Context: an optimization exercise on an open-source flow, tuned for small area. The choices shown serve that exercise and are no tape-out recipe. In this exercise RTL edits were held to simulation tests only and were not proved equivalent to the original. The series may have gaps, and a smaller design here may also do less where the tests do not look.

$ cat design.v
module sdf_delay #(parameter W = 36, D = 1) (
    input  wire         clk,
    input  wire [W-1:0] din,
    output wire [W-1:0] dout
);
reg [W-1:0] sr [0:D-1];
integer k;
always @(posedge clk) begin
    sr[0] <= din;
    for (k = 1; k < D; k = k + 1) sr[k] <= sr[k-1];
end
assign dout = sr[D-1];
endmodule
module w8_tree (
    input  wire [17:0] a,
    input  wire        s,
    output wire [26:0] p
);
wire [17:0] x = a ^ {18{s}};
wire t1 = x[5] ^ x[3];
wire t2 = x[5] & x[3];
wire t3 = x[6] ^ x[4];
wire t4 = x[6] & x[4];
wire t5 = x[7] ^ x[5] ^ x[3];
wire t6 = (x[7] & x[5]) | (x[7] & x[3]) | (x[5] & x[3]);
wire t7 = x[2] ^ x[0];
wire t8 = x[2] & x[0];
wire t9 = x[8] ^ x[6] ^ x[4];
wire t10 = (x[8] & x[6]) | (x[8] & x[4]) | (x[6] & x[4]);
wire t11 = x[3] ^ x[1];
wire t12 = x[3] & x[1];
wire t13 = x[9] ^ x[7] ^ x[5];
wire t14 = (x[9] & x[7]) | (x[9] & x[5]) | (x[7] & x[5]);
wire t15 = x[4] ^ x[2];
wire t16 = x[4] & x[2];
wire t17 = x[10] ^ x[8] ^ x[6];
wire t18 = (x[10] & x[8]) | (x[10] & x[6]) | (x[8] & x[6]);
wire t19 = x[5] ^ x[3];
wire t20 = x[5] & x[3];
wire t21 = x[11] ^ x[9] ^ x[7];
wire t22 = (x[11] & x[9]) | (x[11] & x[7]) | (x[9] & x[7]);
wire t23 = x[6] ^ x[4];
wire t24 = x[6] & x[4];
wire t25 = x[12] ^ x[10] ^ x[8];
wire t26 = (x[12] & x[10]) | (x[12] & x[8]) | (x[10] & x[8]);
wire t27 = x[7] ^ x[5];
wire t28 = x[7] & x[5];
wire t29 = x[13] ^ x[11] ^ x[9];
wire t30 = (x[13] & x[11]) | (x[13] & x[9]) | (x[11] & x[9]);
wire t31 = x[8] ^ x[6];
wire t32 = x[8] & x[6];
wire t33 = x[14] ^ x[12] ^ x[10];
wire t34 = (x[14] & x[12]) | (x[14] & x[10]) | (x[12] & x[10]);
wire t35 = x[9] ^ x[7];
wire t36 = x[9] & x[7];
wire t37 = x[15] ^ x[13] ^ x[11];
wire t38 = (x[15] & x[13]) | (x[15] & x[11]) | (x[13] & x[11]);
wire t39 = x[10] ^ x[8];
wire t40 = x[10] & x[8];
wire t41 = x[16] ^ x[14] ^ x[12];
wire t42 = (x[16] & x[14]) | (x[16] & x[12]) | (x[14] & x[12]);
wire t43 = x[11] ^ x[9];
wire t44 = x[11] & x[9];
wire t45 = x[15] ^ x[13] ^ x[12];
wire t46 = (x[15] & x[13]) | (x[15] & x[12]) | (x[13] & x[12]);
wire t47 = x[10] ^ x[17];
wire t48 = x[10] & x[17];
wire t49 = x[16] ^ x[14] ^ x[13];
wire t50 = (x[16] & x[14]) | (x[16] & x[13]) | (x[14] & x[13]);
wire t51 = x[11] ^ x[17];
wire t52 = x[11] & x[17];
wire t53 = x[15] ^ x[14];
wire t54 = x[15] & x[14];
wire t55 = x[16] ^ x[15];
wire t56 = x[16] & x[15];
wire t57 = x[4] ^ x[2];
wire t58 = x[4] & x[2];
wire t59 = x[1] ^ x[0] ^ s;
wire t60 = (x[1] & x[0]) | (x[1] & s) | (x[0] & s);
wire t61 = x[2] ^ x[1] ^ t2;
wire t62 = (x[2] & x[1]) | (x[2] & t2) | (x[1] & t2);
wire t63 = s ^ t4 ^ t5;
wire t64 = (s & t4) | (s & t5) | (t4 & t5);
wire t65 = t6 ^ t8 ^ t9;
wire t66 = (t6 & t8) | (t6 & t9) | (t8 & t9);
wire t67 = t10 ^ t12 ^ t13;
wire t68 = (t10 & t12) | (t10 & t13) | (t12 & t13);
wire t69 = t14 ^ t16 ^ t17;
wire t70 = (t14 & t16) | (t14 & t17) | (t16 & t17);
wire t71 = t18 ^ t20 ^ t21;
wire t72 = (t18 & t20) | (t18 & t21) | (t20 & t21);
wire t73 = t22 ^ t24 ^ t25;
wire t74 = (t22 & t24) | (t22 & t25) | (t24 & t25);
wire t75 = t26 ^ t28 ^ t29;
wire t76 = (t26 & t28) | (t26 & t29) | (t28 & t29);
wire t77 = t30 ^ t32 ^ t33;
wire t78 = (t30 & t32) | (t30 & t33) | (t32 & t33);
wire t79 = t34 ^ t36 ^ t37;
wire t80 = (t34 & t36) | (t34 & t37) | (t36 & t37);
wire t81 = t38 ^ t40 ^ t41;
wire t82 = (t38 & t40) | (t38 & t41) | (t40 & t41);
wire t83 = t42 ^ t44 ^ t45;
wire t84 = (t42 & t44) | (t42 & t45) | (t44 & t45);
wire t85 = t46 ^ t48 ^ t49;
wire t86 = (t46 & t48) | (t46 & t49) | (t48 & t49);
wire t87 = x[12] ^ t50 ^ t52;
wire t88 = (x[12] & t50) | (x[12] & t52) | (t50 & t52);
wire t89 = x[13] ^ x[17] ^ t54;
wire t90 = (x[13] & x[17]) | (x[13] & t54) | (x[17] & t54);
wire t91 = x[16] ^ x[14];
wire t92 = x[16] & x[14];
wire t93 = x[2] ^ x[0];
wire t94 = x[2] & x[0];
wire t95 = x[3] ^ x[1];
wire t96 = x[3] & x[1];
wire t97 = x[0] ^ s ^ t57;
wire t98 = (x[0] & s) | (x[0] & t57) | (s & t57);
wire t99 = t1 ^ t58 ^ t59;
wire t100 = (t1 & t58) | (t1 & t59) | (t58 & t59);
wire t101 = t3 ^ t60 ^ t61;
wire t102 = (t3 & t60) | (t3 & t61) | (t60 & t61);
wire t103 = t7 ^ t62 ^ t63;
wire t104 = (t7 & t62) | (t7 & t63) | (t62 & t63);
wire t105 = t11 ^ t64 ^ t65;
wire t106 = (t11 & t64) | (t11 & t65) | (t64 & t65);
wire t107 = t15 ^ t66 ^ t67;
wire t108 = (t15 & t66) | (t15 & t67) | (t66 & t67);
wire t109 = t19 ^ t68 ^ t69;
wire t110 = (t19 & t68) | (t19 & t69) | (t68 & t69);
wire t111 = t23 ^ t70 ^ t71;
wire t112 = (t23 & t70) | (t23 & t71) | (t70 & t71);
wire t113 = t27 ^ t72 ^ t73;
wire t114 = (t27 & t72) | (t27 & t73) | (t72 & t73);
wire t115 = t31 ^ t74 ^ t75;
wire t116 = (t31 & t74) | (t31 & t75) | (t74 & t75);
wire t117 = t35 ^ t76 ^ t77;
wire t118 = (t35 & t76) | (t35 & t77) | (t76 & t77);
wire t119 = t39 ^ t78 ^ t79;
wire t120 = (t39 & t78) | (t39 & t79) | (t78 & t79);
wire t121 = t43 ^ t80 ^ t81;
wire t122 = (t43 & t80) | (t43 & t81) | (t80 & t81);
wire t123 = t47 ^ t82 ^ t83;
wire t124 = (t47 & t82) | (t47 & t83) | (t82 & t83);
wire t125 = t51 ^ t84 ^ t85;
wire t126 = (t51 & t84) | (t51 & t85) | (t84 & t85);
wire t127 = t53 ^ t86 ^ t87;
wire t128 = (t53 & t86) | (t53 & t87) | (t86 & t87);
wire t129 = t55 ^ t88 ^ t89;
wire t130 = (t55 & t88) | (t55 & t89) | (t88 & t89);
wire t131 = t56 ^ t90 ^ t91;
wire t132 = (t56 & t90) | (t56 & t91) | (t90 & t91);
wire t133 = x[15] ^ t92;
wire t134 = x[15] & t92;
wire t135 = x[16] ^ x[17];
wire t136 = x[16] & x[17];
wire t137 = x[0] ^ s;
wire t138 = x[0] & s;
wire t139 = x[1] ^ t138;
wire t140 = x[1] & t138;
wire t141 = s ^ t93 ^ t140;
wire t142 = (s & t93) | (s & t140) | (t93 & t140);
wire t143 = t94 ^ t95 ^ t142;
wire t144 = (t94 & t95) | (t94 & t142) | (t95 & t142);
wire t145 = t96 ^ t97 ^ t144;
wire t146 = (t96 & t97) | (t96 & t144) | (t97 & t144);
wire t147 = t98 ^ t99 ^ t146;
wire t148 = (t98 & t99) | (t98 & t146) | (t99 & t146);
wire t149 = t100 ^ t101 ^ t148;
wire t150 = (t100 & t101) | (t100 & t148) | (t101 & t148);
wire t151 = t102 ^ t103 ^ t150;
wire t152 = (t102 & t103) | (t102 & t150) | (t103 & t150);
wire t153 = t104 ^ t105 ^ t152;
wire t154 = (t104 & t105) | (t104 & t152) | (t105 & t152);
wire t155 = t106 ^ t107 ^ t154;
wire t156 = (t106 & t107) | (t106 & t154) | (t107 & t154);
wire t157 = t108 ^ t109 ^ t156;
wire t158 = (t108 & t109) | (t108 & t156) | (t109 & t156);
wire t159 = t110 ^ t111 ^ t158;
wire t160 = (t110 & t111) | (t110 & t158) | (t111 & t158);
wire t161 = t112 ^ t113 ^ t160;
wire t162 = (t112 & t113) | (t112 & t160) | (t113 & t160);
wire t163 = t114 ^ t115 ^ t162;
wire t164 = (t114 & t115) | (t114 & t162) | (t115 & t162);
wire t165 = t116 ^ t117 ^ t164;
wire t166 = (t116 & t117) | (t116 & t164) | (t117 & t164);
wire t167 = t118 ^ t119 ^ t166;
wire t168 = (t118 & t119) | (t118 & t166) | (t119 & t166);
wire t169 = t120 ^ t121 ^ t168;
wire t170 = (t120 & t121) | (t120 & t168) | (t121 & t168);
wire t171 = t122 ^ t123 ^ t170;
wire t172 = (t122 & t123) | (t122 & t170) | (t123 & t170);
wire t173 = t124 ^ t125 ^ t172;
wire t174 = (t124 & t125) | (t124 & t172) | (t125 & t172);
wire t175 = t126 ^ t127 ^ t174;
wire t176 = (t126 & t127) | (t126 & t174) | (t127 & t174);
wire t177 = t128 ^ t129 ^ t176;
wire t178 = (t128 & t129) | (t128 & t176) | (t129 & t176);
wire t179 = t130 ^ t131 ^ t178;
wire t180 = (t130 & t131) | (t130 & t178) | (t131 & t178);
wire t181 = t132 ^ t133 ^ t180;
wire t182 = (t132 & t133) | (t132 & t180) | (t133 & t180);
wire t183 = t134 ^ t135 ^ t182;
wire t184 = (t134 & t135) | (t134 & t182) | (t135 & t182);
wire t185 = t136 ^ t184;
wire t186 = t136 & t184;
wire t187 = x[17] ^ t186;
wire t188 = x[17] & t186;
wire t189 = x[17] ^ t188;
wire t190 = x[17] & t188;
assign p = {t189, t187, t185, t183, t181, t179, t177, t175, t173, t171, t169, t167, t165, t163, t161, t159, t157, t155, t153, t151, t149, t147, t145, t143, t141, t139, t137};
endmodule
module w8_prod (
    input  wire [17:0] a,
    input  wire        s, odd,
    output wire [17:0] f,
    output wire        nz
);
wire [26:0] p;
w8_tree T (.a(a), .s(s), .p(p));
assign f  = odd ? p[26:9] : {a[17], a[17:1]};
assign nz = odd ? |p[8:0] : a[0];
endmodule
module booth_prod (
    input  wire [17:0] a,
    input  wire [6:0]  s1, s2, ng,
    output wire [17:0] h
);
wire pp0_0 = (a[0] & s1[0]) ^ ng[0];
wire pp0_1 = ((a[1] & s1[0]) | (a[0] & s2[0])) ^ ng[0];
wire pp0_2 = ((a[2] & s1[0]) | (a[1] & s2[0])) ^ ng[0];
wire pp0_3 = ((a[3] & s1[0]) | (a[2] & s2[0])) ^ ng[0];
wire pp0_4 = ((a[4] & s1[0]) | (a[3] & s2[0])) ^ ng[0];
wire pp0_5 = ((a[5] & s1[0]) | (a[4] & s2[0])) ^ ng[0];
wire pp0_6 = ((a[6] & s1[0]) | (a[5] & s2[0])) ^ ng[0];
wire pp0_7 = ((a[7] & s1[0]) | (a[6] & s2[0])) ^ ng[0];
wire pp0_8 = ((a[8] & s1[0]) | (a[7] & s2[0])) ^ ng[0];
wire pp0_9 = ((a[9] & s1[0]) | (a[8] & s2[0])) ^ ng[0];
wire pp0_10 = ((a[10] & s1[0]) | (a[9] & s2[0])) ^ ng[0];
wire pp0_11 = ((a[11] & s1[0]) | (a[10] & s2[0])) ^ ng[0];
wire pp0_12 = ((a[12] & s1[0]) | (a[11] & s2[0])) ^ ng[0];
wire pp0_13 = ((a[13] & s1[0]) | (a[12] & s2[0])) ^ ng[0];
wire pp0_14 = ((a[14] & s1[0]) | (a[13] & s2[0])) ^ ng[0];
wire pp0_15 = ((a[15] & s1[0]) | (a[14] & s2[0])) ^ ng[0];
wire pp0_16 = ((a[16] & s1[0]) | (a[15] & s2[0])) ^ ng[0];
wire pp0_17 = ((a[17] & s1[0]) | (a[16] & s2[0])) ^ ng[0];
wire pp0_18 = ((a[17] & s1[0]) | (a[17] & s2[0])) ^ ng[0];
wire pp1_0 = (a[0] & s1[1]) ^ ng[1];
wire pp1_1 = ((a[1] & s1[1]) | (a[0] & s2[1])) ^ ng[1];
wire pp1_2 = ((a[2] & s1[1]) | (a[1] & s2[1])) ^ ng[1];
wire pp1_3 = ((a[3] & s1[1]) | (a[2] & s2[1])) ^ ng[1];
wire pp1_4 = ((a[4] & s1[1]) | (a[3] & s2[1])) ^ ng[1];
wire pp1_5 = ((a[5] & s1[1]) | (a[4] & s2[1])) ^ ng[1];
wire pp1_6 = ((a[6] & s1[1]) | (a[5] & s2[1])) ^ ng[1];
wire pp1_7 = ((a[7] & s1[1]) | (a[6] & s2[1])) ^ ng[1];
wire pp1_8 = ((a[8] & s1[1]) | (a[7] & s2[1])) ^ ng[1];
wire pp1_9 = ((a[9] & s1[1]) | (a[8] & s2[1])) ^ ng[1];
wire pp1_10 = ((a[10] & s1[1]) | (a[9] & s2[1])) ^ ng[1];
wire pp1_11 = ((a[11] & s1[1]) | (a[10] & s2[1])) ^ ng[1];
wire pp1_12 = ((a[12] & s1[1]) | (a[11] & s2[1])) ^ ng[1];
wire pp1_13 = ((a[13] & s1[1]) | (a[12] & s2[1])) ^ ng[1];
wire pp1_14 = ((a[14] & s1[1]) | (a[13] & s2[1])) ^ ng[1];
wire pp1_15 = ((a[15] & s1[1]) | (a[14] & s2[1])) ^ ng[1];
wire pp1_16 = ((a[16] & s1[1]) | (a[15] & s2[1])) ^ ng[1];
wire pp1_17 = ((a[17] & s1[1]) | (a[16] & s2[1])) ^ ng[1];
wire pp1_18 = ((a[17] & s1[1]) | (a[17] & s2[1])) ^ ng[1];
wire pp2_0 = (a[0] & s1[2]) ^ ng[2];
wire pp2_1 = ((a[1] & s1[2]) | (a[0] & s2[2])) ^ ng[2];
wire pp2_2 = ((a[2] & s1[2]) | (a[1] & s2[2])) ^ ng[2];
wire pp2_3 = ((a[3] & s1[2]) | (a[2] & s2[2])) ^ ng[2];
wire pp2_4 = ((a[4] & s1[2]) | (a[3] & s2[2])) ^ ng[2];
wire pp2_5 = ((a[5] & s1[2]) | (a[4] & s2[2])) ^ ng[2];
wire pp2_6 = ((a[6] & s1[2]) | (a[5] & s2[2])) ^ ng[2];
wire pp2_7 = ((a[7] & s1[2]) | (a[6] & s2[2])) ^ ng[2];
wire pp2_8 = ((a[8] & s1[2]) | (a[7] & s2[2])) ^ ng[2];
wire pp2_9 = ((a[9] & s1[2]) | (a[8] & s2[2])) ^ ng[2];
wire pp2_10 = ((a[10] & s1[2]) | (a[9] & s2[2])) ^ ng[2];
wire pp2_11 = ((a[11] & s1[2]) | (a[10] & s2[2])) ^ ng[2];
wire pp2_12 = ((a[12] & s1[2]) | (a[11] & s2[2])) ^ ng[2];
wire pp2_13 = ((a[13] & s1[2]) | (a[12] & s2[2])) ^ ng[2];
wire pp2_14 = ((a[14] & s1[2]) | (a[13] & s2[2])) ^ ng[2];
wire pp2_15 = ((a[15] & s1[2]) | (a[14] & s2[2])) ^ ng[2];
wire pp2_16 = ((a[16] & s1[2]) | (a[15] & s2[2])) ^ ng[2];
wire pp2_17 = ((a[17] & s1[2]) | (a[16] & s2[2])) ^ ng[2];
wire pp2_18 = ((a[17] & s1[2]) | (a[17] & s2[2])) ^ ng[2];
wire pp3_0 = (a[0] & s1[3]) ^ ng[3];
wire pp3_1 = ((a[1] & s1[3]) | (a[0] & s2[3])) ^ ng[3];
wire pp3_2 = ((a[2] & s1[3]) | (a[1] & s2[3])) ^ ng[3];
wire pp3_3 = ((a[3] & s1[3]) | (a[2] & s2[3])) ^ ng[3];
wire pp3_4 = ((a[4] & s1[3]) | (a[3] & s2[3])) ^ ng[3];
wire pp3_5 = ((a[5] & s1[3]) | (a[4] & s2[3])) ^ ng[3];
wire pp3_6 = ((a[6] & s1[3]) | (a[5] & s2[3])) ^ ng[3];
wire pp3_7 = ((a[7] & s1[3]) | (a[6] & s2[3])) ^ ng[3];
wire pp3_8 = ((a[8] & s1[3]) | (a[7] & s2[3])) ^ ng[3];
wire pp3_9 = ((a[9] & s1[3]) | (a[8] & s2[3])) ^ ng[3];
wire pp3_10 = ((a[10] & s1[3]) | (a[9] & s2[3])) ^ ng[3];
wire pp3_11 = ((a[11] & s1[3]) | (a[10] & s2[3])) ^ ng[3];
wire pp3_12 = ((a[12] & s1[3]) | (a[11] & s2[3])) ^ ng[3];
wire pp3_13 = ((a[13] & s1[3]) | (a[12] & s2[3])) ^ ng[3];
wire pp3_14 = ((a[14] & s1[3]) | (a[13] & s2[3])) ^ ng[3];
wire pp3_15 = ((a[15] & s1[3]) | (a[14] & s2[3])) ^ ng[3];
wire pp3_16 = ((a[16] & s1[3]) | (a[15] & s2[3])) ^ ng[3];
wire pp3_17 = ((a[17] & s1[3]) | (a[16] & s2[3])) ^ ng[3];
wire pp3_18 = ((a[17] & s1[3]) | (a[17] & s2[3])) ^ ng[3];
wire pp4_0 = (a[0] & s1[4]) ^ ng[4];
wire pp4_1 = ((a[1] & s1[4]) | (a[0] & s2[4])) ^ ng[4];
wire pp4_2 = ((a[2] & s1[4]) | (a[1] & s2[4])) ^ ng[4];
wire pp4_3 = ((a[3] & s1[4]) | (a[2] & s2[4])) ^ ng[4];
wire pp4_4 = ((a[4] & s1[4]) | (a[3] & s2[4])) ^ ng[4];
wire pp4_5 = ((a[5] & s1[4]) | (a[4] & s2[4])) ^ ng[4];
wire pp4_6 = ((a[6] & s1[4]) | (a[5] & s2[4])) ^ ng[4];
wire pp4_7 = ((a[7] & s1[4]) | (a[6] & s2[4])) ^ ng[4];
wire pp4_8 = ((a[8] & s1[4]) | (a[7] & s2[4])) ^ ng[4];
wire pp4_9 = ((a[9] & s1[4]) | (a[8] & s2[4])) ^ ng[4];
wire pp4_10 = ((a[10] & s1[4]) | (a[9] & s2[4])) ^ ng[4];
wire pp4_11 = ((a[11] & s1[4]) | (a[10] & s2[4])) ^ ng[4];
wire pp4_12 = ((a[12] & s1[4]) | (a[11] & s2[4])) ^ ng[4];
wire pp4_13 = ((a[13] & s1[4]) | (a[12] & s2[4])) ^ ng[4];
wire pp4_14 = ((a[14] & s1[4]) | (a[13] & s2[4])) ^ ng[4];
wire pp4_15 = ((a[15] & s1[4]) | (a[14] & s2[4])) ^ ng[4];
wire pp4_16 = ((a[16] & s1[4]) | (a[15] & s2[4])) ^ ng[4];
wire pp4_17 = ((a[17] & s1[4]) | (a[16] & s2[4])) ^ ng[4];
wire pp4_18 = ((a[17] & s1[4]) | (a[17] & s2[4])) ^ ng[4];
wire pp5_0 = (a[0] & s1[5]) ^ ng[5];
wire pp5_1 = ((a[1] & s1[5]) | (a[0] & s2[5])) ^ ng[5];
wire pp5_2 = ((a[2] & s1[5]) | (a[1] & s2[5])) ^ ng[5];
wire pp5_3 = ((a[3] & s1[5]) | (a[2] & s2[5])) ^ ng[5];
wire pp5_4 = ((a[4] & s1[5]) | (a[3] & s2[5])) ^ ng[5];
wire pp5_5 = ((a[5] & s1[5]) | (a[4] & s2[5])) ^ ng[5];
wire pp5_6 = ((a[6] & s1[5]) | (a[5] & s2[5])) ^ ng[5];
wire pp5_7 = ((a[7] & s1[5]) | (a[6] & s2[5])) ^ ng[5];
wire pp5_8 = ((a[8] & s1[5]) | (a[7] & s2[5])) ^ ng[5];
wire pp5_9 = ((a[9] & s1[5]) | (a[8] & s2[5])) ^ ng[5];
wire pp5_10 = ((a[10] & s1[5]) | (a[9] & s2[5])) ^ ng[5];
wire pp5_11 = ((a[11] & s1[5]) | (a[10] & s2[5])) ^ ng[5];
wire pp5_12 = ((a[12] & s1[5]) | (a[11] & s2[5])) ^ ng[5];
wire pp5_13 = ((a[13] & s1[5]) | (a[12] & s2[5])) ^ ng[5];
wire pp5_14 = ((a[14] & s1[5]) | (a[13] & s2[5])) ^ ng[5];
wire pp5_15 = ((a[15] & s1[5]) | (a[14] & s2[5])) ^ ng[5];
wire pp5_16 = ((a[16] & s1[5]) | (a[15] & s2[5])) ^ ng[5];
wire pp5_17 = ((a[17] & s1[5]) | (a[16] & s2[5])) ^ ng[5];
wire pp5_18 = ((a[17] & s1[5]) | (a[17] & s2[5])) ^ ng[5];
wire pp6_0 = (a[0] & s1[6]) ^ ng[6];
wire pp6_1 = ((a[1] & s1[6]) | (a[0] & s2[6])) ^ ng[6];
wire pp6_2 = ((a[2] & s1[6]) | (a[1] & s2[6])) ^ ng[6];
wire pp6_3 = ((a[3] & s1[6]) | (a[2] & s2[6])) ^ ng[6];
wire pp6_4 = ((a[4] & s1[6]) | (a[3] & s2[6])) ^ ng[6];
wire pp6_5 = ((a[5] & s1[6]) | (a[4] & s2[6])) ^ ng[6];
wire pp6_6 = ((a[6] & s1[6]) | (a[5] & s2[6])) ^ ng[6];
wire pp6_7 = ((a[7] & s1[6]) | (a[6] & s2[6])) ^ ng[6];
wire pp6_8 = ((a[8] & s1[6]) | (a[7] & s2[6])) ^ ng[6];
wire pp6_9 = ((a[9] & s1[6]) | (a[8] & s2[6])) ^ ng[6];
wire pp6_10 = ((a[10] & s1[6]) | (a[9] & s2[6])) ^ ng[6];
wire pp6_11 = ((a[11] & s1[6]) | (a[10] & s2[6])) ^ ng[6];
wire pp6_12 = ((a[12] & s1[6]) | (a[11] & s2[6])) ^ ng[6];
wire pp6_13 = ((a[13] & s1[6]) | (a[12] & s2[6])) ^ ng[6];
wire pp6_14 = ((a[14] & s1[6]) | (a[13] & s2[6])) ^ ng[6];
wire pp6_15 = ((a[15] & s1[6]) | (a[14] & s2[6])) ^ ng[6];
wire pp6_16 = ((a[16] & s1[6]) | (a[15] & s2[6])) ^ ng[6];
wire pp6_17 = ((a[17] & s1[6]) | (a[16] & s2[6])) ^ ng[6];
wire pp6_18 = ((a[17] & s1[6]) | (a[17] & s2[6])) ^ ng[6];
wire t1 = pp0_10 ^ pp1_8;
wire t2 = pp0_10 & pp1_8;
wire t3 = pp0_11 ^ pp1_9;
wire t4 = pp0_11 & pp1_9;
wire t5 = pp0_12 ^ pp1_10 ^ pp2_8;
wire t6 = (pp0_12 & pp1_10) | (pp0_12 & pp2_8) | (pp1_10 & pp2_8);
wire t7 = pp3_6 ^ pp4_4;
wire t8 = pp3_6 & pp4_4;
wire t9 = pp0_13 ^ pp1_11 ^ pp2_9;
wire t10 = (pp0_13 & pp1_11) | (pp0_13 & pp2_9) | (pp1_11 & pp2_9);
wire t11 = pp3_7 ^ pp4_5;
wire t12 = pp3_7 & pp4_5;
wire t13 = pp0_14 ^ pp1_12 ^ pp2_10;
wire t14 = (pp0_14 & pp1_12) | (pp0_14 & pp2_10) | (pp1_12 & pp2_10);
wire t15 = pp3_8 ^ pp4_6;
wire t16 = pp3_8 & pp4_6;
wire t17 = pp0_15 ^ pp1_13 ^ pp2_11;
wire t18 = (pp0_15 & pp1_13) | (pp0_15 & pp2_11) | (pp1_13 & pp2_11);
wire t19 = pp3_9 ^ pp4_7;
wire t20 = pp3_9 & pp4_7;
wire t21 = pp0_16 ^ pp1_14 ^ pp2_12;
wire t22 = (pp0_16 & pp1_14) | (pp0_16 & pp2_12) | (pp1_14 & pp2_12);
wire t23 = pp3_10 ^ pp4_8;
wire t24 = pp3_10 & pp4_8;
wire t25 = pp0_17 ^ pp1_15 ^ pp2_13;
wire t26 = (pp0_17 & pp1_15) | (pp0_17 & pp2_13) | (pp1_15 & pp2_13);
wire t27 = pp3_11 ^ pp4_9;
wire t28 = pp3_11 & pp4_9;
wire t29 = ~pp0_18 ^ pp1_16 ^ pp2_14;
wire t30 = (~pp0_18 & pp1_16) | (~pp0_18 & pp2_14) | (pp1_16 & pp2_14);
wire t31 = pp3_12 ^ pp4_10 ^ pp5_8;
wire t32 = (pp3_12 & pp4_10) | (pp3_12 & pp5_8) | (pp4_10 & pp5_8);
wire t33 = pp1_17 ^ pp2_15 ^ pp3_13;
wire t34 = (pp1_17 & pp2_15) | (pp1_17 & pp3_13) | (pp2_15 & pp3_13);
wire t35 = pp4_11 ^ pp5_9;
wire t36 = pp4_11 & pp5_9;
wire t37 = ~pp1_18 ^ pp2_16 ^ pp3_14;
wire t38 = (~pp1_18 & pp2_16) | (~pp1_18 & pp3_14) | (pp2_16 & pp3_14);
wire t39 = pp2_17 ^ pp3_15;
wire t40 = pp2_17 & pp3_15;
wire t41 = pp0_6 ^ pp1_4;
wire t42 = pp0_6 & pp1_4;
wire t43 = pp0_7 ^ pp1_5;
wire t44 = pp0_7 & pp1_5;
wire t45 = pp0_8 ^ pp1_6 ^ pp2_4;
wire t46 = (pp0_8 & pp1_6) | (pp0_8 & pp2_4) | (pp1_6 & pp2_4);
wire t47 = pp3_2 ^ pp4_0;
wire t48 = pp3_2 & pp4_0;
wire t49 = pp0_9 ^ pp1_7 ^ pp2_5;
wire t50 = (pp0_9 & pp1_7) | (pp0_9 & pp2_5) | (pp1_7 & pp2_5);
wire t51 = pp3_3 ^ pp4_1;
wire t52 = pp3_3 & pp4_1;
wire t53 = pp2_6 ^ pp3_4 ^ pp4_2;
wire t54 = (pp2_6 & pp3_4) | (pp2_6 & pp4_2) | (pp3_4 & pp4_2);
wire t55 = pp5_0 ^ ng[5] ^ t1;
wire t56 = (pp5_0 & ng[5]) | (pp5_0 & t1) | (ng[5] & t1);
wire t57 = pp2_7 ^ pp3_5 ^ pp4_3;
wire t58 = (pp2_7 & pp3_5) | (pp2_7 & pp4_3) | (pp3_5 & pp4_3);
wire t59 = pp5_1 ^ t2 ^ t3;
wire t60 = (pp5_1 & t2) | (pp5_1 & t3) | (t2 & t3);
wire t61 = pp5_2 ^ pp6_0 ^ ng[6];
wire t62 = (pp5_2 & pp6_0) | (pp5_2 & ng[6]) | (pp6_0 & ng[6]);
wire t63 = t4 ^ t5 ^ t7;
wire t64 = (t4 & t5) | (t4 & t7) | (t5 & t7);
wire t65 = pp5_3 ^ pp6_1 ^ t6;
wire t66 = (pp5_3 & pp6_1) | (pp5_3 & t6) | (pp6_1 & t6);
wire t67 = t8 ^ t9 ^ t11;
wire t68 = (t8 & t9) | (t8 & t11) | (t9 & t11);
wire t69 = pp5_4 ^ pp6_2 ^ t10;
wire t70 = (pp5_4 & pp6_2) | (pp5_4 & t10) | (pp6_2 & t10);
wire t71 = t12 ^ t13 ^ t15;
wire t72 = (t12 & t13) | (t12 & t15) | (t13 & t15);
wire t73 = pp5_5 ^ pp6_3 ^ t14;
wire t74 = (pp5_5 & pp6_3) | (pp5_5 & t14) | (pp6_3 & t14);
wire t75 = t16 ^ t17 ^ t19;
wire t76 = (t16 & t17) | (t16 & t19) | (t17 & t19);
wire t77 = pp5_6 ^ pp6_4 ^ t18;
wire t78 = (pp5_6 & pp6_4) | (pp5_6 & t18) | (pp6_4 & t18);
wire t79 = t20 ^ t21 ^ t23;
wire t80 = (t20 & t21) | (t20 & t23) | (t21 & t23);
wire t81 = pp5_7 ^ pp6_5 ^ t22;
wire t82 = (pp5_7 & pp6_5) | (pp5_7 & t22) | (pp6_5 & t22);
wire t83 = t24 ^ t25 ^ t27;
wire t84 = (t24 & t25) | (t24 & t27) | (t25 & t27);
wire t85 = pp6_6 ^ 1'b1 ^ t26;
wire t86 = (pp6_6 & 1'b1) | (pp6_6 & t26) | (1'b1 & t26);
wire t87 = t28 ^ t29 ^ t31;
wire t88 = (t28 & t29) | (t28 & t31) | (t29 & t31);
wire t89 = pp6_7 ^ 1'b1 ^ t30;
wire t90 = (pp6_7 & 1'b1) | (pp6_7 & t30) | (1'b1 & t30);
wire t91 = t32 ^ t33 ^ t35;
wire t92 = (t32 & t33) | (t32 & t35) | (t33 & t35);
wire t93 = pp4_12 ^ pp5_10 ^ pp6_8;
wire t94 = (pp4_12 & pp5_10) | (pp4_12 & pp6_8) | (pp5_10 & pp6_8);
wire t95 = t34 ^ t36 ^ t37;
wire t96 = (t34 & t36) | (t34 & t37) | (t36 & t37);
wire t97 = pp4_13 ^ pp5_11 ^ pp6_9;
wire t98 = (pp4_13 & pp5_11) | (pp4_13 & pp6_9) | (pp5_11 & pp6_9);
wire t99 = 1'b1 ^ t38 ^ t39;
wire t100 = (1'b1 & t38) | (1'b1 & t39) | (t38 & t39);
wire t101 = ~pp2_18 ^ pp3_16 ^ pp4_14;
wire t102 = (~pp2_18 & pp3_16) | (~pp2_18 & pp4_14) | (pp3_16 & pp4_14);
wire t103 = pp5_12 ^ pp6_10 ^ t40;
wire t104 = (pp5_12 & pp6_10) | (pp5_12 & t40) | (pp6_10 & t40);
wire t105 = pp3_17 ^ pp4_15 ^ pp5_13;
wire t106 = (pp3_17 & pp4_15) | (pp3_17 & pp5_13) | (pp4_15 & pp5_13);
wire t107 = pp6_11 ^ 1'b1;
wire t108 = pp6_11 & 1'b1;
wire t109 = ~pp3_18 ^ pp4_16 ^ pp5_14;
wire t110 = (~pp3_18 & pp4_16) | (~pp3_18 & pp5_14) | (pp4_16 & pp5_14);
wire t111 = pp4_17 ^ pp5_15;
wire t112 = pp4_17 & pp5_15;
wire t113 = pp0_4 ^ pp1_2;
wire t114 = pp0_4 & pp1_2;
wire t115 = pp0_5 ^ pp1_3;
wire t116 = pp0_5 & pp1_3;
wire t117 = pp2_2 ^ pp3_0 ^ ng[3];
wire t118 = (pp2_2 & pp3_0) | (pp2_2 & ng[3]) | (pp3_0 & ng[3]);
wire t119 = pp2_3 ^ pp3_1 ^ t42;
wire t120 = (pp2_3 & pp3_1) | (pp2_3 & t42) | (pp3_1 & t42);
wire t121 = ng[4] ^ t44 ^ t45;
wire t122 = (ng[4] & t44) | (ng[4] & t45) | (t44 & t45);
wire t123 = t46 ^ t48 ^ t49;
wire t124 = (t46 & t48) | (t46 & t49) | (t48 & t49);
wire t125 = t50 ^ t52 ^ t53;
wire t126 = (t50 & t52) | (t50 & t53) | (t52 & t53);
wire t127 = t54 ^ t56 ^ t57;
wire t128 = (t54 & t56) | (t54 & t57) | (t56 & t57);
wire t129 = t58 ^ t60 ^ t61;
wire t130 = (t58 & t60) | (t58 & t61) | (t60 & t61);
wire t131 = t62 ^ t64 ^ t65;
wire t132 = (t62 & t64) | (t62 & t65) | (t64 & t65);
wire t133 = t66 ^ t68 ^ t69;
wire t134 = (t66 & t68) | (t66 & t69) | (t68 & t69);
wire t135 = t70 ^ t72 ^ t73;
wire t136 = (t70 & t72) | (t70 & t73) | (t72 & t73);
wire t137 = t74 ^ t76 ^ t77;
wire t138 = (t74 & t76) | (t74 & t77) | (t76 & t77);
wire t139 = t78 ^ t80 ^ t81;
wire t140 = (t78 & t80) | (t78 & t81) | (t80 & t81);
wire t141 = t82 ^ t84 ^ t85;
wire t142 = (t82 & t84) | (t82 & t85) | (t84 & t85);
wire t143 = t86 ^ t88 ^ t89;
wire t144 = (t86 & t88) | (t86 & t89) | (t88 & t89);
wire t145 = t90 ^ t92 ^ t93;
wire t146 = (t90 & t92) | (t90 & t93) | (t92 & t93);
wire t147 = t94 ^ t96 ^ t97;
wire t148 = (t94 & t96) | (t94 & t97) | (t96 & t97);
wire t149 = t98 ^ t100 ^ t101;
wire t150 = (t98 & t100) | (t98 & t101) | (t100 & t101);
wire t151 = t102 ^ t104 ^ t105;
wire t152 = (t102 & t104) | (t102 & t105) | (t104 & t105);
wire t153 = pp6_12 ^ t106 ^ t108;
wire t154 = (pp6_12 & t106) | (pp6_12 & t108) | (t106 & t108);
wire t155 = pp6_13 ^ 1'b1 ^ t110;
wire t156 = (pp6_13 & 1'b1) | (pp6_13 & t110) | (1'b1 & t110);
wire t157 = ~pp4_18 ^ pp5_16 ^ pp6_14;
wire t158 = (~pp4_18 & pp5_16) | (~pp4_18 & pp6_14) | (pp5_16 & pp6_14);
wire t159 = pp5_17 ^ pp6_15;
wire t160 = pp5_17 & pp6_15;
wire t161 = pp0_2 ^ pp1_0;
wire t162 = pp0_2 & pp1_0;
wire t163 = pp0_3 ^ pp1_1;
wire t164 = pp0_3 & pp1_1;
wire t165 = pp2_0 ^ ng[2] ^ t113;
wire t166 = (pp2_0 & ng[2]) | (pp2_0 & t113) | (ng[2] & t113);
wire t167 = pp2_1 ^ t114 ^ t115;
wire t168 = (pp2_1 & t114) | (pp2_1 & t115) | (t114 & t115);
wire t169 = t41 ^ t116 ^ t117;
wire t170 = (t41 & t116) | (t41 & t117) | (t116 & t117);
wire t171 = t43 ^ t118 ^ t119;
wire t172 = (t43 & t118) | (t43 & t119) | (t118 & t119);
wire t173 = t47 ^ t120 ^ t121;
wire t174 = (t47 & t120) | (t47 & t121) | (t120 & t121);
wire t175 = t51 ^ t122 ^ t123;
wire t176 = (t51 & t122) | (t51 & t123) | (t122 & t123);
wire t177 = t55 ^ t124 ^ t125;
wire t178 = (t55 & t124) | (t55 & t125) | (t124 & t125);
wire t179 = t59 ^ t126 ^ t127;
wire t180 = (t59 & t126) | (t59 & t127) | (t126 & t127);
wire t181 = t63 ^ t128 ^ t129;
wire t182 = (t63 & t128) | (t63 & t129) | (t128 & t129);
wire t183 = t67 ^ t130 ^ t131;
wire t184 = (t67 & t130) | (t67 & t131) | (t130 & t131);
wire t185 = t71 ^ t132 ^ t133;
wire t186 = (t71 & t132) | (t71 & t133) | (t132 & t133);
wire t187 = t75 ^ t134 ^ t135;
wire t188 = (t75 & t134) | (t75 & t135) | (t134 & t135);
wire t189 = t79 ^ t136 ^ t137;
wire t190 = (t79 & t136) | (t79 & t137) | (t136 & t137);
wire t191 = t83 ^ t138 ^ t139;
wire t192 = (t83 & t138) | (t83 & t139) | (t138 & t139);
wire t193 = t87 ^ t140 ^ t141;
wire t194 = (t87 & t140) | (t87 & t141) | (t140 & t141);
wire t195 = t91 ^ t142 ^ t143;
wire t196 = (t91 & t142) | (t91 & t143) | (t142 & t143);
wire t197 = t95 ^ t144 ^ t145;
wire t198 = (t95 & t144) | (t95 & t145) | (t144 & t145);
wire t199 = t99 ^ t146 ^ t147;
wire t200 = (t99 & t146) | (t99 & t147) | (t146 & t147);
wire t201 = t103 ^ t148 ^ t149;
wire t202 = (t103 & t148) | (t103 & t149) | (t148 & t149);
wire t203 = t107 ^ t150 ^ t151;
wire t204 = (t107 & t150) | (t107 & t151) | (t150 & t151);
wire t205 = t109 ^ t152 ^ t153;
wire t206 = (t109 & t152) | (t109 & t153) | (t152 & t153);
wire t207 = t111 ^ t154 ^ t155;
wire t208 = (t111 & t154) | (t111 & t155) | (t154 & t155);
wire t209 = t112 ^ t156 ^ t157;
wire t210 = (t112 & t156) | (t112 & t157) | (t156 & t157);
wire t211 = 1'b1 ^ t158 ^ t159;
wire t212 = (1'b1 & t158) | (1'b1 & t159) | (t158 & t159);
wire t213 = ~pp5_18 ^ pp6_16 ^ t160;
wire t214 = (~pp5_18 & pp6_16) | (~pp5_18 & t160) | (pp6_16 & t160);
wire t215 = pp6_17 ^ 1'b1;
wire t216 = pp6_17 & 1'b1;
wire t217 = pp0_0 ^ ng[0];
wire t218 = pp0_0 & ng[0];
wire t219 = pp0_1 ^ t218;
wire t220 = pp0_1 & t218;
wire t221 = ng[1] ^ t161 ^ t220;
wire t222 = (ng[1] & t161) | (ng[1] & t220) | (t161 & t220);
wire t223 = t162 ^ t163 ^ t222;
wire t224 = (t162 & t163) | (t162 & t222) | (t163 & t222);
wire t225 = t164 ^ t165 ^ t224;
wire t226 = (t164 & t165) | (t164 & t224) | (t165 & t224);
wire t227 = t166 ^ t167 ^ t226;
wire t228 = (t166 & t167) | (t166 & t226) | (t167 & t226);
wire t229 = t168 ^ t169 ^ t228;
wire t230 = (t168 & t169) | (t168 & t228) | (t169 & t228);
wire t231 = t170 ^ t171 ^ t230;
wire t232 = (t170 & t171) | (t170 & t230) | (t171 & t230);
wire t233 = t172 ^ t173 ^ t232;
wire t234 = (t172 & t173) | (t172 & t232) | (t173 & t232);
wire t235 = t174 ^ t175 ^ t234;
wire t236 = (t174 & t175) | (t174 & t234) | (t175 & t234);
wire t237 = t176 ^ t177 ^ t236;
wire t238 = (t176 & t177) | (t176 & t236) | (t177 & t236);
wire t239 = t178 ^ t179 ^ t238;
wire t240 = (t178 & t179) | (t178 & t238) | (t179 & t238);
wire t241 = t180 ^ t181 ^ t240;
wire t242 = (t180 & t181) | (t180 & t240) | (t181 & t240);
wire t243 = t182 ^ t183 ^ t242;
wire t244 = (t182 & t183) | (t182 & t242) | (t183 & t242);
wire t245 = t184 ^ t185 ^ t244;
wire t246 = (t184 & t185) | (t184 & t244) | (t185 & t244);
wire t247 = t186 ^ t187 ^ t246;
wire t248 = (t186 & t187) | (t186 & t246) | (t187 & t246);
wire t249 = t188 ^ t189 ^ t248;
wire t250 = (t188 & t189) | (t188 & t248) | (t189 & t248);
wire t251 = t190 ^ t191 ^ t250;
wire t252 = (t190 & t191) | (t190 & t250) | (t191 & t250);
wire t253 = t192 ^ t193 ^ t252;
wire t254 = (t192 & t193) | (t192 & t252) | (t193 & t252);
wire t255 = t194 ^ t195 ^ t254;
wire t256 = (t194 & t195) | (t194 & t254) | (t195 & t254);
wire t257 = t196 ^ t197 ^ t256;
wire t258 = (t196 & t197) | (t196 & t256) | (t197 & t256);
wire t259 = t198 ^ t199 ^ t258;
wire t260 = (t198 & t199) | (t198 & t258) | (t199 & t258);
wire t261 = t200 ^ t201 ^ t260;
wire t262 = (t200 & t201) | (t200 & t260) | (t201 & t260);
wire t263 = t202 ^ t203 ^ t262;
wire t264 = (t202 & t203) | (t202 & t262) | (t203 & t262);
wire t265 = t204 ^ t205 ^ t264;
wire t266 = (t204 & t205) | (t204 & t264) | (t205 & t264);
wire t267 = t206 ^ t207 ^ t266;
wire t268 = (t206 & t207) | (t206 & t266) | (t207 & t266);
wire t269 = t208 ^ t209 ^ t268;
wire t270 = (t208 & t209) | (t208 & t268) | (t209 & t268);
wire t271 = t210 ^ t211 ^ t270;
wire t272 = (t210 & t211) | (t210 & t270) | (t211 & t270);
wire t273 = t212 ^ t213 ^ t272;
wire t274 = (t212 & t213) | (t212 & t272) | (t213 & t272);
wire t275 = t214 ^ t215 ^ t274;
wire t276 = (t214 & t215) | (t214 & t274) | (t215 & t274);
wire t277 = ~pp6_18 ^ t216 ^ t276;
wire t278 = (~pp6_18 & t216) | (~pp6_18 & t276) | (t216 & t276);
wire t279 = 1'b1 ^ t278;
wire t280 = 1'b1 & t278;
wire [31:0] p = {t279, t277, t275, t273, t271, t269, t267, t265, t263, t261, t259, t257, t255, t253, t251, t249, t247, t245, t243, t241, t239, t237, t235, t233, t231, t229, t227, t225, t223, t221, t219, t217};
assign h = p[31:14];
endmodule
module rca #(parameter W = 18) (
    input  wire [W-1:0] x, y,
    input  wire         ci,
    output wire [W-1:0] s
);
wire [W:0] c;
assign c[0] = ci;
genvar k;
generate for (k = 0; k < W; k = k + 1) begin : b
    assign s[k]   = x[k] ^ y[k] ^ c[k];
    assign c[k+1] = (x[k] & y[k]) | (x[k] & c[k]) | (y[k] & c[k]);
end endgenerate
endmodule
module sdf_bfly #(parameter W = 18) (
    input  wire         sel, tw,
    input  wire [W-1:0] a_r, a_i, u_r, u_i,
    output wire [W-1:0] dl_r, dl_i,      
    output wire [W-1:0] o_r, o_i         
);
wire         t    = tw & ~sel;
wire [W-1:0] xr   = t ? a_i : a_r;
wire [W-1:0] xi   = t ? ~a_r : a_i;
wire [W-1:0] yr   = sel ? u_r : {W{1'b0}};
wire [W-1:0] yi   = sel ? u_i : {W{1'b0}};
wire [W-1:0] d_r, d_i;
rca #(W) ADR (.x(xr),  .y(yr),   .ci(1'b0), .s(o_r));
rca #(W) ADI (.x(xi),  .y(yi),   .ci(t),    .s(o_i));
rca #(W) SBR (.x(a_r), .y(~u_r), .ci(1'b1), .s(d_r));
rca #(W) SBI (.x(a_i), .y(~u_i), .ci(1'b1), .s(d_i));
assign dl_r = sel ? d_r : u_r;
assign dl_i = sel ? d_i : u_i;
endmodule
module w8_front (
    input  wire [1:0]  addr,
    input  wire [17:0] in_r, in_i,
    output wire [37:0] q         
);
wire s = (addr == 2'd3);
wire [17:0] fA, fB;
wire        nzA, nzB;
w8_prod PA (.a(in_r), .s(s), .odd(addr[0]), .f(fA), .nz(nzA));
w8_prod PB (.a(in_i), .s(s), .odd(addr[0]), .f(fB), .nz(nzB));
assign q = {fA, nzA, fB, nzB};
endmodule
module w8_back (
    input  wire [1:0]  addr,
    input  wire [37:0] q,
    output wire [17:0] out_r, out_i
);
wire [17:0] fA = q[37:20], fB = q[18:1];
wire        nzA = q[19], nzB = q[0];
wire [17:0] xr = (addr == 2'd2) ? 18'd0 : fA;
wire [17:0] yr = (addr == 2'd0) ? 18'd0 : (addr == 2'd3) ? ~fB : fB;
wire        cr = (addr == 2'd3) | (addr[0] ^ addr[1]) & nzB;
wire [17:0] xi = (addr == 2'd0) ? 18'd0 : (addr == 2'd3) ? fA : ~fA;
wire [17:0] yi = (addr == 2'd2) ? 18'd0 : fB;
wire        ci = (addr[0] ^ addr[1]) & ~nzA;
rca #(18) AR (.x(xr), .y(yr), .ci(cr), .s(out_r));
rca #(18) AI (.x(xi), .y(yi), .ci(ci), .s(out_i));
endmodule
module w8_front2 (
    input  wire [1:0]  addr,          
    input  wire [17:0] in_r, in_i,
    input  wire [38:0] q1,            
    output wire [38:0] q1n,           
    output wire [39:0] q2n            
);
wire [1:0]  pa  = q1[1:0];            
wire [17:0] pb  = q1[19:2];           
wire        bc  = pa[0];              
wire [17:0] x   = bc ? pb : in_r;
wire        s   = bc ? (pa == 2'd3) : (addr == 2'd3);
wire [26:0] p;
w8_tree T (.a(x), .s(s), .p(p));
wire [17:0] fA  = addr[0] ? p[26:9] : {in_r[17], in_r[17:1]};
wire        nzA = addr[0] ? |p[8:0] : in_r[0];
wire [17:0] fB  = pa[0] ? p[26:9] : {pb[17], pb[17:1]};
wire        nzB = pa[0] ? |p[8:0] : pb[0];
assign q1n = {fA, nzA, in_i, addr};
assign q2n = {q1[38:20], fB, nzB, pa};
endmodule
module w64_front (
    input  wire [17:0] in_r, in_i,
    input  wire [20:0] dr, di,        
    output wire [71:0] q              
);
booth_prod M1 (.a(in_r), .s1(dr[20:14]), .s2(dr[13:7]), .ng(dr[6:0]), .h(q[71:54]));
booth_prod M2 (.a(in_i), .s1(di[20:14]), .s2(di[13:7]), .ng(di[6:0]), .h(q[53:36]));
booth_prod M3 (.a(in_r), .s1(di[20:14]), .s2(di[13:7]), .ng(di[6:0]), .h(q[35:18]));
booth_prod M4 (.a(in_i), .s1(dr[20:14]), .s2(dr[13:7]), .ng(dr[6:0]), .h(q[17:0]));
endmodule
module w64_back (
    input  wire [71:0] q,
    output wire [17:0] out_r, out_i
);
rca #(18) AR (.x(q[71:54]), .y(~q[53:36]), .ci(1'b1), .s(out_r));
rca #(18) AI (.x(q[35:18]), .y(q[17:0]),   .ci(1'b0), .s(out_i));
endmodule
module tw64_rom (
    input  wire [5:0]  address,
    output wire [20:0] dr, di
);
wire [5:0] e = {address[3], address[4], address[5]} * address[2:0];
reg  [20:0] br, bi;
always @(*) begin
    case (e[3:0])
    4'd0: begin br = 21'h002000; bi = 21'h000000; end  
    4'd1: begin br = 21'h036108; bi = 21'h0ec22a; end  
    4'd2: begin br = 21'h06e211; bi = 21'h1218c8; end  
    4'd3: begin br = 21'h086e21; bi = 21'h1790dc; end  
    4'd4: begin br = 21'h0d2420; bi = 21'h1a4048; end  
    4'd5: begin br = 21'h0b6124; bi = 21'h1603c8; end  
    4'd6: begin br = 21'h10de03; bi = 21'h1b4964; end  
    4'd7: begin br = 21'h16d00a; bi = 21'h1bc06d; end  
    4'd8: begin br = 21'h184e00; bi = 21'h067241; end  
    4'd9: begin br = 21'h1bc002; bi = 21'h06f051; end  
    4'd10: begin br = 21'h124909; bi = 21'h0ee240; end  
    4'd12: begin br = 21'h1a4021; bi = 21'h012c44; end  
    4'd14: begin br = 21'h0a8882; bi = 21'h00e642; end  
    4'd15: begin br = 21'h0cc211; bi = 21'h006341; end  
    default: begin br = 21'h0; bi = 21'h0; end
    endcase
end
function [20:0] dneg(input [20:0] d);
    dneg = {d[20:7], d[6:0] ^ (d[20:14] | d[13:7])};
endfunction
assign dr = (e[5:4] == 2'd0) ? br : (e[5:4] == 2'd1) ? bi : (e[5:4] == 2'd2) ? dneg(br) : dneg(bi);
assign di = (e[5:4] == 2'd0) ? bi : (e[5:4] == 2'd1) ? dneg(br) : (e[5:4] == 2'd2) ? dneg(bi) : br;
endmodule
module fft_ctrl (
    input  wire       clk, rst, start_FFT,
    output reg        busy,
    output reg  [7:0] cnt,
    output wire       end_FFT, data_valid
);
always @(posedge clk or negedge rst) begin
    if (!rst) begin
        busy <= 1'b0;
        cnt  <= 8'd0;
    end else if (!busy) begin
        if (start_FFT) begin
            busy <= 1'b1;
            cnt  <= 8'd0;
        end
    end else begin
        if (cnt == 8'd144) busy <= 1'b0;
        cnt <= cnt + 8'd1;
    end
end
assign data_valid = busy & (cnt >= 8'd80) & (cnt <= 8'd143);
assign end_FFT    = busy & (cnt == 8'd80);
endmodule
module Top_FFT #(
    parameter   INTEGER_SIZE = 4,
                FRACT_SIZE = 14,
                NFFT = 64
) (
    input       wire                                             clk, rst,
    input       wire                                             start_FFT,
    input       wire    signed  [INTEGER_SIZE+FRACT_SIZE-1:0]    serial_in_r, serial_in_i,
    output      wire    signed  [INTEGER_SIZE+FRACT_SIZE-1:0]    serial_out_r, serial_out_i,
    output      wire                                             end_FFT, data_valid_FFT
);
localparam W = INTEGER_SIZE + FRACT_SIZE;
wire       busy;
wire [7:0] cnt;
fft_ctrl CTRL (.clk(clk), .rst(rst), .start_FFT(start_FFT), .busy(busy), .cnt(cnt),
               .end_FFT(end_FFT), .data_valid(data_valid_FFT));
localparam LIN = 6;
localparam S1 = LIN - 1, S2 = S1 + 32 + 1, S3 = S2 + 16 + 3, S4 = S3 + 8 + 2, S5 = S4 + 4 + 1, S6 = S5 + 2 + 4;
wire [7:0] t1 = cnt - S1, t2 = cnt - S2, t3 = cnt - S3, t4 = cnt - S4, t5 = cnt - S5, t6 = cnt - S6;
wire [7:0] m1  = cnt - (S1 + 32);
wire [7:0] m2n = cnt - (S2 + 16), m2b = cnt - (S2 + 16 + 2);
wire [7:0] m3n = cnt - (S3 + 8);        
wire [7:0] m4  = cnt - (S4 + 4);
wire [7:0] m5n = cnt - (S5 + 2);
reg  [1:0] ad2f, ad5f;
always @(posedge clk) begin
    ad2f <= m2n[3] ? {m2n[4], m2n[5]} : 2'd0;
    ad5f <= m5n[0] ? {m5n[1], m5n[2]} : 2'd0;
end
wire ml = busy & (cnt >= 8'd68);           
wire [2*W-1:0] u1, y, a6, u6, u5, p5, dl5a, a5;
wire [2*W-1:0] dl6, o6, w5, o4, o5, dl5;
sdf_delay #(.W(2*W), .D(1)) R6  (.clk(clk), .din(ml ? o6  : {serial_in_r, serial_in_i}), .dout(y));
sdf_delay #(.W(2*W), .D(1)) DL6 (.clk(clk), .din(ml ? dl6 : y),    .dout(a6));
sdf_delay #(.W(2*W), .D(1)) R5  (.clk(clk), .din(ml ? w5  : a6),   .dout(u6));
sdf_delay #(.W(2*W), .D(1)) R4  (.clk(clk), .din(ml ? o4  : u6),   .dout(u5));
sdf_delay #(.W(2*W), .D(1)) P5  (.clk(clk), .din(ml ? o5  : u5),   .dout(p5));
sdf_delay #(.W(2*W), .D(1)) DL5 (.clk(clk), .din(ml ? dl5 : p5),   .dout(dl5a));
assign u1 = dl5a;
wire [2*W-1:0] a1, dl1, o1;
reg  [2*W-1:0] dl1w [0:31];
wire           ms4 = busy & (cnt >= 8'd73);
wire           ms6 = busy & (cnt >= 8'd75);
wire           ms7 = busy & (cnt >= 8'd76);
wire [38:0]    q51n, q51;
wire [39:0]    q52n, q52;
reg  [2:0]     q51x;
reg  [3:0]     q52x;
integer k1;
always @(posedge clk) begin
    dl1w[0] <= dl1;
    for (k1 = 1; k1 < 32; k1 = k1 + 1)
        if (k1 != 4 && k1 != 6 && k1 != 7) dl1w[k1] <= dl1w[k1-1];
    dl1w[4] <= ms4 ? dl5a        : dl1w[3];
    dl1w[6] <= ms6 ? q51n[38:3]  : dl1w[5];
    dl1w[7] <= ms7 ? q52n[39:4]  : dl1w[6];
    q51x    <= q51n[2:0];
    q52x    <= q52n[3:0];
end
assign a1  = dl1w[31];
assign a5  = dl1w[4];
assign q51 = {dl1w[6], q51x};
assign q52 = {dl1w[7], q52x};
sdf_bfly  #(.W(W)) BF1 (.sel(t1[5]), .tw(m1[4] & m1[5]),
    .a_r(a1[2*W-1:W]), .a_i(a1[W-1:0]), .u_r(u1[2*W-1:W]), .u_i(u1[W-1:0]),
    .dl_r(dl1[2*W-1:W]), .dl_i(dl1[W-1:0]), .o_r(o1[2*W-1:W]), .o_i(o1[W-1:0]));
wire [2*W-1:0] u2;
sdf_delay #(.W(2*W), .D(1)) R1 (.clk(clk), .din(o1), .dout(u2));
wire [2*W-1:0] a2, dl2, o2;
sdf_delay #(.W(2*W), .D(16)) DL2 (.clk(clk), .din(dl2), .dout(a2));
sdf_bfly  #(.W(W)) BF2 (.sel(t2[4]), .tw(1'b0),
    .a_r(a2[2*W-1:W]), .a_i(a2[W-1:0]), .u_r(u2[2*W-1:W]), .u_i(u2[W-1:0]),
    .dl_r(dl2[2*W-1:W]), .dl_i(dl2[W-1:0]), .o_r(o2[2*W-1:W]), .o_i(o2[W-1:0]));
wire [2*W-1:0] p2, w2, u3;
wire [37:0]    f2, q2;
sdf_delay #(.W(2*W), .D(1)) P2 (.clk(clk), .din(o2), .dout(p2));
w8_front TF2 (.addr(ad2f), .in_r(p2[2*W-1:W]), .in_i(p2[W-1:0]), .q(f2));
sdf_delay #(.W(38), .D(1)) Q2 (.clk(clk), .din(f2), .dout(q2));
w8_back  TB2 (.addr(m2b[3] ? {m2b[4], m2b[5]} : 2'd0), .q(q2), .out_r(w2[2*W-1:W]), .out_i(w2[W-1:0]));
sdf_delay #(.W(2*W), .D(1)) R2 (.clk(clk), .din(w2), .dout(u3));
wire [2*W-1:0] a3, dl3, o3;
sdf_delay #(.W(2*W), .D(8)) DL3 (.clk(clk), .din(dl3), .dout(a3));
sdf_bfly  #(.W(W)) BF3 (.sel(t3[3]), .tw(1'b0),
    .a_r(a3[2*W-1:W]), .a_i(a3[W-1:0]), .u_r(u3[2*W-1:W]), .u_i(u3[W-1:0]),
    .dl_r(dl3[2*W-1:W]), .dl_i(dl3[W-1:0]), .o_r(o3[2*W-1:W]), .o_i(o3[W-1:0]));
wire [2*W-1:0] p3, w3, u4;
wire [41:0]    cn3, c3;
wire [71:0]    f3;
sdf_delay #(.W(2*W), .D(1)) P3 (.clk(clk), .din(o3), .dout(p3));
tw64_rom ROM3 (.address(m3n[5:0]), .dr(cn3[41:21]), .di(cn3[20:0]));
sdf_delay #(.W(42), .D(1)) C3 (.clk(clk), .din(cn3), .dout(c3));
w64_front TF3 (.in_r(p3[2*W-1:W]), .in_i(p3[W-1:0]), .dr(c3[41:21]), .di(c3[20:0]), .q(f3));
w64_back  TB3 (.q(f3), .out_r(w3[2*W-1:W]), .out_i(w3[W-1:0]));
sdf_delay #(.W(2*W), .D(1)) R3 (.clk(clk), .din(w3), .dout(u4));
wire [2*W-1:0] a4, dl4;
sdf_delay #(.W(2*W), .D(4)) DL4 (.clk(clk), .din(dl4), .dout(a4));
sdf_bfly  #(.W(W)) BF4 (.sel(t4[2]), .tw(m4[1] & m4[2]),
    .a_r(a4[2*W-1:W]), .a_i(a4[W-1:0]), .u_r(u4[2*W-1:W]), .u_i(u4[W-1:0]),
    .dl_r(dl4[2*W-1:W]), .dl_i(dl4[W-1:0]), .o_r(o4[2*W-1:W]), .o_i(o4[W-1:0]));
sdf_bfly  #(.W(W)) BF5 (.sel(t5[1]), .tw(1'b0),
    .a_r(a5[2*W-1:W]), .a_i(a5[W-1:0]), .u_r(u5[2*W-1:W]), .u_i(u5[W-1:0]),
    .dl_r(dl5[2*W-1:W]), .dl_i(dl5[W-1:0]), .o_r(o5[2*W-1:W]), .o_i(o5[W-1:0]));
w8_front2 TF5 (.addr(ad5f), .in_r(p5[2*W-1:W]), .in_i(p5[W-1:0]),
               .q1(q51), .q1n(q51n), .q2n(q52n));
w8_back  TB5 (.addr(q52[1:0]), .q(q52[39:2]), .out_r(w5[2*W-1:W]), .out_i(w5[W-1:0]));
sdf_bfly  #(.W(W)) BF6 (.sel(t6[0]), .tw(1'b0),
    .a_r(a6[2*W-1:W]), .a_i(a6[W-1:0]), .u_r(u6[2*W-1:W]), .u_i(u6[W-1:0]),
    .dl_r(dl6[2*W-1:W]), .dl_i(dl6[W-1:0]), .o_r(o6[2*W-1:W]), .o_i(o6[W-1:0]));
assign serial_out_r = y[2*W-1:W];
assign serial_out_i = y[W-1:0];
endmodule
$ cat constraint.sdc
create_clock -name core_clock -period 12.0 [get_ports {clk}]
set_input_delay 2.4000 -clock core_clock [delete_from_list [all_inputs] [get_ports {clk}]]
set_output_delay 2.4000 -clock core_clock [all_outputs]
set_load 0.01 [all_outputs]
$ cat config.mk
export PLATFORM = sky130hd
export DESIGN_NAME = Top_FFT
export DESIGN_NICKNAME = Top_FFT
export VERILOG_FILES = /design/flow/design.v
export SDC_FILE = /design/flow/constraint.sdc
export NUM_CORES = 4
export LEC_CHECK = 0
export ABC_AREA = 1
export CAP_MARGIN = 5
export CORE_MARGIN = 2
export CORE_UTILIZATION = 65
export CTS_BUF_LIST = sky130_fd_sc_hd__clkbuf_16
export CTS_CLUSTER_DIAMETER = 120
export CTS_CLUSTER_SIZE = 22
export PLACE_DENSITY = 0.8
export SLEW_MARGIN = 5
$ cat run.sh
#!/bin/bash
# synth_recipe.tcl (not shown) runs the flow's synth.tcl, then flattens the netlist and writes it again
# the make line also repeats each setting of config.mk as NAME=value (left out here)
make -C /OpenROAD-flow-scripts/flow DESIGN_CONFIG=/design/flow/config.mk WORK_HOME=/design/flow/orfs CLKGATE_MAP_FILE= SYNTH_SCRIPT=/design/flow/synth_recipe.tcl finish
Figure 1. Met1 routing (run 1).
(1 px per um)
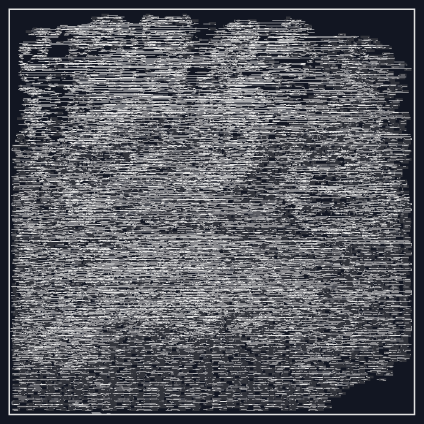
share of all routed wire	40%
main direction	horizontal
longest straight run	92.9 um
met1 Usage GRT: 43.1%
DR vias: 63700
DRT Wirelength: 258000 um

Figure 2. The metal 2 layer (run 1).
(1 px per um)
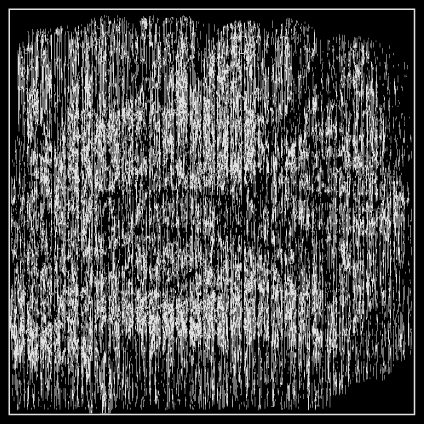
nets with wire on the layer	9145
wire length on this layer	118 mm
share of all routed wire	46%
GR Util met2: 50.5%

==> qor.csv, run 1 <==
metric,value,unit
"flops & latches, synth",2656,
initial antenna violation count,29,
Worst path slowest cell,and2_1,
Worst Reg-to-Reg Cells,36,
critical setup path kind,reg -> reg,
total gr overflow,0,
DR vias/cell,5.55,
Total Nets Final,10600,
Yosys cell types,58,
Worst Clk Skew,54.2,ps
post-synth top area cell,dfxtp_1,
CTS Sinks,2656,
port bufs,76,
status,timing/DRC/antenna clean,
CTS tree,done,
most common cell in the netlist,dfxtp_1,
largest net degree at the start of global routing,106,
Remaining DRCs,0,
CTS Root Buffer Type,clkbuf_16,
ys flop type,dfxtp_1,
layout cells sized above 1,4.38,%
CP most frequent cell,fa_1,
"Cell Area, Synth",104000,um2
hold bufs inserted after CTS,0,
hold depth,0,
clk latency of the worst-skew pair,820,ps
"Slew Viols, Final",0,
I/O pin total,77,
Die Y,404,um
Syn Inst Count,9450,
achievable clock frequency,85.6,MHz
HP Start,DL4.sr[2][9],
crit path time final,11680,ps
die area,163000,um2
leading post-synthesis cells by cell area,"dfxtp_1 (51%), fa_1 (20%), xor2_1 (5.4%)",
Critical Path AT,12310,ps
CTS buffer count,140,
Post-synth top cells,"dfxtp_1 (2647), inv_1 (1358), nand2_1 (1209)",
"EDFF count, synth",0,
H-tree depth,4,
area share of the largest cell type after synthesis,51.0,%
global placer's final weighted congestion,0.986,
share of flip-flops with an asynchronous set or reset,0.339,%
core area,159000,um2
Figure 3. The metal 3 layer (run 1).
(1 px per um)
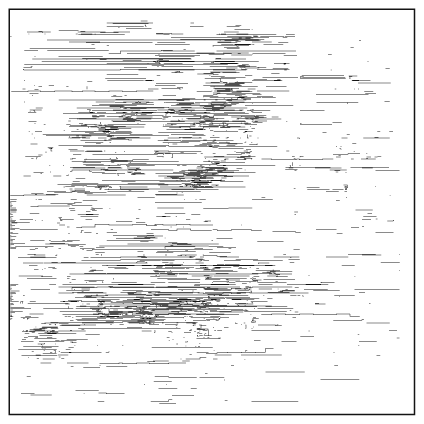
share of all routed wire	10%
nets with wire on the layer	916
main direction	horizontal
wire length on this layer	26.0 mm
met3 GRT Util: 8.68%

[run 1: kinds of logic after synthesis]
group,count (synthesis),synth area share (%)
flip-flops,2656,51.2
buffers and inverters,1873,6.96
AND/OR/NAND/NOR,1601,6.02
AO/OA/AOI/OAI,1376,7.48
adder cells (fa/ha/maj),1212,22.1
XOR/XNOR,710,6.02
multiplexers,22,0.235
[run 1: worst max-delay path by stage]
stage	startpoint	slack, ps	to	cells past startpoint
4_1_cts	C3.sr[0][37]	560	R3.sr[0][34]	30
6_report	q51x[0]	320	dl1w[6][33]	36
3_3_place_gp	C3.sr[0][37]	610	R3.sr[0][34]	35
5_1_grt	C3.sr[0][37]	120	R3.sr[0][34]	30
3_5_place_dp	C3.sr[0][37]	460	R3.sr[0][35]	30
2_1_floorplan	C3.sr[0][2]	1450	R3.sr[0][35]	32
[run 1: layout by cell type, fill, tap and decap left out, types with 47 or more instances in the layout]
cell type | Yosys | routed
dfxtp_1 | 2647 | 2647
inv_1 | 1358 | 1360
nand2_1 | 1209 | 1205
fa_1 | 1031 | 1031
xor2_1 | 641 | 641
o21ai_0 | 631 | 629
o22ai_1 | 490 | 490
nor2_1 | 305 | 305
ha_1 | 180 | 178
a21oi_1 | 146 | 146
clkbuf_16 | 0 | 141
buf_4 | 6 | 131
clkdlybuf4s50_1 | 0 | 76
xnor2_1 | 66 | 66
inv_2 | 53 | 52
o211ai_1 | 47 | 47
[run 1: metal layers]
metal  vias to the layer above  wire length, um  GRT usage, %
li1                      28700                -             -
met1                     31200           103000          43.1
met2                      3055           118000          50.5
met3                       670            26000          8.68
met4                        22            10500          11.8
met5                         -              154             0
[run 1: cell type report]
type / instances / area [um2]
flip-flops and latches: 2656 / 53200
fillers: 11000 / 48200
multi-input cells: 4921 / 43400
inverters: 1443 / 5420
clock buffers: 141 / 3530
well taps: 2072 / 2590
repair buffers: 208 / 1760
clock inverters: 21 / 329
diodes: 9 / 22.5
[run 1: flip-flops by register name, summed over array words and instances, names as in the netlist]
register,count
Q2.sr,38
DL2.sr,576
C3.sr,42
P3.sr,36
q52x,4
DL4.sr,144
DL5.sr,36
P2.sr,36
CTRL.cnt,8
R5.sr,36
dl1w,1152
CTRL.busy,1
ad5f,2
R3.sr,36
DL3.sr,288
q51x,3
R1.sr,36
R2.sr,36
R6.sr,36
DL6.sr,36
P5.sr,36
ad2f,2
R4.sr,36
[run 1: through the flow]
stage	hold slack (ps)	setup WS, ps	instances	util (%)
floorplan	310	1450	9450	-
detailed placement	312	462	11300	67.1
global placement	310	608	11300	67.1
finish	294	322	11500	69.6
CTS	286	564	11500	69.6
global route	315	118	11500	69.6
[run 1: worst max-delay path: cells and delay by family, from the launching register on]
kind	cells	cell delay [ps]
adders and majority gates	25	9050
AOI/OAI and AO/OA	1	490
buffers and inverters	7	870
DFF	1	320
and+or+nand+nor	3	760
==> run 1 -> run 2 <==
--- a/config.mk
+++ b/config.mk
@@ -8,3 +8,3 @@
 export ABC_AREA = 1
-export CAP_MARGIN = 5
+export CAP_MARGIN = 20
 export CORE_MARGIN = 2
@@ -15,2 +15,2 @@
 export PLACE_DENSITY = 0.8
-export SLEW_MARGIN = 5
+export SLEW_MARGIN = 20
Figure 4. Met1 routing (run 2).
(1 px per um)
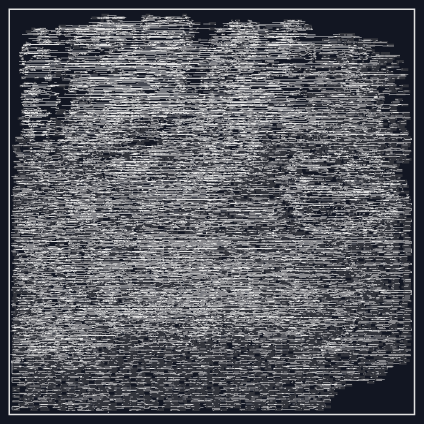
wire length on this layer	103 mm
share of all routed wire	40%
nets with wire on the layer	10123
main direction	horizontal
DR vias: 63800
DRT Wirelength: 257000 um
met1 Usage GRT: 42.5%

==> qor.csv, run 2 <==
metric,value,unit
"Cell Area, Synth",104000,um2
I/O pin total,77,
"flops & latches, synth",2656,
Worst Clk Skew,50.0,ps
hold bufs inserted after CTS,0,
Remaining DRCs,0,
post-synth top area cell,dfxtp_1,
Die Y,404,um
Yosys cell types,58,
CP most frequent cell,fa_1,
hold_ws,291,ps
die area,163000,um2
most common cell in the netlist,dfxtp_1,
Post-synth top cells,"dfxtp_1 (2647), inv_1 (1358), nand2_1 (1209)",
Total Nets Final,10600,
Worst path slowest cell,a21boi_0,
worst setup margin,553,ps
total gr overflow,0,
GR Util met2,49.9,%
critical setup path kind,reg -> reg,
layout cells sized above 1,4.43,%
DR vias/cell,5.56,
area share of the largest cell type after synthesis,51.0,%
ys flop type,dfxtp_1,
status,timing/DRC/antenna clean,
busiest grt layer,met2,
global placer's final weighted congestion,0.986,
port bufs,76,
"most common cell after layout, fill and taps aside",dfxtp_1,
placed insts,11300,
Final Non-Filler Cells,11500,
Syn Inst Count,9450,
"commonest cells after routing, fill and taps aside","dfxtp_1 (2647), inv_1 (1361), nand2_1 (1205)",
CTS tree,done,
Figure 5. The metal 3 layer (run 2).
(1 px per um)
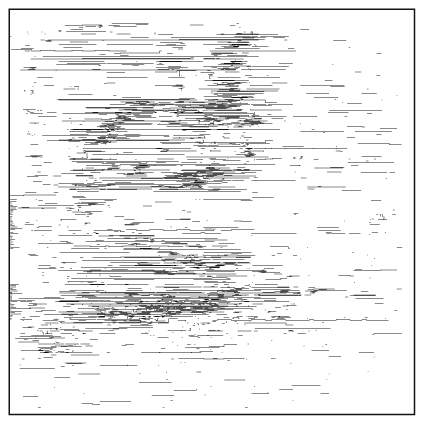
share of all routed wire	10%
wire length on this layer	25.7 mm
met3 GRT Util: 9.08%

[run 2: changes by cell type in the layout (fill, tap and decap cells not counted), moves of 2 or more]
cell       previous run  this run
clkinv_8              1         4
clkinv_2              0         2
inv_16                3         1
diode_2               9         7
inv_6                 6         3
clkinv_16             5         9
[run 2: area by class of cell]
cell class / count / area (um2)
Sequential cell: 2656 / 53200
Fill cell: 10900 / 48100
Multi-Input combinational cell: 4921 / 43400
Inverter: 1443 / 5420
Clock buffer: 142 / 3550
Tap cell: 2072 / 2590
Timing Repair Buffer: 208 / 1780
Clock inverter: 25 / 442
Antenna cell: 7 / 17.5
[run 2: final timing paths]
check | from | end | slack (ps) | cells after the start
max reg2reg | C3.sr[0][37] | R3.sr[0][34] | 550 | 30
max in group asynchronous | rst | CTRL.cnt[0] | 9760 | 1
max | C3.sr[0][37] | R3.sr[0][34] | 550 | 30
min in group asynchronous | rst | CTRL.busy | 1880 | 1
min | DL2.sr[11][17] | DL2.sr[12][17] | 290 | 0
min reg2reg | DL2.sr[11][17] | DL2.sr[12][17] | 290 | 0
[run 2: logic make-up (layout without fill, tap and decap cells)]
family                   count (synthesis)  count (layout)  synth area share [%]
adder cells (fa/ha/maj)               1212            1212                  22.1
flip-flops                            2656            2656                  51.2
AO/OA/AOI/OAI                         1376            1376                  7.48
AND/OR/NAND/NOR                       1601            1601                  6.02
buffers and inverters                 1873            1818                  6.96
XOR/XNOR                               710             710                  6.02
multiplexers                            22              22                 0.235
other                                    0               7                     0
[run 2: worst max-delay path, delay by kind of cell (launching register included)]
kind                     cells  cell delay [ps]
buffers and inverters        3              580
adder cells (fa/ha/maj)     22             9100
flip-flops                   1              460
AO/OA/AOI/OAI                3              950
AND/OR/NAND/NOR              1              120
XOR/XNOR                     1              210
[run 2: stage by stage]
stage,util (%)
global placement,67.1
floorplan,-
CTS,69.6
global route,69.7
detailed placement,67.1
finish,69.7
[run 2: layer usage]
layer,up-vias,routed length (um)
li1,28700,-
met1,31300,103000
met2,3031,117000
met3,694,25700
met4,10,11700
met5,-,105
==> run 2 -> run 3 <==
--- a/design.v
+++ b/design.v
@@ -824,17 +824,24 @@
 end
-wire ml = busy & (cnt >= 8'd68);           
-wire [2*W-1:0] u1, y, a6, u6, u5, p5, dl5a, a5;
-wire [2*W-1:0] dl6, o6, w5, o4, o5, dl5;
-sdf_delay #(.W(2*W), .D(1)) R6  (.clk(clk), .din(ml ? o6  : {serial_in_r, serial_in_i}), .dout(y));
-sdf_delay #(.W(2*W), .D(1)) DL6 (.clk(clk), .din(ml ? dl6 : y),    .dout(a6));
-sdf_delay #(.W(2*W), .D(1)) R5  (.clk(clk), .din(ml ? w5  : a6),   .dout(u6));
-sdf_delay #(.W(2*W), .D(1)) R4  (.clk(clk), .din(ml ? o4  : u6),   .dout(u5));
-sdf_delay #(.W(2*W), .D(1)) P5  (.clk(clk), .din(ml ? o5  : u5),   .dout(p5));
-sdf_delay #(.W(2*W), .D(1)) DL5 (.clk(clk), .din(ml ? dl5 : p5),   .dout(dl5a));
-assign u1 = dl5a;
+wire [2*W-1:0] x_in = {serial_in_r, serial_in_i};
+wire [2*W-1:0] u1, p3, u4, a4, u5, a5, p5, u6, a6, y;
+wire [2*W-1:0] o3, w3, dl4, o4, dl5, o5, w5, dl6, o6;
+wire           mP3 = busy & (cnt >= 8'd65);
+wire           mR3 = busy & (cnt >= 8'd66);
+wire           mD4 = busy & (cnt >= 8'd67);
+reg  [2*W-1:0] p3r, r3r;
+reg  [2*W-1:0] dl4w [0:3];
+always @(posedge clk) begin
+    p3r     <= mP3 ? o3  : x_in;
+    r3r     <= mR3 ? w3  : p3r;
+    dl4w[0] <= mD4 ? dl4 : r3r;
+    dl4w[1] <= dl4w[0];
+    dl4w[2] <= dl4w[1];
+    dl4w[3] <= dl4w[2];
+end
+assign p3 = p3r;
+assign u4 = r3r;
+assign a4 = dl4w[3];
+assign u1 = dl4w[3];
 wire [2*W-1:0] a1, dl1, o1;
 reg  [2*W-1:0] dl1w [0:31];
-wire           ms4 = busy & (cnt >= 8'd73);
-wire           ms6 = busy & (cnt >= 8'd75);
-wire           ms7 = busy & (cnt >= 8'd76);
 wire [38:0]    q51n, q51;
@@ -843,2 +850,10 @@
 reg  [3:0]     q52x;
+wire           mk1 = busy & (cnt >= 8'd70);
+wire           mk2 = busy & (cnt >= 8'd71);
+wire           mk4 = busy & (cnt >= 8'd73);
+wire           mk5 = busy & (cnt >= 8'd74);
+wire           mk6 = busy & (cnt >= 8'd75);
+wire           mk7 = busy & (cnt >= 8'd76);
+wire           mk8 = busy & (cnt >= 8'd77);
+wire           mk9 = busy & (cnt >= 8'd78);
 integer k1;
@@ -846,7 +861,13 @@
     dl1w[0] <= dl1;
-    for (k1 = 1; k1 < 32; k1 = k1 + 1)
-        if (k1 != 4 && k1 != 6 && k1 != 7) dl1w[k1] <= dl1w[k1-1];
-    dl1w[4] <= ms4 ? dl5a        : dl1w[3];
-    dl1w[6] <= ms6 ? q51n[38:3]  : dl1w[5];
-    dl1w[7] <= ms7 ? q52n[39:4]  : dl1w[6];
+    dl1w[1] <= mk1 ? o4         : dl1w[0];      
+    dl1w[2] <= mk2 ? dl5        : dl1w[1];      
+    dl1w[3] <= dl1w[2];                         
+    dl1w[4] <= mk4 ? o5         : dl1w[3];      
+    dl1w[5] <= mk5 ? q51n[38:3] : dl1w[4];      
+    dl1w[6] <= mk6 ? q52n[39:4] : dl1w[5];      
+    dl1w[7] <= mk7 ? w5         : dl1w[6];      
+    dl1w[8] <= mk8 ? dl6        : dl1w[7];      
+    dl1w[9] <= mk9 ? o6         : dl1w[8];      
+    for (k1 = 10; k1 < 32; k1 = k1 + 1)
+        dl1w[k1] <= dl1w[k1-1];
     q51x    <= q51n[2:0];
@@ -855,5 +876,10 @@
 assign a1  = dl1w[31];
-assign a5  = dl1w[4];
-assign q51 = {dl1w[6], q51x};
-assign q52 = {dl1w[7], q52x};
+assign u5  = dl1w[1];
+assign a5  = dl1w[3];
+assign p5  = dl1w[4];
+assign q51 = {dl1w[5], q51x};
+assign q52 = {dl1w[6], q52x};
+assign u6  = dl1w[7];
+assign a6  = dl1w[8];
+assign y   = dl1w[9];
 sdf_bfly  #(.W(W)) BF1 (.sel(t1[5]), .tw(m1[4] & m1[5]),
@@ -875,3 +901,3 @@
 sdf_delay #(.W(2*W), .D(1)) R2 (.clk(clk), .din(w2), .dout(u3));
-wire [2*W-1:0] a3, dl3, o3;
+wire [2*W-1:0] a3, dl3;
 sdf_delay #(.W(2*W), .D(8)) DL3 (.clk(clk), .din(dl3), .dout(a3));
@@ -880,6 +906,4 @@
     .dl_r(dl3[2*W-1:W]), .dl_i(dl3[W-1:0]), .o_r(o3[2*W-1:W]), .o_i(o3[W-1:0]));
-wire [2*W-1:0] p3, w3, u4;
 wire [41:0]    cn3, c3;
 wire [71:0]    f3;
-sdf_delay #(.W(2*W), .D(1)) P3 (.clk(clk), .din(o3), .dout(p3));
 tw64_rom ROM3 (.address(m3n[5:0]), .dr(cn3[41:21]), .di(cn3[20:0]));
@@ -888,5 +912,2 @@
 w64_back  TB3 (.q(f3), .out_r(w3[2*W-1:W]), .out_i(w3[W-1:0]));
-sdf_delay #(.W(2*W), .D(1)) R3 (.clk(clk), .din(w3), .dout(u4));
-wire [2*W-1:0] a4, dl4;
-sdf_delay #(.W(2*W), .D(4)) DL4 (.clk(clk), .din(dl4), .dout(a4));
 sdf_bfly  #(.W(W)) BF4 (.sel(t4[2]), .tw(m4[1] & m4[2]),
Figure 6. The metal 3 layer (run 3).
(1 px per um)
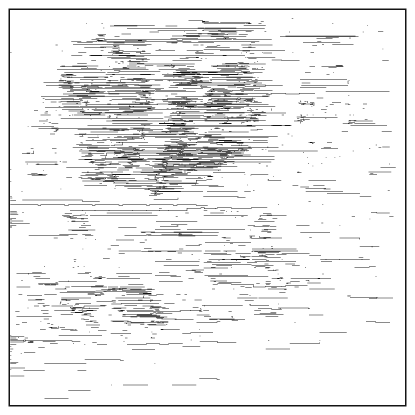
nets with wire on the layer	866
longest straight run	190 um
wire length on this layer	23.5 mm

==> qor.csv, run 3 <==
metric,value,unit
Worst Clk Skew,68.7,ps
achievable clock frequency,87.9,MHz
Remaining DRCs,0,
Die Y,395,um
Reg with most FFs,dl1w,
Critical Path AT,11990,ps
"flops & latches, synth",2440,
most common cell in the netlist,dfxtp_1,
crit path time final,11370,ps
Yosys cell types,59,
largest net degree at the start of global routing,72,
post-synth top area cell,dfxtp_1,
hold depth,0,
die area,156000,um2
total stage count of the critical path,33,
leading post-synthesis cells by cell area,"dfxtp_1 (49%), fa_1 (21%), xor2_1 (5.6%)",
hold bufs inserted after CTS,0,
multi-input combinational cell area,43200,um2
critical path's top delay family,adder cells,
initial antenna violation count,11,
port bufs,76,
DRT Wirelength,238000,um
largest registers,"dl1w (1152), DL2.sr (576), DL3.sr (288)",
critical setup path kind,reg -> reg,
hold_ws,274,ps
Syn Inst Count,9152,
I/O pin total,77,
CTS buffer count,121,
clk latency of the worst-skew pair,800,ps
layout cells sized above 1,4.69,%
FILL cells,10700,
"commonest cells after routing, fill and taps aside","dfxtp_1 (2431), inv_1 (1411), nand2_1 (1041)",
DR vias/cell,5.52,
share of flip-flops with an asynchronous set or reset,0.369,%
CP most frequent cell,fa_1,
ys flop type,dfxtp_1,
pre-CTS setup slack,758,ps
Buf/Inv on CP,4,
CTS Sinks,2440,
CTS Root Buffer Type,clkbuf_16,
Total Nets Final,10400,
max reg flops,1152,
core area,152000,um2
"Cell Area, Synth",99400,um2
worst setup margin,626,ps
DR vias,61600,
Post-synth top cells,"dfxtp_1 (2431), inv_1 (1410), nand2_1 (1045)",
H-tree depth,3,
status,timing/DRC/antenna clean,
total gr overflow,0,
Figure 7. Track usage over the die (run 3).
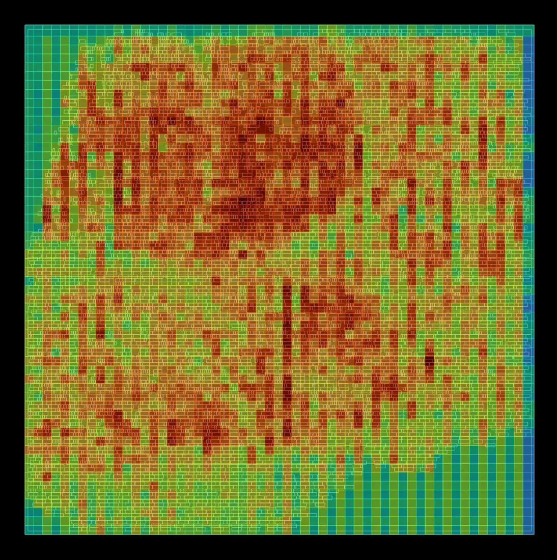
GR Util met2: 49.0%
busiest grt layer: met2
GRT Total Usage: 30.8%
met3 GRT Util: 7.70%

==> run 3: worst register-to-register path: cells and delay by family, from the launching register on <==
kind / cells / cell delay (ps)
compound gates: 3 / 500
buf+inv: 4 / 540
flops: 1 / 410
xor+xnor: 2 / 300
fa+ha+maj: 22 / 9290
simple gates: 2 / 170
==> run 3: area by class of cell <==
class                           count  share of cell area, %
Timing Repair Buffer              242                   1.93
Antenna cell                        3                0.00711
Sequential cell                  2440                   46.3
Clock buffer                      122                   2.89
Clock inverter                     12                  0.167
Inverter                         1495                   5.32
Tap cell                         2030                   2.41
Multi-Input combinational cell   4798                   40.9
==> run 3: worst paths after layout <==
path	end	startpoint	slack (ps)
worst max-delay path	r3r[17]	C3.sr[0][36]	630
worst min-delay path	DL3.sr[4][35]	DL3.sr[3][35]	270
worst max register to register	r3r[17]	C3.sr[0][36]	630
worst min register to register	DL3.sr[4][35]	DL3.sr[3][35]	270
max in group asynchronous	CTRL.cnt[0]	rst	9740
min in group asynchronous	CTRL.cnt[2]	rst	1920
==> run 3: cell families after synthesis <==
kind of cell,synth area share [%]
DFF,49.2
buffers and inverters,7.42
AOI/OAI and AO/OA,7.98
and+or+nand+nor,5.55
adders and majority gates,23.1
xor gates and xnor gates,6.27
muxes,0.507
==> run 3: metal layers <==
metal | global-route usage, % | share of wire, % | up-vias
met1 | 40.9 | 40 | 30100
met4 | 11.4 | 4.3 | 8
met3 | 7.70 | 9.9 | 630
met5 | 0 | 0.023 | -
met2 | 49.0 | 46 | 2981
li1 | - | - | 27800
==> run 3: stage by stage <==
step / util, % / instances
global placement: 67.3 / 11000
global route: 69.5 / 11100
floorplan: - / 9152
CTS: 69.4 / 11100
detailed placement: 67.3 / 11000
finish: 69.5 / 11100
==> run 3 -> run 4 <==
==> flow/run.sh (new file) <==
#!/bin/bash
# Standard layout, with one netlist step between synthesis and floorplan:
# flow/polarity.py re-polarises full adders (a full adder is self-dual) to
# drop inverters around them. Registers and everything else stay as the
# standard synthesis made them. Each step logs to a file of its own here.
set -euo pipefail
WORK=$(pwd)
R=$WORK/orfs/results/$FLOW_PLATFORM/Top_FFT/base
bash standard.sh synth > $WORK/1_standard_synth.log 2>&1
cp $R/1_2_yosys.v $WORK/1_2_yosys.standard.v
python3 $WORK/flow/polarity.py $WORK/1_2_yosys.standard.v $R/1_2_yosys.v > $WORK/2_polarity.log 2>&1
rm -f $R/1_synth.odb $R/1_synth.sdc
bash standard.sh finish > $WORK/3_standard_finish.log 2>&1
==> flow/polarity.py (new file) <==
#!/usr/bin/env python3
"""Inverter reduction on a flat yosys gate netlist (sky130hd).

A full adder is self-dual: FA(~a, ~b, ~c) = (~sum, ~cout).  Flipping an adder
(complementing its three inputs and two outputs) keeps the function; it pays
when its inputs come from inverters or its outputs feed inverters.  This
greedily flips adders while that lowers the inverter count, then removes
inverters left without loads and collapses inverter pairs.
Usage: polarity.py in.v out.v
"""
import re, sys, collections

INV = re.compile(r'^sky130_fd_sc_hd__(clk)?inv_\d+$')
FA = re.compile(r'^sky130_fd_sc_hd__fa_\d+$')
OUTPINS = {'X', 'Y', 'Q', 'Q_N', 'SUM', 'COUT', 'HI', 'LO'}

def parse(path):
    txt = open(path).read()
    m = re.search(r'\bmodule\s+(\S+)\s*\(', txt)
    head_end = txt.index(';', m.end()) + 1
    body = txt[head_end:txt.rindex('endmodule')]
    items = []  # ('raw', text) or ('cell', [type, name, [(pin, net)]])
    pos = 0
    cell_re = re.compile(r'\s*(sky130_fd_sc_hd__\w+)\s+(\S+)\s*\((.*?)\);', re.S)
    stmt_re = re.compile(r'\s*(.*?;)', re.S)
    while True:
        while pos < len(body) and body[pos].isspace():
            pos += 1
        if pos >= len(body):
            break
        mc = cell_re.match(body, pos)
        if mc:
            conns = [(p, n.strip()) for p, n in re.findall(r'\.(\w+)\(([^()]*)\)', mc.group(3))]
            items.append(['cell', mc.group(1), mc.group(2), conns])
            pos = mc.end()
        else:
            ms = stmt_re.match(body, pos)
            items.append(['raw', ms.group(1)])
            pos = ms.end()
    return txt[:head_end], items, txt[txt.rindex('endmodule'):]

def main(inp, outp):
    head, items, tail = parse(inp)
    outputs = set()
    port_nets = set()
    for it in items:
        if it[0] == 'raw':
            mm = re.match(r'(output|input|inout)\s+(\[[^\]]*\]\s*)?(\S+)\s*;', it[1])
            if mm:
                port_nets.add(mm.group(3))
    cells = [it for it in items if it[0] == 'cell']
    # nets referenced by assign statements are treated as fixed (never rewired)
    fixed = set()
    for it in items:
        if it[0] == 'raw' and it[1].startswith('assign'):
            for tok in re.findall(r'(\\\S+|[A-Za-z_][\w$]*(?:\s*\[\d+\])?)', it[1][6:]):
                fixed.add(tok.replace(' ', ''))
    def base(n):
        return re.sub(r'\s*\[\d+(:\d+)?\]$', '', n)
    nid = [0]
    def newnet():
        nid[0] += 1
        return '_pol%d_' % nid[0]
    newwires = []
    # connectivity
    drv = {}
    loads = collections.defaultdict(set)
    cid = {}
    for i, c in enumerate(cells):
        cid[i] = c
    def rebuild():
        drv.clear(); loads.clear()
        for i, c in cid.items():
            for k, (p, n) in enumerate(c[3]):
                if p in OUTPINS:
                    drv[n] = (i, p)
                else:
                    loads[n].add((i, k))
    rebuild()
    def is_inv(i):
        return INV.match(cid[i][1]) is not None
    def pin(i, p):
        for q, n in cid[i][3]:
            if q == p: return n
    def setpin(i, k, n):
        old = cid[i][3][k][1]
        loads[old].discard((i, k))
        cid[i][3][k] = (cid[i][3][k][0], n)
        loads[n].add((i, k))
    def protected(n):
        return n in fixed or base(n) in port_nets or n in port_nets or n.startswith("1'") or n == ''
    next_cell = [0]
    def add_inv(a):
        y = newnet(); newwires.append(y)
        next_cell[0] += 1
        i = max(cid) + 1
        cid[i] = ['cell', 'sky130_fd_sc_hd__inv_1', '_polinv%d_' % next_cell[0], [('A', a), ('Y', y)]]
        drv[y] = (i, 'Y'); loads[a].add((i, 0))
        return y
    def remove_cell(i):
        for k, (p, n) in enumerate(cid[i][3]):
            if p in OUTPINS:
                if drv.get(n) == (i, p): del drv[n]
            else:
                loads[n].discard((i, k))
        del cid[i]
    def inv_of(n):
        """a net carrying ~n, if one exists without new cells"""
        d = drv.get(n)
        if d and is_inv(d[0]):
            return pin(d[0], 'A')
        for (j, k) in loads[n]:
            if j in cid and is_inv(j):
                return pin(j, 'Y')
        return None
    def cleanup(nets):
        # remove inverters whose outputs have no loads
        changed = True
        while changed:
            changed = False
            for n in list(nets):
                d = drv.get(n)
                if d and d[0] in cid and is_inv(d[0]) and not loads[n] and not protected(n):
                    a = pin(d[0], 'A')
                    remove_cell(d[0]); changed = True
                    nets.add(a)
    def count_inv():
        return sum(1 for i in cid if is_inv(i))
    def flip(i):
        """complement inputs and outputs of adder i"""
        c = cid[i]
        touched = set()
        for k, (p, n) in enumerate(list(c[3])):
            if p in ('A', 'B', 'CIN'):
                if n.startswith("1'"):
                    nn = "1'h1" if n in ("1'h0", "1'b0") else "1'h0"
                else:
                    nn = inv_of(n)
                    if nn is None:
                        nn = add_inv(n)
                setpin(i, k, nn); touched.add(n)
        for k, (p, n) in enumerate(list(c[3])):
            if p in ('SUM', 'COUT'):
                if protected(n):
                    # keep the net: drive it through a new inverter from the new output
                    o = newnet(); newwires.append(o)
                    del drv[n]
                    cid[i][3][k] = (p, o); drv[o] = (i, p)
                    y = add_inv(o)
                    j = drv[y][0]
                    del drv[y]
                    cid[j][3][1] = ('Y', n); drv[n] = (j, 'Y')
                    continue
                o = newnet(); newwires.append(o)
                del drv[n]
                cid[i][3][k] = (p, o); drv[o] = (i, p)
                inv_loads = [(j, kk) for (j, kk) in list(loads[n]) if is_inv(j)]
                other = [(j, kk) for (j, kk) in list(loads[n]) if not is_inv(j)]
                for (j, kk) in inv_loads:
                    z = pin(j, 'Y')
                    if protected(z):
                        # z must stay driven: let it be driven by a buffer-free path: keep inverter, feed it ~o? -> needs o: keep as is via inverter of o
                        continue
                    for (jj, k2) in list(loads[z]):
                        setpin(jj, k2, o)
                    remove_cell(j)
                rem = [(j, kk) for (j, kk) in list(loads[n]) if j in cid]
                if rem:
                    # loads that need the old polarity: drive net n from an inverter of o
                    next_cell[0] += 1
                    j = max(cid) + 1
                    cid[j] = ['cell', 'sky130_fd_sc_hd__inv_1', '_polinv%d_' % next_cell[0], [('A', o), ('Y', n)]]
                    drv[n] = (j, 'Y'); loads[o].add((j, 0))
                touched.add(n)
        cleanup(touched)
    fas = [i for i in cid if FA.match(cid[i][1])]
    def delta(i):
        d = 0
        c = cid[i]
        seen = set()
        for p, n in c[3]:
            if p in ('A', 'B', 'CIN'):
                if n.startswith("1'") or n in seen:
                    continue
                seen.add(n)
                dd = drv.get(n)
                if dd and dd[0] in cid and is_inv(dd[0]):
                    y = n
                    nl = sum(1 for (j, k) in loads[y] if j != i)
                    if nl == 0 and not protected(y):
                        d -= 1
                elif inv_of(n) is None:
                    d += 1
        for p, n in c[3]:
            if p in ('SUM', 'COUT'):
                if protected(n):
                    d += 1
                    continue
                other = False
                for (j, k) in loads[n]:
                    if is_inv(j) and not protected(pin(j, 'Y')):
                        d -= 1
                    else:
                        other = True
                if other:
                    d += 1
        return d
    best = count_inv()
    print('inverters before', best, 'adders', len(fas))
    for rnd in range(10):
        nflip = 0
        for i in fas:
            if i in cid and delta(i) < 0:
                b = count_inv()
                flip(i)
                nflip += 1
        print('round', rnd, 'flips', nflip, 'inverters', count_inv())
        if nflip == 0:
            break
    # write
    out = [head]
    for w in newwires:
        out.append('  wire %s;' % w)
    for it in items:
        if it[0] == 'raw':
            out.append('  ' + it[1])
    for i in sorted(cid):
        c = cid[i]
        out.append('  %s %s (%s);' % (c[1], c[2], ', '.join('.%s(%s)' % (p, n + ' ' if n.startswith('\\') else n) for p, n in c[3])))
    out.append(tail)
    open(outp, 'w').write('\n'.join(out))

if __name__ == '__main__':
    main(sys.argv[1], sys.argv[2])
==> standard.sh (new file) <==
#!/bin/bash
# synth_recipe.tcl (not shown) runs the flow's synth.tcl, then flattens the netlist and writes it again
# the make line also repeats each setting of config.mk as NAME=value (left out here)
make -C /OpenROAD-flow-scripts/flow DESIGN_CONFIG=/design/flow/config.mk WORK_HOME=/design/flow/orfs CLKGATE_MAP_FILE= SYNTH_SCRIPT=/design/flow/synth_recipe.tcl "${@:-finish}"
removed: run.sh
Figure 8. Met1 routing (run 4).
(1 px per um)
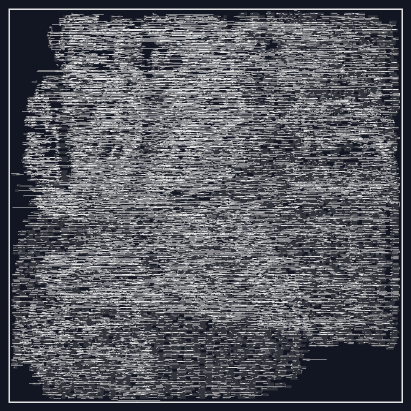
share of all routed wire	39%
main direction	horizontal
longest straight run	91.5 um

==> qor.csv, run 4 <==
metric,value,unit
status,timing/DRC/antenna clean,
met1 WL,93200,um
largest registers,"dl1w (1152), DL2.sr (576), DL3.sr (288)",
DR vias/cell,5.60,
"Slew Viols, Final",0,
met2 wire len,111000,um
Critical Path AT,12320,ps
top layer in use,met5,
Worst Reg-to-Reg Cells,30,
reg2reg start,C3.sr[0][37],
Worst Clk Skew,47.3,ps
Remaining DRCs,0,
Crit. Startpoint,C3.sr[0][37],
CTS tree,done,
Total Nets Final,9880,
"most common cell after layout, fill and taps aside",dfxtp_1,
largest net degree at the start of global routing,72,
HP Start,dl1w[30][25],
FILL cells,10300,
achievable clock frequency,85.9,MHz
global placer's final weighted congestion,1.00,
GRT Total Usage,31.8,%
Worst path slowest cell,fa_1,
DRT Wirelength,238000,um
layout cells sized above 1,5.12,%
Die Y,391,um
I/O pin total,77,
hold bufs inserted after CTS,0,
crit path time final,11640,ps
CP most frequent cell,fa_1,
hold depth,0,
H-tree depth,4,
max reg flops,1152,
CTS Root Buffer Type,clkbuf_16,
CTS Sinks,2440,
Figure 9. Placement view (run 4).
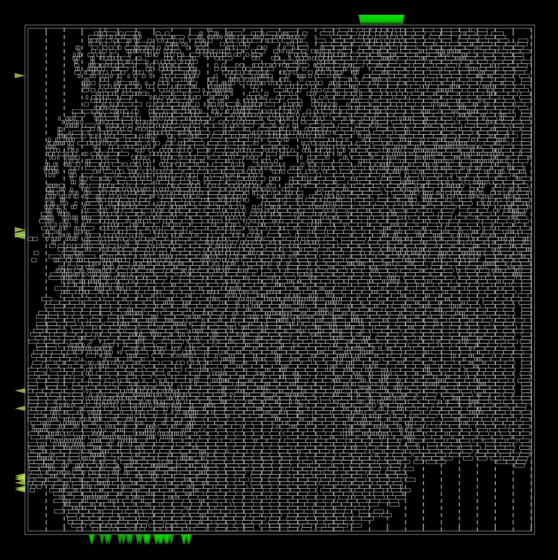
Finished Core Util: 69.7%
row count: 142
Final Non-Filler Cells: 10700
core area: 149000 um2

-- run 4: final timing paths --
check	to	slack [ps]
max	r3r[17]	360
min	dl1w[31][25]	290
max reg2reg	r3r[17]	360
min reg2reg	dl1w[31][25]	290
max in group asynchronous	CTRL.cnt[0]	9750
min in group asynchronous	CTRL.cnt[5]	1910
-- run 4: through the flow --
stage	hold WS [ps]	utilization [%]	std cells	area, um2
6_report	293	69.7	10700	104000
5_1_grt	298	69.7	10700	104000
4_1_cts	290	69.7	10700	104000
3_5_place_dp	312	67.2	10500	100000
3_3_place_gp	310	67.2	10500	100000
2_1_floorplan	310	-	8675	97600
-- run 4: layout make-up --
cell class	count	area share, %
timing repair buffer	240	1.94
multi-input combinational	4798	41.5
antenna	1	0.00240
tap	2016	2.42
inverter	1018	3.68
sequential	2440	46.9
clock inverter	21	0.418
clock buffer	130	3.12
-- run 4: worst max-delay path: cells and delay by family, from the launching register on --
| family | cells | cell delay (ps) |
|---|---|---|
| flops | 1 | 450 |
| buf+inv | 2 | 590 |
| simple gates | 2 | 370 |
| fa+ha+maj | 22 | 9300 |
| xor+xnor | 2 | 340 |
| compound gates | 2 | 470 |
-- run 4: layer usage --
| metal | global-route usage [%] | vias up |
|---|---|---|
| li1 | - | 26900 |
| met4 | 14.3 | 16 |
| met3 | 8.75 | 696 |
| met5 | 0 | - |
| met1 | 40.9 | 29400 |
| met2 | 50.5 | 2747 |
==> run 4 -> run 5 <==
--- a/design.v
+++ b/design.v
@@ -888,3 +888,5 @@
 wire [2*W-1:0] u2;
-sdf_delay #(.W(2*W), .D(1)) R1 (.clk(clk), .din(o1), .dout(u2));
+wire [2*W-1:0] u2n;
+sdf_delay #(.W(2*W), .D(1)) R1 (.clk(clk), .din(~o1), .dout(u2n));
+assign u2 = ~u2n;
 wire [2*W-1:0] a2, dl2, o2;
@@ -900,3 +902,5 @@
 w8_back  TB2 (.addr(m2b[3] ? {m2b[4], m2b[5]} : 2'd0), .q(q2), .out_r(w2[2*W-1:W]), .out_i(w2[W-1:0]));
-sdf_delay #(.W(2*W), .D(1)) R2 (.clk(clk), .din(w2), .dout(u3));
+wire [2*W-1:0] u3n;
+sdf_delay #(.W(2*W), .D(1)) R2 (.clk(clk), .din(~w2), .dout(u3n));
+assign u3 = ~u3n;
 wire [2*W-1:0] a3, dl3;
Figure 10. M4 wires (run 5).
(1 px per um)
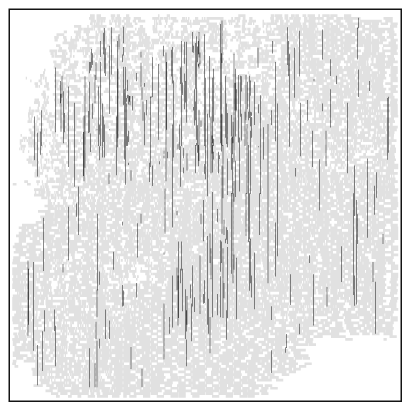
wire length on this layer	11300 um
share of all routed wire	4.8%
longest straight run	159 um

==> qor.csv, run 5 <==
metric,value,unit
die area,152000,um2
initial antenna violation count,18,
layout cells sized above 1,5.25,%
H-tree depth,4,
placed insts,10300,
global placer's final weighted congestion,1.03,
port bufs,76,
max reg flops,1152,
hold depth,0,
FILL cells,10100,
reg2reg setup slack,460,ps
row count,141,
Worst path slowest cell,fa_1,
WHS Endpoint,DL2.sr[9][13],
register area,48900,um2
HP Start,DL2.sr[8][13],
Initial Util,65.6,%
Critical Path AT,12240,ps
"most common cell after layout, fill and taps aside",dfxtp_1,
Final Non-Filler Cells,10500,
crit path time final,11540,ps
pre-CTS setup slack,421,ps
total gr overflow,0,
achievable clock frequency,86.7,MHz
CTS Root Buffer Type,clkbuf_16,
largest net degree at the start of global routing,73,
status,timing/DRC/antenna clean,
CP most frequent cell,fa_1,
multi-input combinational cell area,43100,um2
DR vias,59800,
RR Endpoint,r3r[35],
Syn Inst Count,8563,
core area,148000,um2
clk latency of the worst-skew pair,800,ps
Worst Clk Skew,42.0,ps
worst setup margin,464,ps
"Slew Viols, Final",0,
Remaining DRCs,0,
CTS buffer count,131,
CTS tree,done,
"Cell Area, Synth",97100,um2
DRT Wirelength,236000,um
I/O pin total,77,
CTS Sinks,2440,
largest registers,"dl1w (1152), DL2.sr (576), DL3.sr (288)",
Total Nets Final,9777,
critical setup path kind,reg -> reg,
"commonest cells after routing, fill and taps aside","dfxtp_1 (2430), fa_1 (1031), nand2_1 (1008)",
Crit Path Max Fanout,15,
clk slew on worst S/H paths,90,ps
Die Y,390,um
Worst Reg-to-Reg Cells,31,
Figure 11. Track usage over the die (run 5).
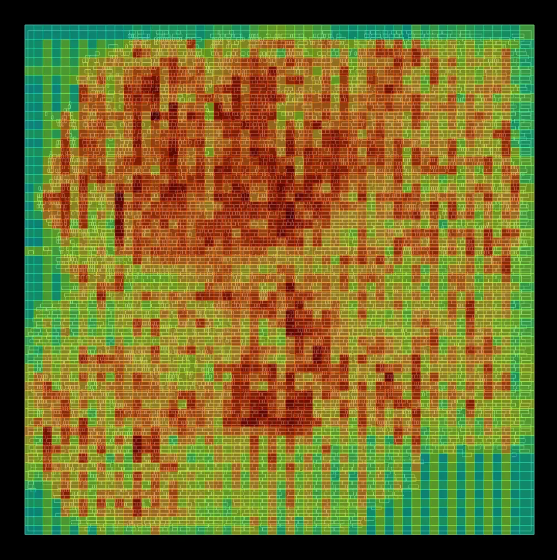
met1 Usage GRT: 40.6%
GRT Total Usage: 31.5%
routed length per instance: 22.5 um
met3 GRT Util: 8.81%
Finished Core Util: 70.0%

-- run 5: through the flow --
stage / utilization, % / instance area [um2] / hold slack (ps)
finish: 70.0 / 104000 / 303
global route: 70.0 / 104000 / 317
CTS: 69.9 / 104000 / 302
detailed placement: 67.5 / 99800 / 312
global placement: 67.5 / 99800 / 310
floorplan: - / 97100 / 310
-- run 5: cell type report --
type | instances | share of cell area (%)
flip-flops and latches | 2440 | 47.2
multi-input cells | 4809 | 41.6
clock buffers | 135 | 3.26
inverters | 894 | 3.25
well taps | 1930 | 2.33
repair buffers | 249 | 2.02
clock inverters | 18 | 0.294
diodes | 9 | 0.0217
-- run 5: per-layer routing --
metal | track usage, % | routed length [um]
met2 | 50.2 | 110000
met1 | 40.6 | 91400
met4 | 13.3 | 11300
met3 | 8.81 | 23100
met5 | 0 | 98
-- run 5: worst max path at each step --
stage,startpoint,to,slack [ps]
3_5_place_dp,C3.sr[0][30],r3r[35],420
3_3_place_gp,C3.sr[0][30],r3r[35],610
4_1_cts,C3.sr[0][30],r3r[35],430
5_1_grt,C3.sr[0][16],r3r[35],50
2_1_floorplan,q51x[0],dl1w[6][15],1120
6_report,C3.sr[0][16],r3r[35],460
-- run 5: timing repair --
action                                 CTS  global route
resized for setup                        0             2
hold buffers                             0             0
setup endpoints to repair                0             2
endpoints found under the hold margin    0             0
-- run 5: worst max-delay path, delay by kind of cell, from the launching register on --
kind | cells | cell delay (ps)
xor gates and xnor gates | 2 | 380
AOI/OAI and AO/OA | 4 | 670
buffers and inverters | 3 | 690
adders and majority gates | 22 | 9250
DFF | 1 | 430
==> run 5 -> run 6 <==
--- a/design.v
+++ b/design.v
@@ -824,24 +824,17 @@
 end
-wire [2*W-1:0] x_in = {serial_in_r, serial_in_i};
-wire [2*W-1:0] u1, p3, u4, a4, u5, a5, p5, u6, a6, y;
-wire [2*W-1:0] o3, w3, dl4, o4, dl5, o5, w5, dl6, o6;
-wire           mP3 = busy & (cnt >= 8'd65);
-wire           mR3 = busy & (cnt >= 8'd66);
-wire           mD4 = busy & (cnt >= 8'd67);
-reg  [2*W-1:0] p3r, r3r;
-reg  [2*W-1:0] dl4w [0:3];
-always @(posedge clk) begin
-    p3r     <= mP3 ? o3  : x_in;
-    r3r     <= mR3 ? w3  : p3r;
-    dl4w[0] <= mD4 ? dl4 : r3r;
-    dl4w[1] <= dl4w[0];
-    dl4w[2] <= dl4w[1];
-    dl4w[3] <= dl4w[2];
-end
-assign p3 = p3r;
-assign u4 = r3r;
-assign a4 = dl4w[3];
-assign u1 = dl4w[3];
+wire ml = busy & (cnt >= 8'd68);           
+wire [2*W-1:0] u1, y, a6, u6, u5, p5, dl5a, a5;
+wire [2*W-1:0] dl6, o6, w5, o4, o5, dl5;
+sdf_delay #(.W(2*W), .D(1)) R6  (.clk(clk), .din(ml ? o6  : {serial_in_r, serial_in_i}), .dout(y));
+sdf_delay #(.W(2*W), .D(1)) DL6 (.clk(clk), .din(ml ? dl6 : y),    .dout(a6));
+sdf_delay #(.W(2*W), .D(1)) R5  (.clk(clk), .din(ml ? w5  : a6),   .dout(u6));
+sdf_delay #(.W(2*W), .D(1)) R4  (.clk(clk), .din(ml ? o4  : u6),   .dout(u5));
+sdf_delay #(.W(2*W), .D(1)) P5  (.clk(clk), .din(ml ? o5  : u5),   .dout(p5));
+sdf_delay #(.W(2*W), .D(1)) DL5 (.clk(clk), .din(ml ? dl5 : p5),   .dout(dl5a));
+assign u1 = dl5a;
 wire [2*W-1:0] a1, dl1, o1;
 reg  [2*W-1:0] dl1w [0:31];
+wire           ms4 = busy & (cnt >= 8'd73);
+wire           ms6 = busy & (cnt >= 8'd75);
+wire           ms7 = busy & (cnt >= 8'd76);
 wire [38:0]    q51n, q51;
@@ -850,10 +843,2 @@
 reg  [3:0]     q52x;
-wire           mk1 = busy & (cnt >= 8'd70);
-wire           mk2 = busy & (cnt >= 8'd71);
-wire           mk4 = busy & (cnt >= 8'd73);
-wire           mk5 = busy & (cnt >= 8'd74);
-wire           mk6 = busy & (cnt >= 8'd75);
-wire           mk7 = busy & (cnt >= 8'd76);
-wire           mk8 = busy & (cnt >= 8'd77);
-wire           mk9 = busy & (cnt >= 8'd78);
 integer k1;
@@ -861,13 +846,7 @@
     dl1w[0] <= dl1;
-    dl1w[1] <= mk1 ? o4         : dl1w[0];      
-    dl1w[2] <= mk2 ? dl5        : dl1w[1];      
-    dl1w[3] <= dl1w[2];                         
-    dl1w[4] <= mk4 ? o5         : dl1w[3];      
-    dl1w[5] <= mk5 ? q51n[38:3] : dl1w[4];      
-    dl1w[6] <= mk6 ? q52n[39:4] : dl1w[5];      
-    dl1w[7] <= mk7 ? w5         : dl1w[6];      
-    dl1w[8] <= mk8 ? dl6        : dl1w[7];      
-    dl1w[9] <= mk9 ? o6         : dl1w[8];      
-    for (k1 = 10; k1 < 32; k1 = k1 + 1)
-        dl1w[k1] <= dl1w[k1-1];
+    for (k1 = 1; k1 < 32; k1 = k1 + 1)
+        if (k1 != 4 && k1 != 6 && k1 != 7) dl1w[k1] <= dl1w[k1-1];
+    dl1w[4] <= ms4 ? dl5a        : dl1w[3];
+    dl1w[6] <= ms6 ? q51n[38:3]  : dl1w[5];
+    dl1w[7] <= ms7 ? q52n[39:4]  : dl1w[6];
     q51x    <= q51n[2:0];
@@ -876,10 +855,5 @@
 assign a1  = dl1w[31];
-assign u5  = dl1w[1];
-assign a5  = dl1w[3];
-assign p5  = dl1w[4];
-assign q51 = {dl1w[5], q51x};
-assign q52 = {dl1w[6], q52x};
-assign u6  = dl1w[7];
-assign a6  = dl1w[8];
-assign y   = dl1w[9];
+assign a5  = dl1w[4];
+assign q51 = {dl1w[6], q51x};
+assign q52 = {dl1w[7], q52x};
 sdf_bfly  #(.W(W)) BF1 (.sel(t1[5]), .tw(m1[4] & m1[5]),
@@ -888,5 +862,3 @@
 wire [2*W-1:0] u2;
-wire [2*W-1:0] u2n;
-sdf_delay #(.W(2*W), .D(1)) R1 (.clk(clk), .din(~o1), .dout(u2n));
-assign u2 = ~u2n;
+sdf_delay #(.W(2*W), .D(1)) R1 (.clk(clk), .din(o1), .dout(u2));
 wire [2*W-1:0] a2, dl2, o2;
@@ -902,6 +874,4 @@
 w8_back  TB2 (.addr(m2b[3] ? {m2b[4], m2b[5]} : 2'd0), .q(q2), .out_r(w2[2*W-1:W]), .out_i(w2[W-1:0]));
-wire [2*W-1:0] u3n;
-sdf_delay #(.W(2*W), .D(1)) R2 (.clk(clk), .din(~w2), .dout(u3n));
-assign u3 = ~u3n;
-wire [2*W-1:0] a3, dl3;
+sdf_delay #(.W(2*W), .D(1)) R2 (.clk(clk), .din(w2), .dout(u3));
+wire [2*W-1:0] a3, dl3, o3;
 sdf_delay #(.W(2*W), .D(8)) DL3 (.clk(clk), .din(dl3), .dout(a3));
@@ -910,4 +880,6 @@
     .dl_r(dl3[2*W-1:W]), .dl_i(dl3[W-1:0]), .o_r(o3[2*W-1:W]), .o_i(o3[W-1:0]));
+wire [2*W-1:0] p3, w3, u4;
 wire [41:0]    cn3, c3;
 wire [71:0]    f3;
+sdf_delay #(.W(2*W), .D(1)) P3 (.clk(clk), .din(o3), .dout(p3));
 tw64_rom ROM3 (.address(m3n[5:0]), .dr(cn3[41:21]), .di(cn3[20:0]));
@@ -916,2 +888,5 @@
 w64_back  TB3 (.q(f3), .out_r(w3[2*W-1:W]), .out_i(w3[W-1:0]));
+sdf_delay #(.W(2*W), .D(1)) R3 (.clk(clk), .din(w3), .dout(u4));
+wire [2*W-1:0] a4, dl4;
+sdf_delay #(.W(2*W), .D(4)) DL4 (.clk(clk), .din(dl4), .dout(a4));
 sdf_bfly  #(.W(W)) BF4 (.sel(t4[2]), .tw(m4[1] & m4[2]),
Figure 12. Met1 routing (run 6).
(1 px per um)
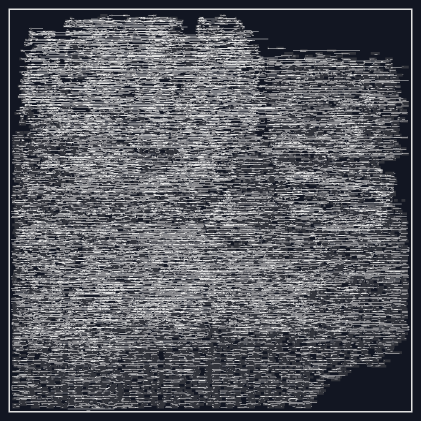
wire length on this layer	99.1 mm
share of all routed wire	40%
longest straight run	117 um
nets with wire on the layer	9738

==> qor.csv, run 6 <==
metric,value,unit
"Cell Area, Synth",103000,um2
CTS Sinks,2656,
global placer's final weighted congestion,1.01,
GRT Total Usage,31.3,%
multi-input combinational cell area,43400,um2
max reg flops,1152,
port bufs,76,
Syn Inst Count,9092,
Post-DP HPWL,180000,um
Initial Util,65.5,%
crit path time final,11460,ps
Worst path slowest cell,o21ai_0,
DR vias/cell,5.64,
clk latency of the worst-skew pair,830,ps
DRT Wirelength,248000,um
Reg with most FFs,dl1w,
CP most frequent cell,fa_1,
Worst Reg-to-Reg Cells,33,
Total Nets Final,10300,
register area,53200,um2
Final Cycle Share,95.5,%
FILL cells,10800,
critical setup path kind,reg -> reg,
Die Y,401,um
core area,156000,um2
largest registers,"dl1w (1152), DL2.sr (576), DL3.sr (288)",
hold depth,0,
clk slew on worst S/H paths,100,ps
"Slew Viols, Final",0,
row count,145,
post_cts resized,0,
"most common cell after layout, fill and taps aside",dfxtp_1,
Remaining DRCs,0,
initial antenna violation count,17,
DR vias,62800,
status,timing/DRC/antenna clean,
CTS buffer count,140,
largest net degree at the start of global routing,117,
hold bufs inserted after CTS,0,
CTS Root Buffer Type,clkbuf_16,
H-tree depth,4,
Worst Clk Skew,57.8,ps
Critical Path AT,12220,ps
achievable clock frequency,87.2,MHz
Crit Path Max Fanout,12,
"commonest cells after routing, fill and taps aside","dfxtp_1 (2647), nand2_1 (1205), fa_1 (1031)",
CTS tree,done,
layout cells sized above 1,4.95,%
die area,161000,um2
I/O pin total,77,
Figure 13. Track usage over the die (run 6).
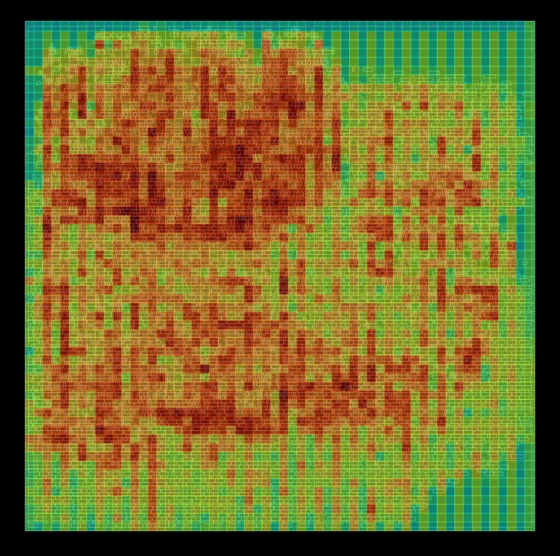
Finished Core Util: 69.9%
routed length per instance: 22.3 um

run 6: area by class of cell:
| cell class | count | share of cell area [%] |
|---|---|---|
| Sequential cell | 2656 | 48.7 |
| Multi-Input combinational cell | 4921 | 39.8 |
| Inverter | 1085 | 3.73 |
| Clock buffer | 141 | 3.23 |
| Tap cell | 2058 | 2.36 |
| Timing Repair Buffer | 245 | 1.86 |
| Clock inverter | 22 | 0.323 |
| Antenna cell | 5 | 0.0115 |
run 6: worst paths after layout:
path	startpoint	endpoint	slack, ps
max	q51x[0]	dl1w[6][34]	540
min	DL4.sr[2][10]	DL4.sr[3][10]	310
max reg2reg	q51x[0]	dl1w[6][34]	540
min reg2reg	DL4.sr[2][10]	DL4.sr[3][10]	310
max in group asynchronous	rst	CTRL.cnt[1]	9760
min in group asynchronous	rst	CTRL.cnt[0]	1910
run 6: metrics by stage:
| step | hold WS (ps) | instance area, um2 | instances | setup slack, ps |
|---|---|---|---|---|
| 2_1_floorplan | 310 | 103000 | 9092 | 1160 |
| 3_3_place_gp | 310 | 105000 | 11000 | 695 |
| 3_5_place_dp | 312 | 105000 | 11000 | 530 |
| 4_1_cts | 295 | 109000 | 11100 | 579 |
| 5_1_grt | 307 | 109000 | 11100 | 144 |
| 6_report | 308 | 109000 | 11100 | 536 |
run 6: critical path: cells and delay by family, from the launching register on:
family | cells | cell delay (ps)
compound gates | 2 | 660
fa+ha+maj | 26 | 9910
buf+inv | 3 | 250
flops | 1 | 410
simple gates | 2 | 160
run 6: layer usage:
metal  vias up  routed length [um]  track usage (%)
li1      28100                   -                -
met4         8               11700             13.1
met5         -                  52           0.0297
met2      3122              110000             47.7
met1     30800               99100             42.0
met3       715               27100             9.23

## Gallery

M4 wires.
(1 px per um)
(a)
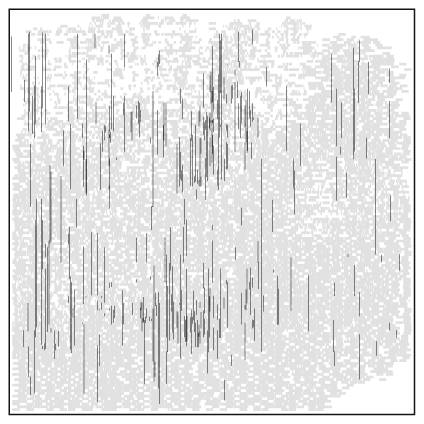
(b)
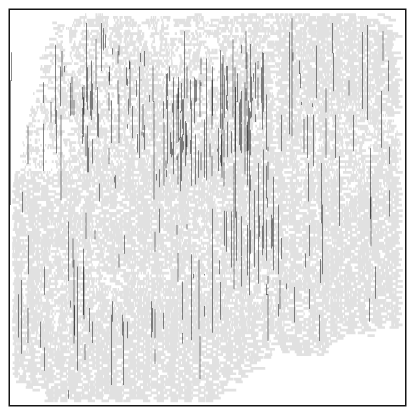
(c)
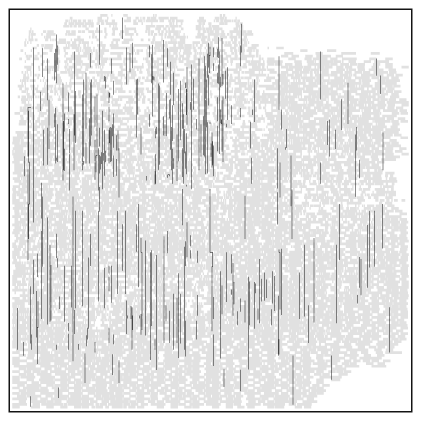
- run 3 = (b)
- run 1 = (a)
- run 6 = (c)

Key to (c):
longest straight run	175 um
share of all routed wire	4.7%
main direction	vertical
nets with wire on the layer	244

port drivers added, routing unchanged:
No port has a modelled driver above. Below, the same layouts with a new extraction and two added sets of constraints. Step 1 (the two cells are an assumption about what drives the block):
set clk [get_ports {clk}]
set_driving_cell -lib_cell sky130_fd_sc_hd__clkbuf_16 $clk
set_driving_cell -lib_cell sky130_fd_sc_hd__buf_2 [delete_from_list [all_inputs] $clk]
Step 2, shift: input delay + t, output delay - t, t = (earliest + latest rising clock arrival at the registers) / 2. This alone moves slack from input paths to output paths. a / b / c = no drivers / after step 1 / after step 2; a / b = the first two.
| run | t, ns | setup WS [ns] | latest minus earliest clock arrival (ns) | worst register clock-pin slew, ns | worst slew at a driven data input, ns |
|---|---|---|---|---|---|
| run 1 | 0.879 | 0.322 / 0.322 / 0.322 | 0.055 / 0.055 | 0.10 / 0.10 | 0.06 |
| run 2 | 0.895 | 0.553 / 0.553 / 0.553 | 0.051 / 0.051 | 0.10 / 0.10 | 0.06 |
| run 3 | 0.833 | 0.626 / 0.626 / 0.626 | 0.070 / 0.070 | 0.11 / 0.11 | 0.05 |
| run 4 | 0.885 | 0.357 / 0.357 / 0.357 | 0.051 / 0.051 | 0.10 / 0.10 | 0.04 |
| run 5 | 0.867 | 0.464 / 0.464 / 0.464 | 0.044 / 0.043 | 0.10 / 0.10 | 0.05 |
| run 6 | 0.897 | 0.536 / 0.536 / 0.536 | 0.066 / 0.066 | 0.10 / 0.10 | 0.18 |
After both steps setup and hold are still met in every run listed.
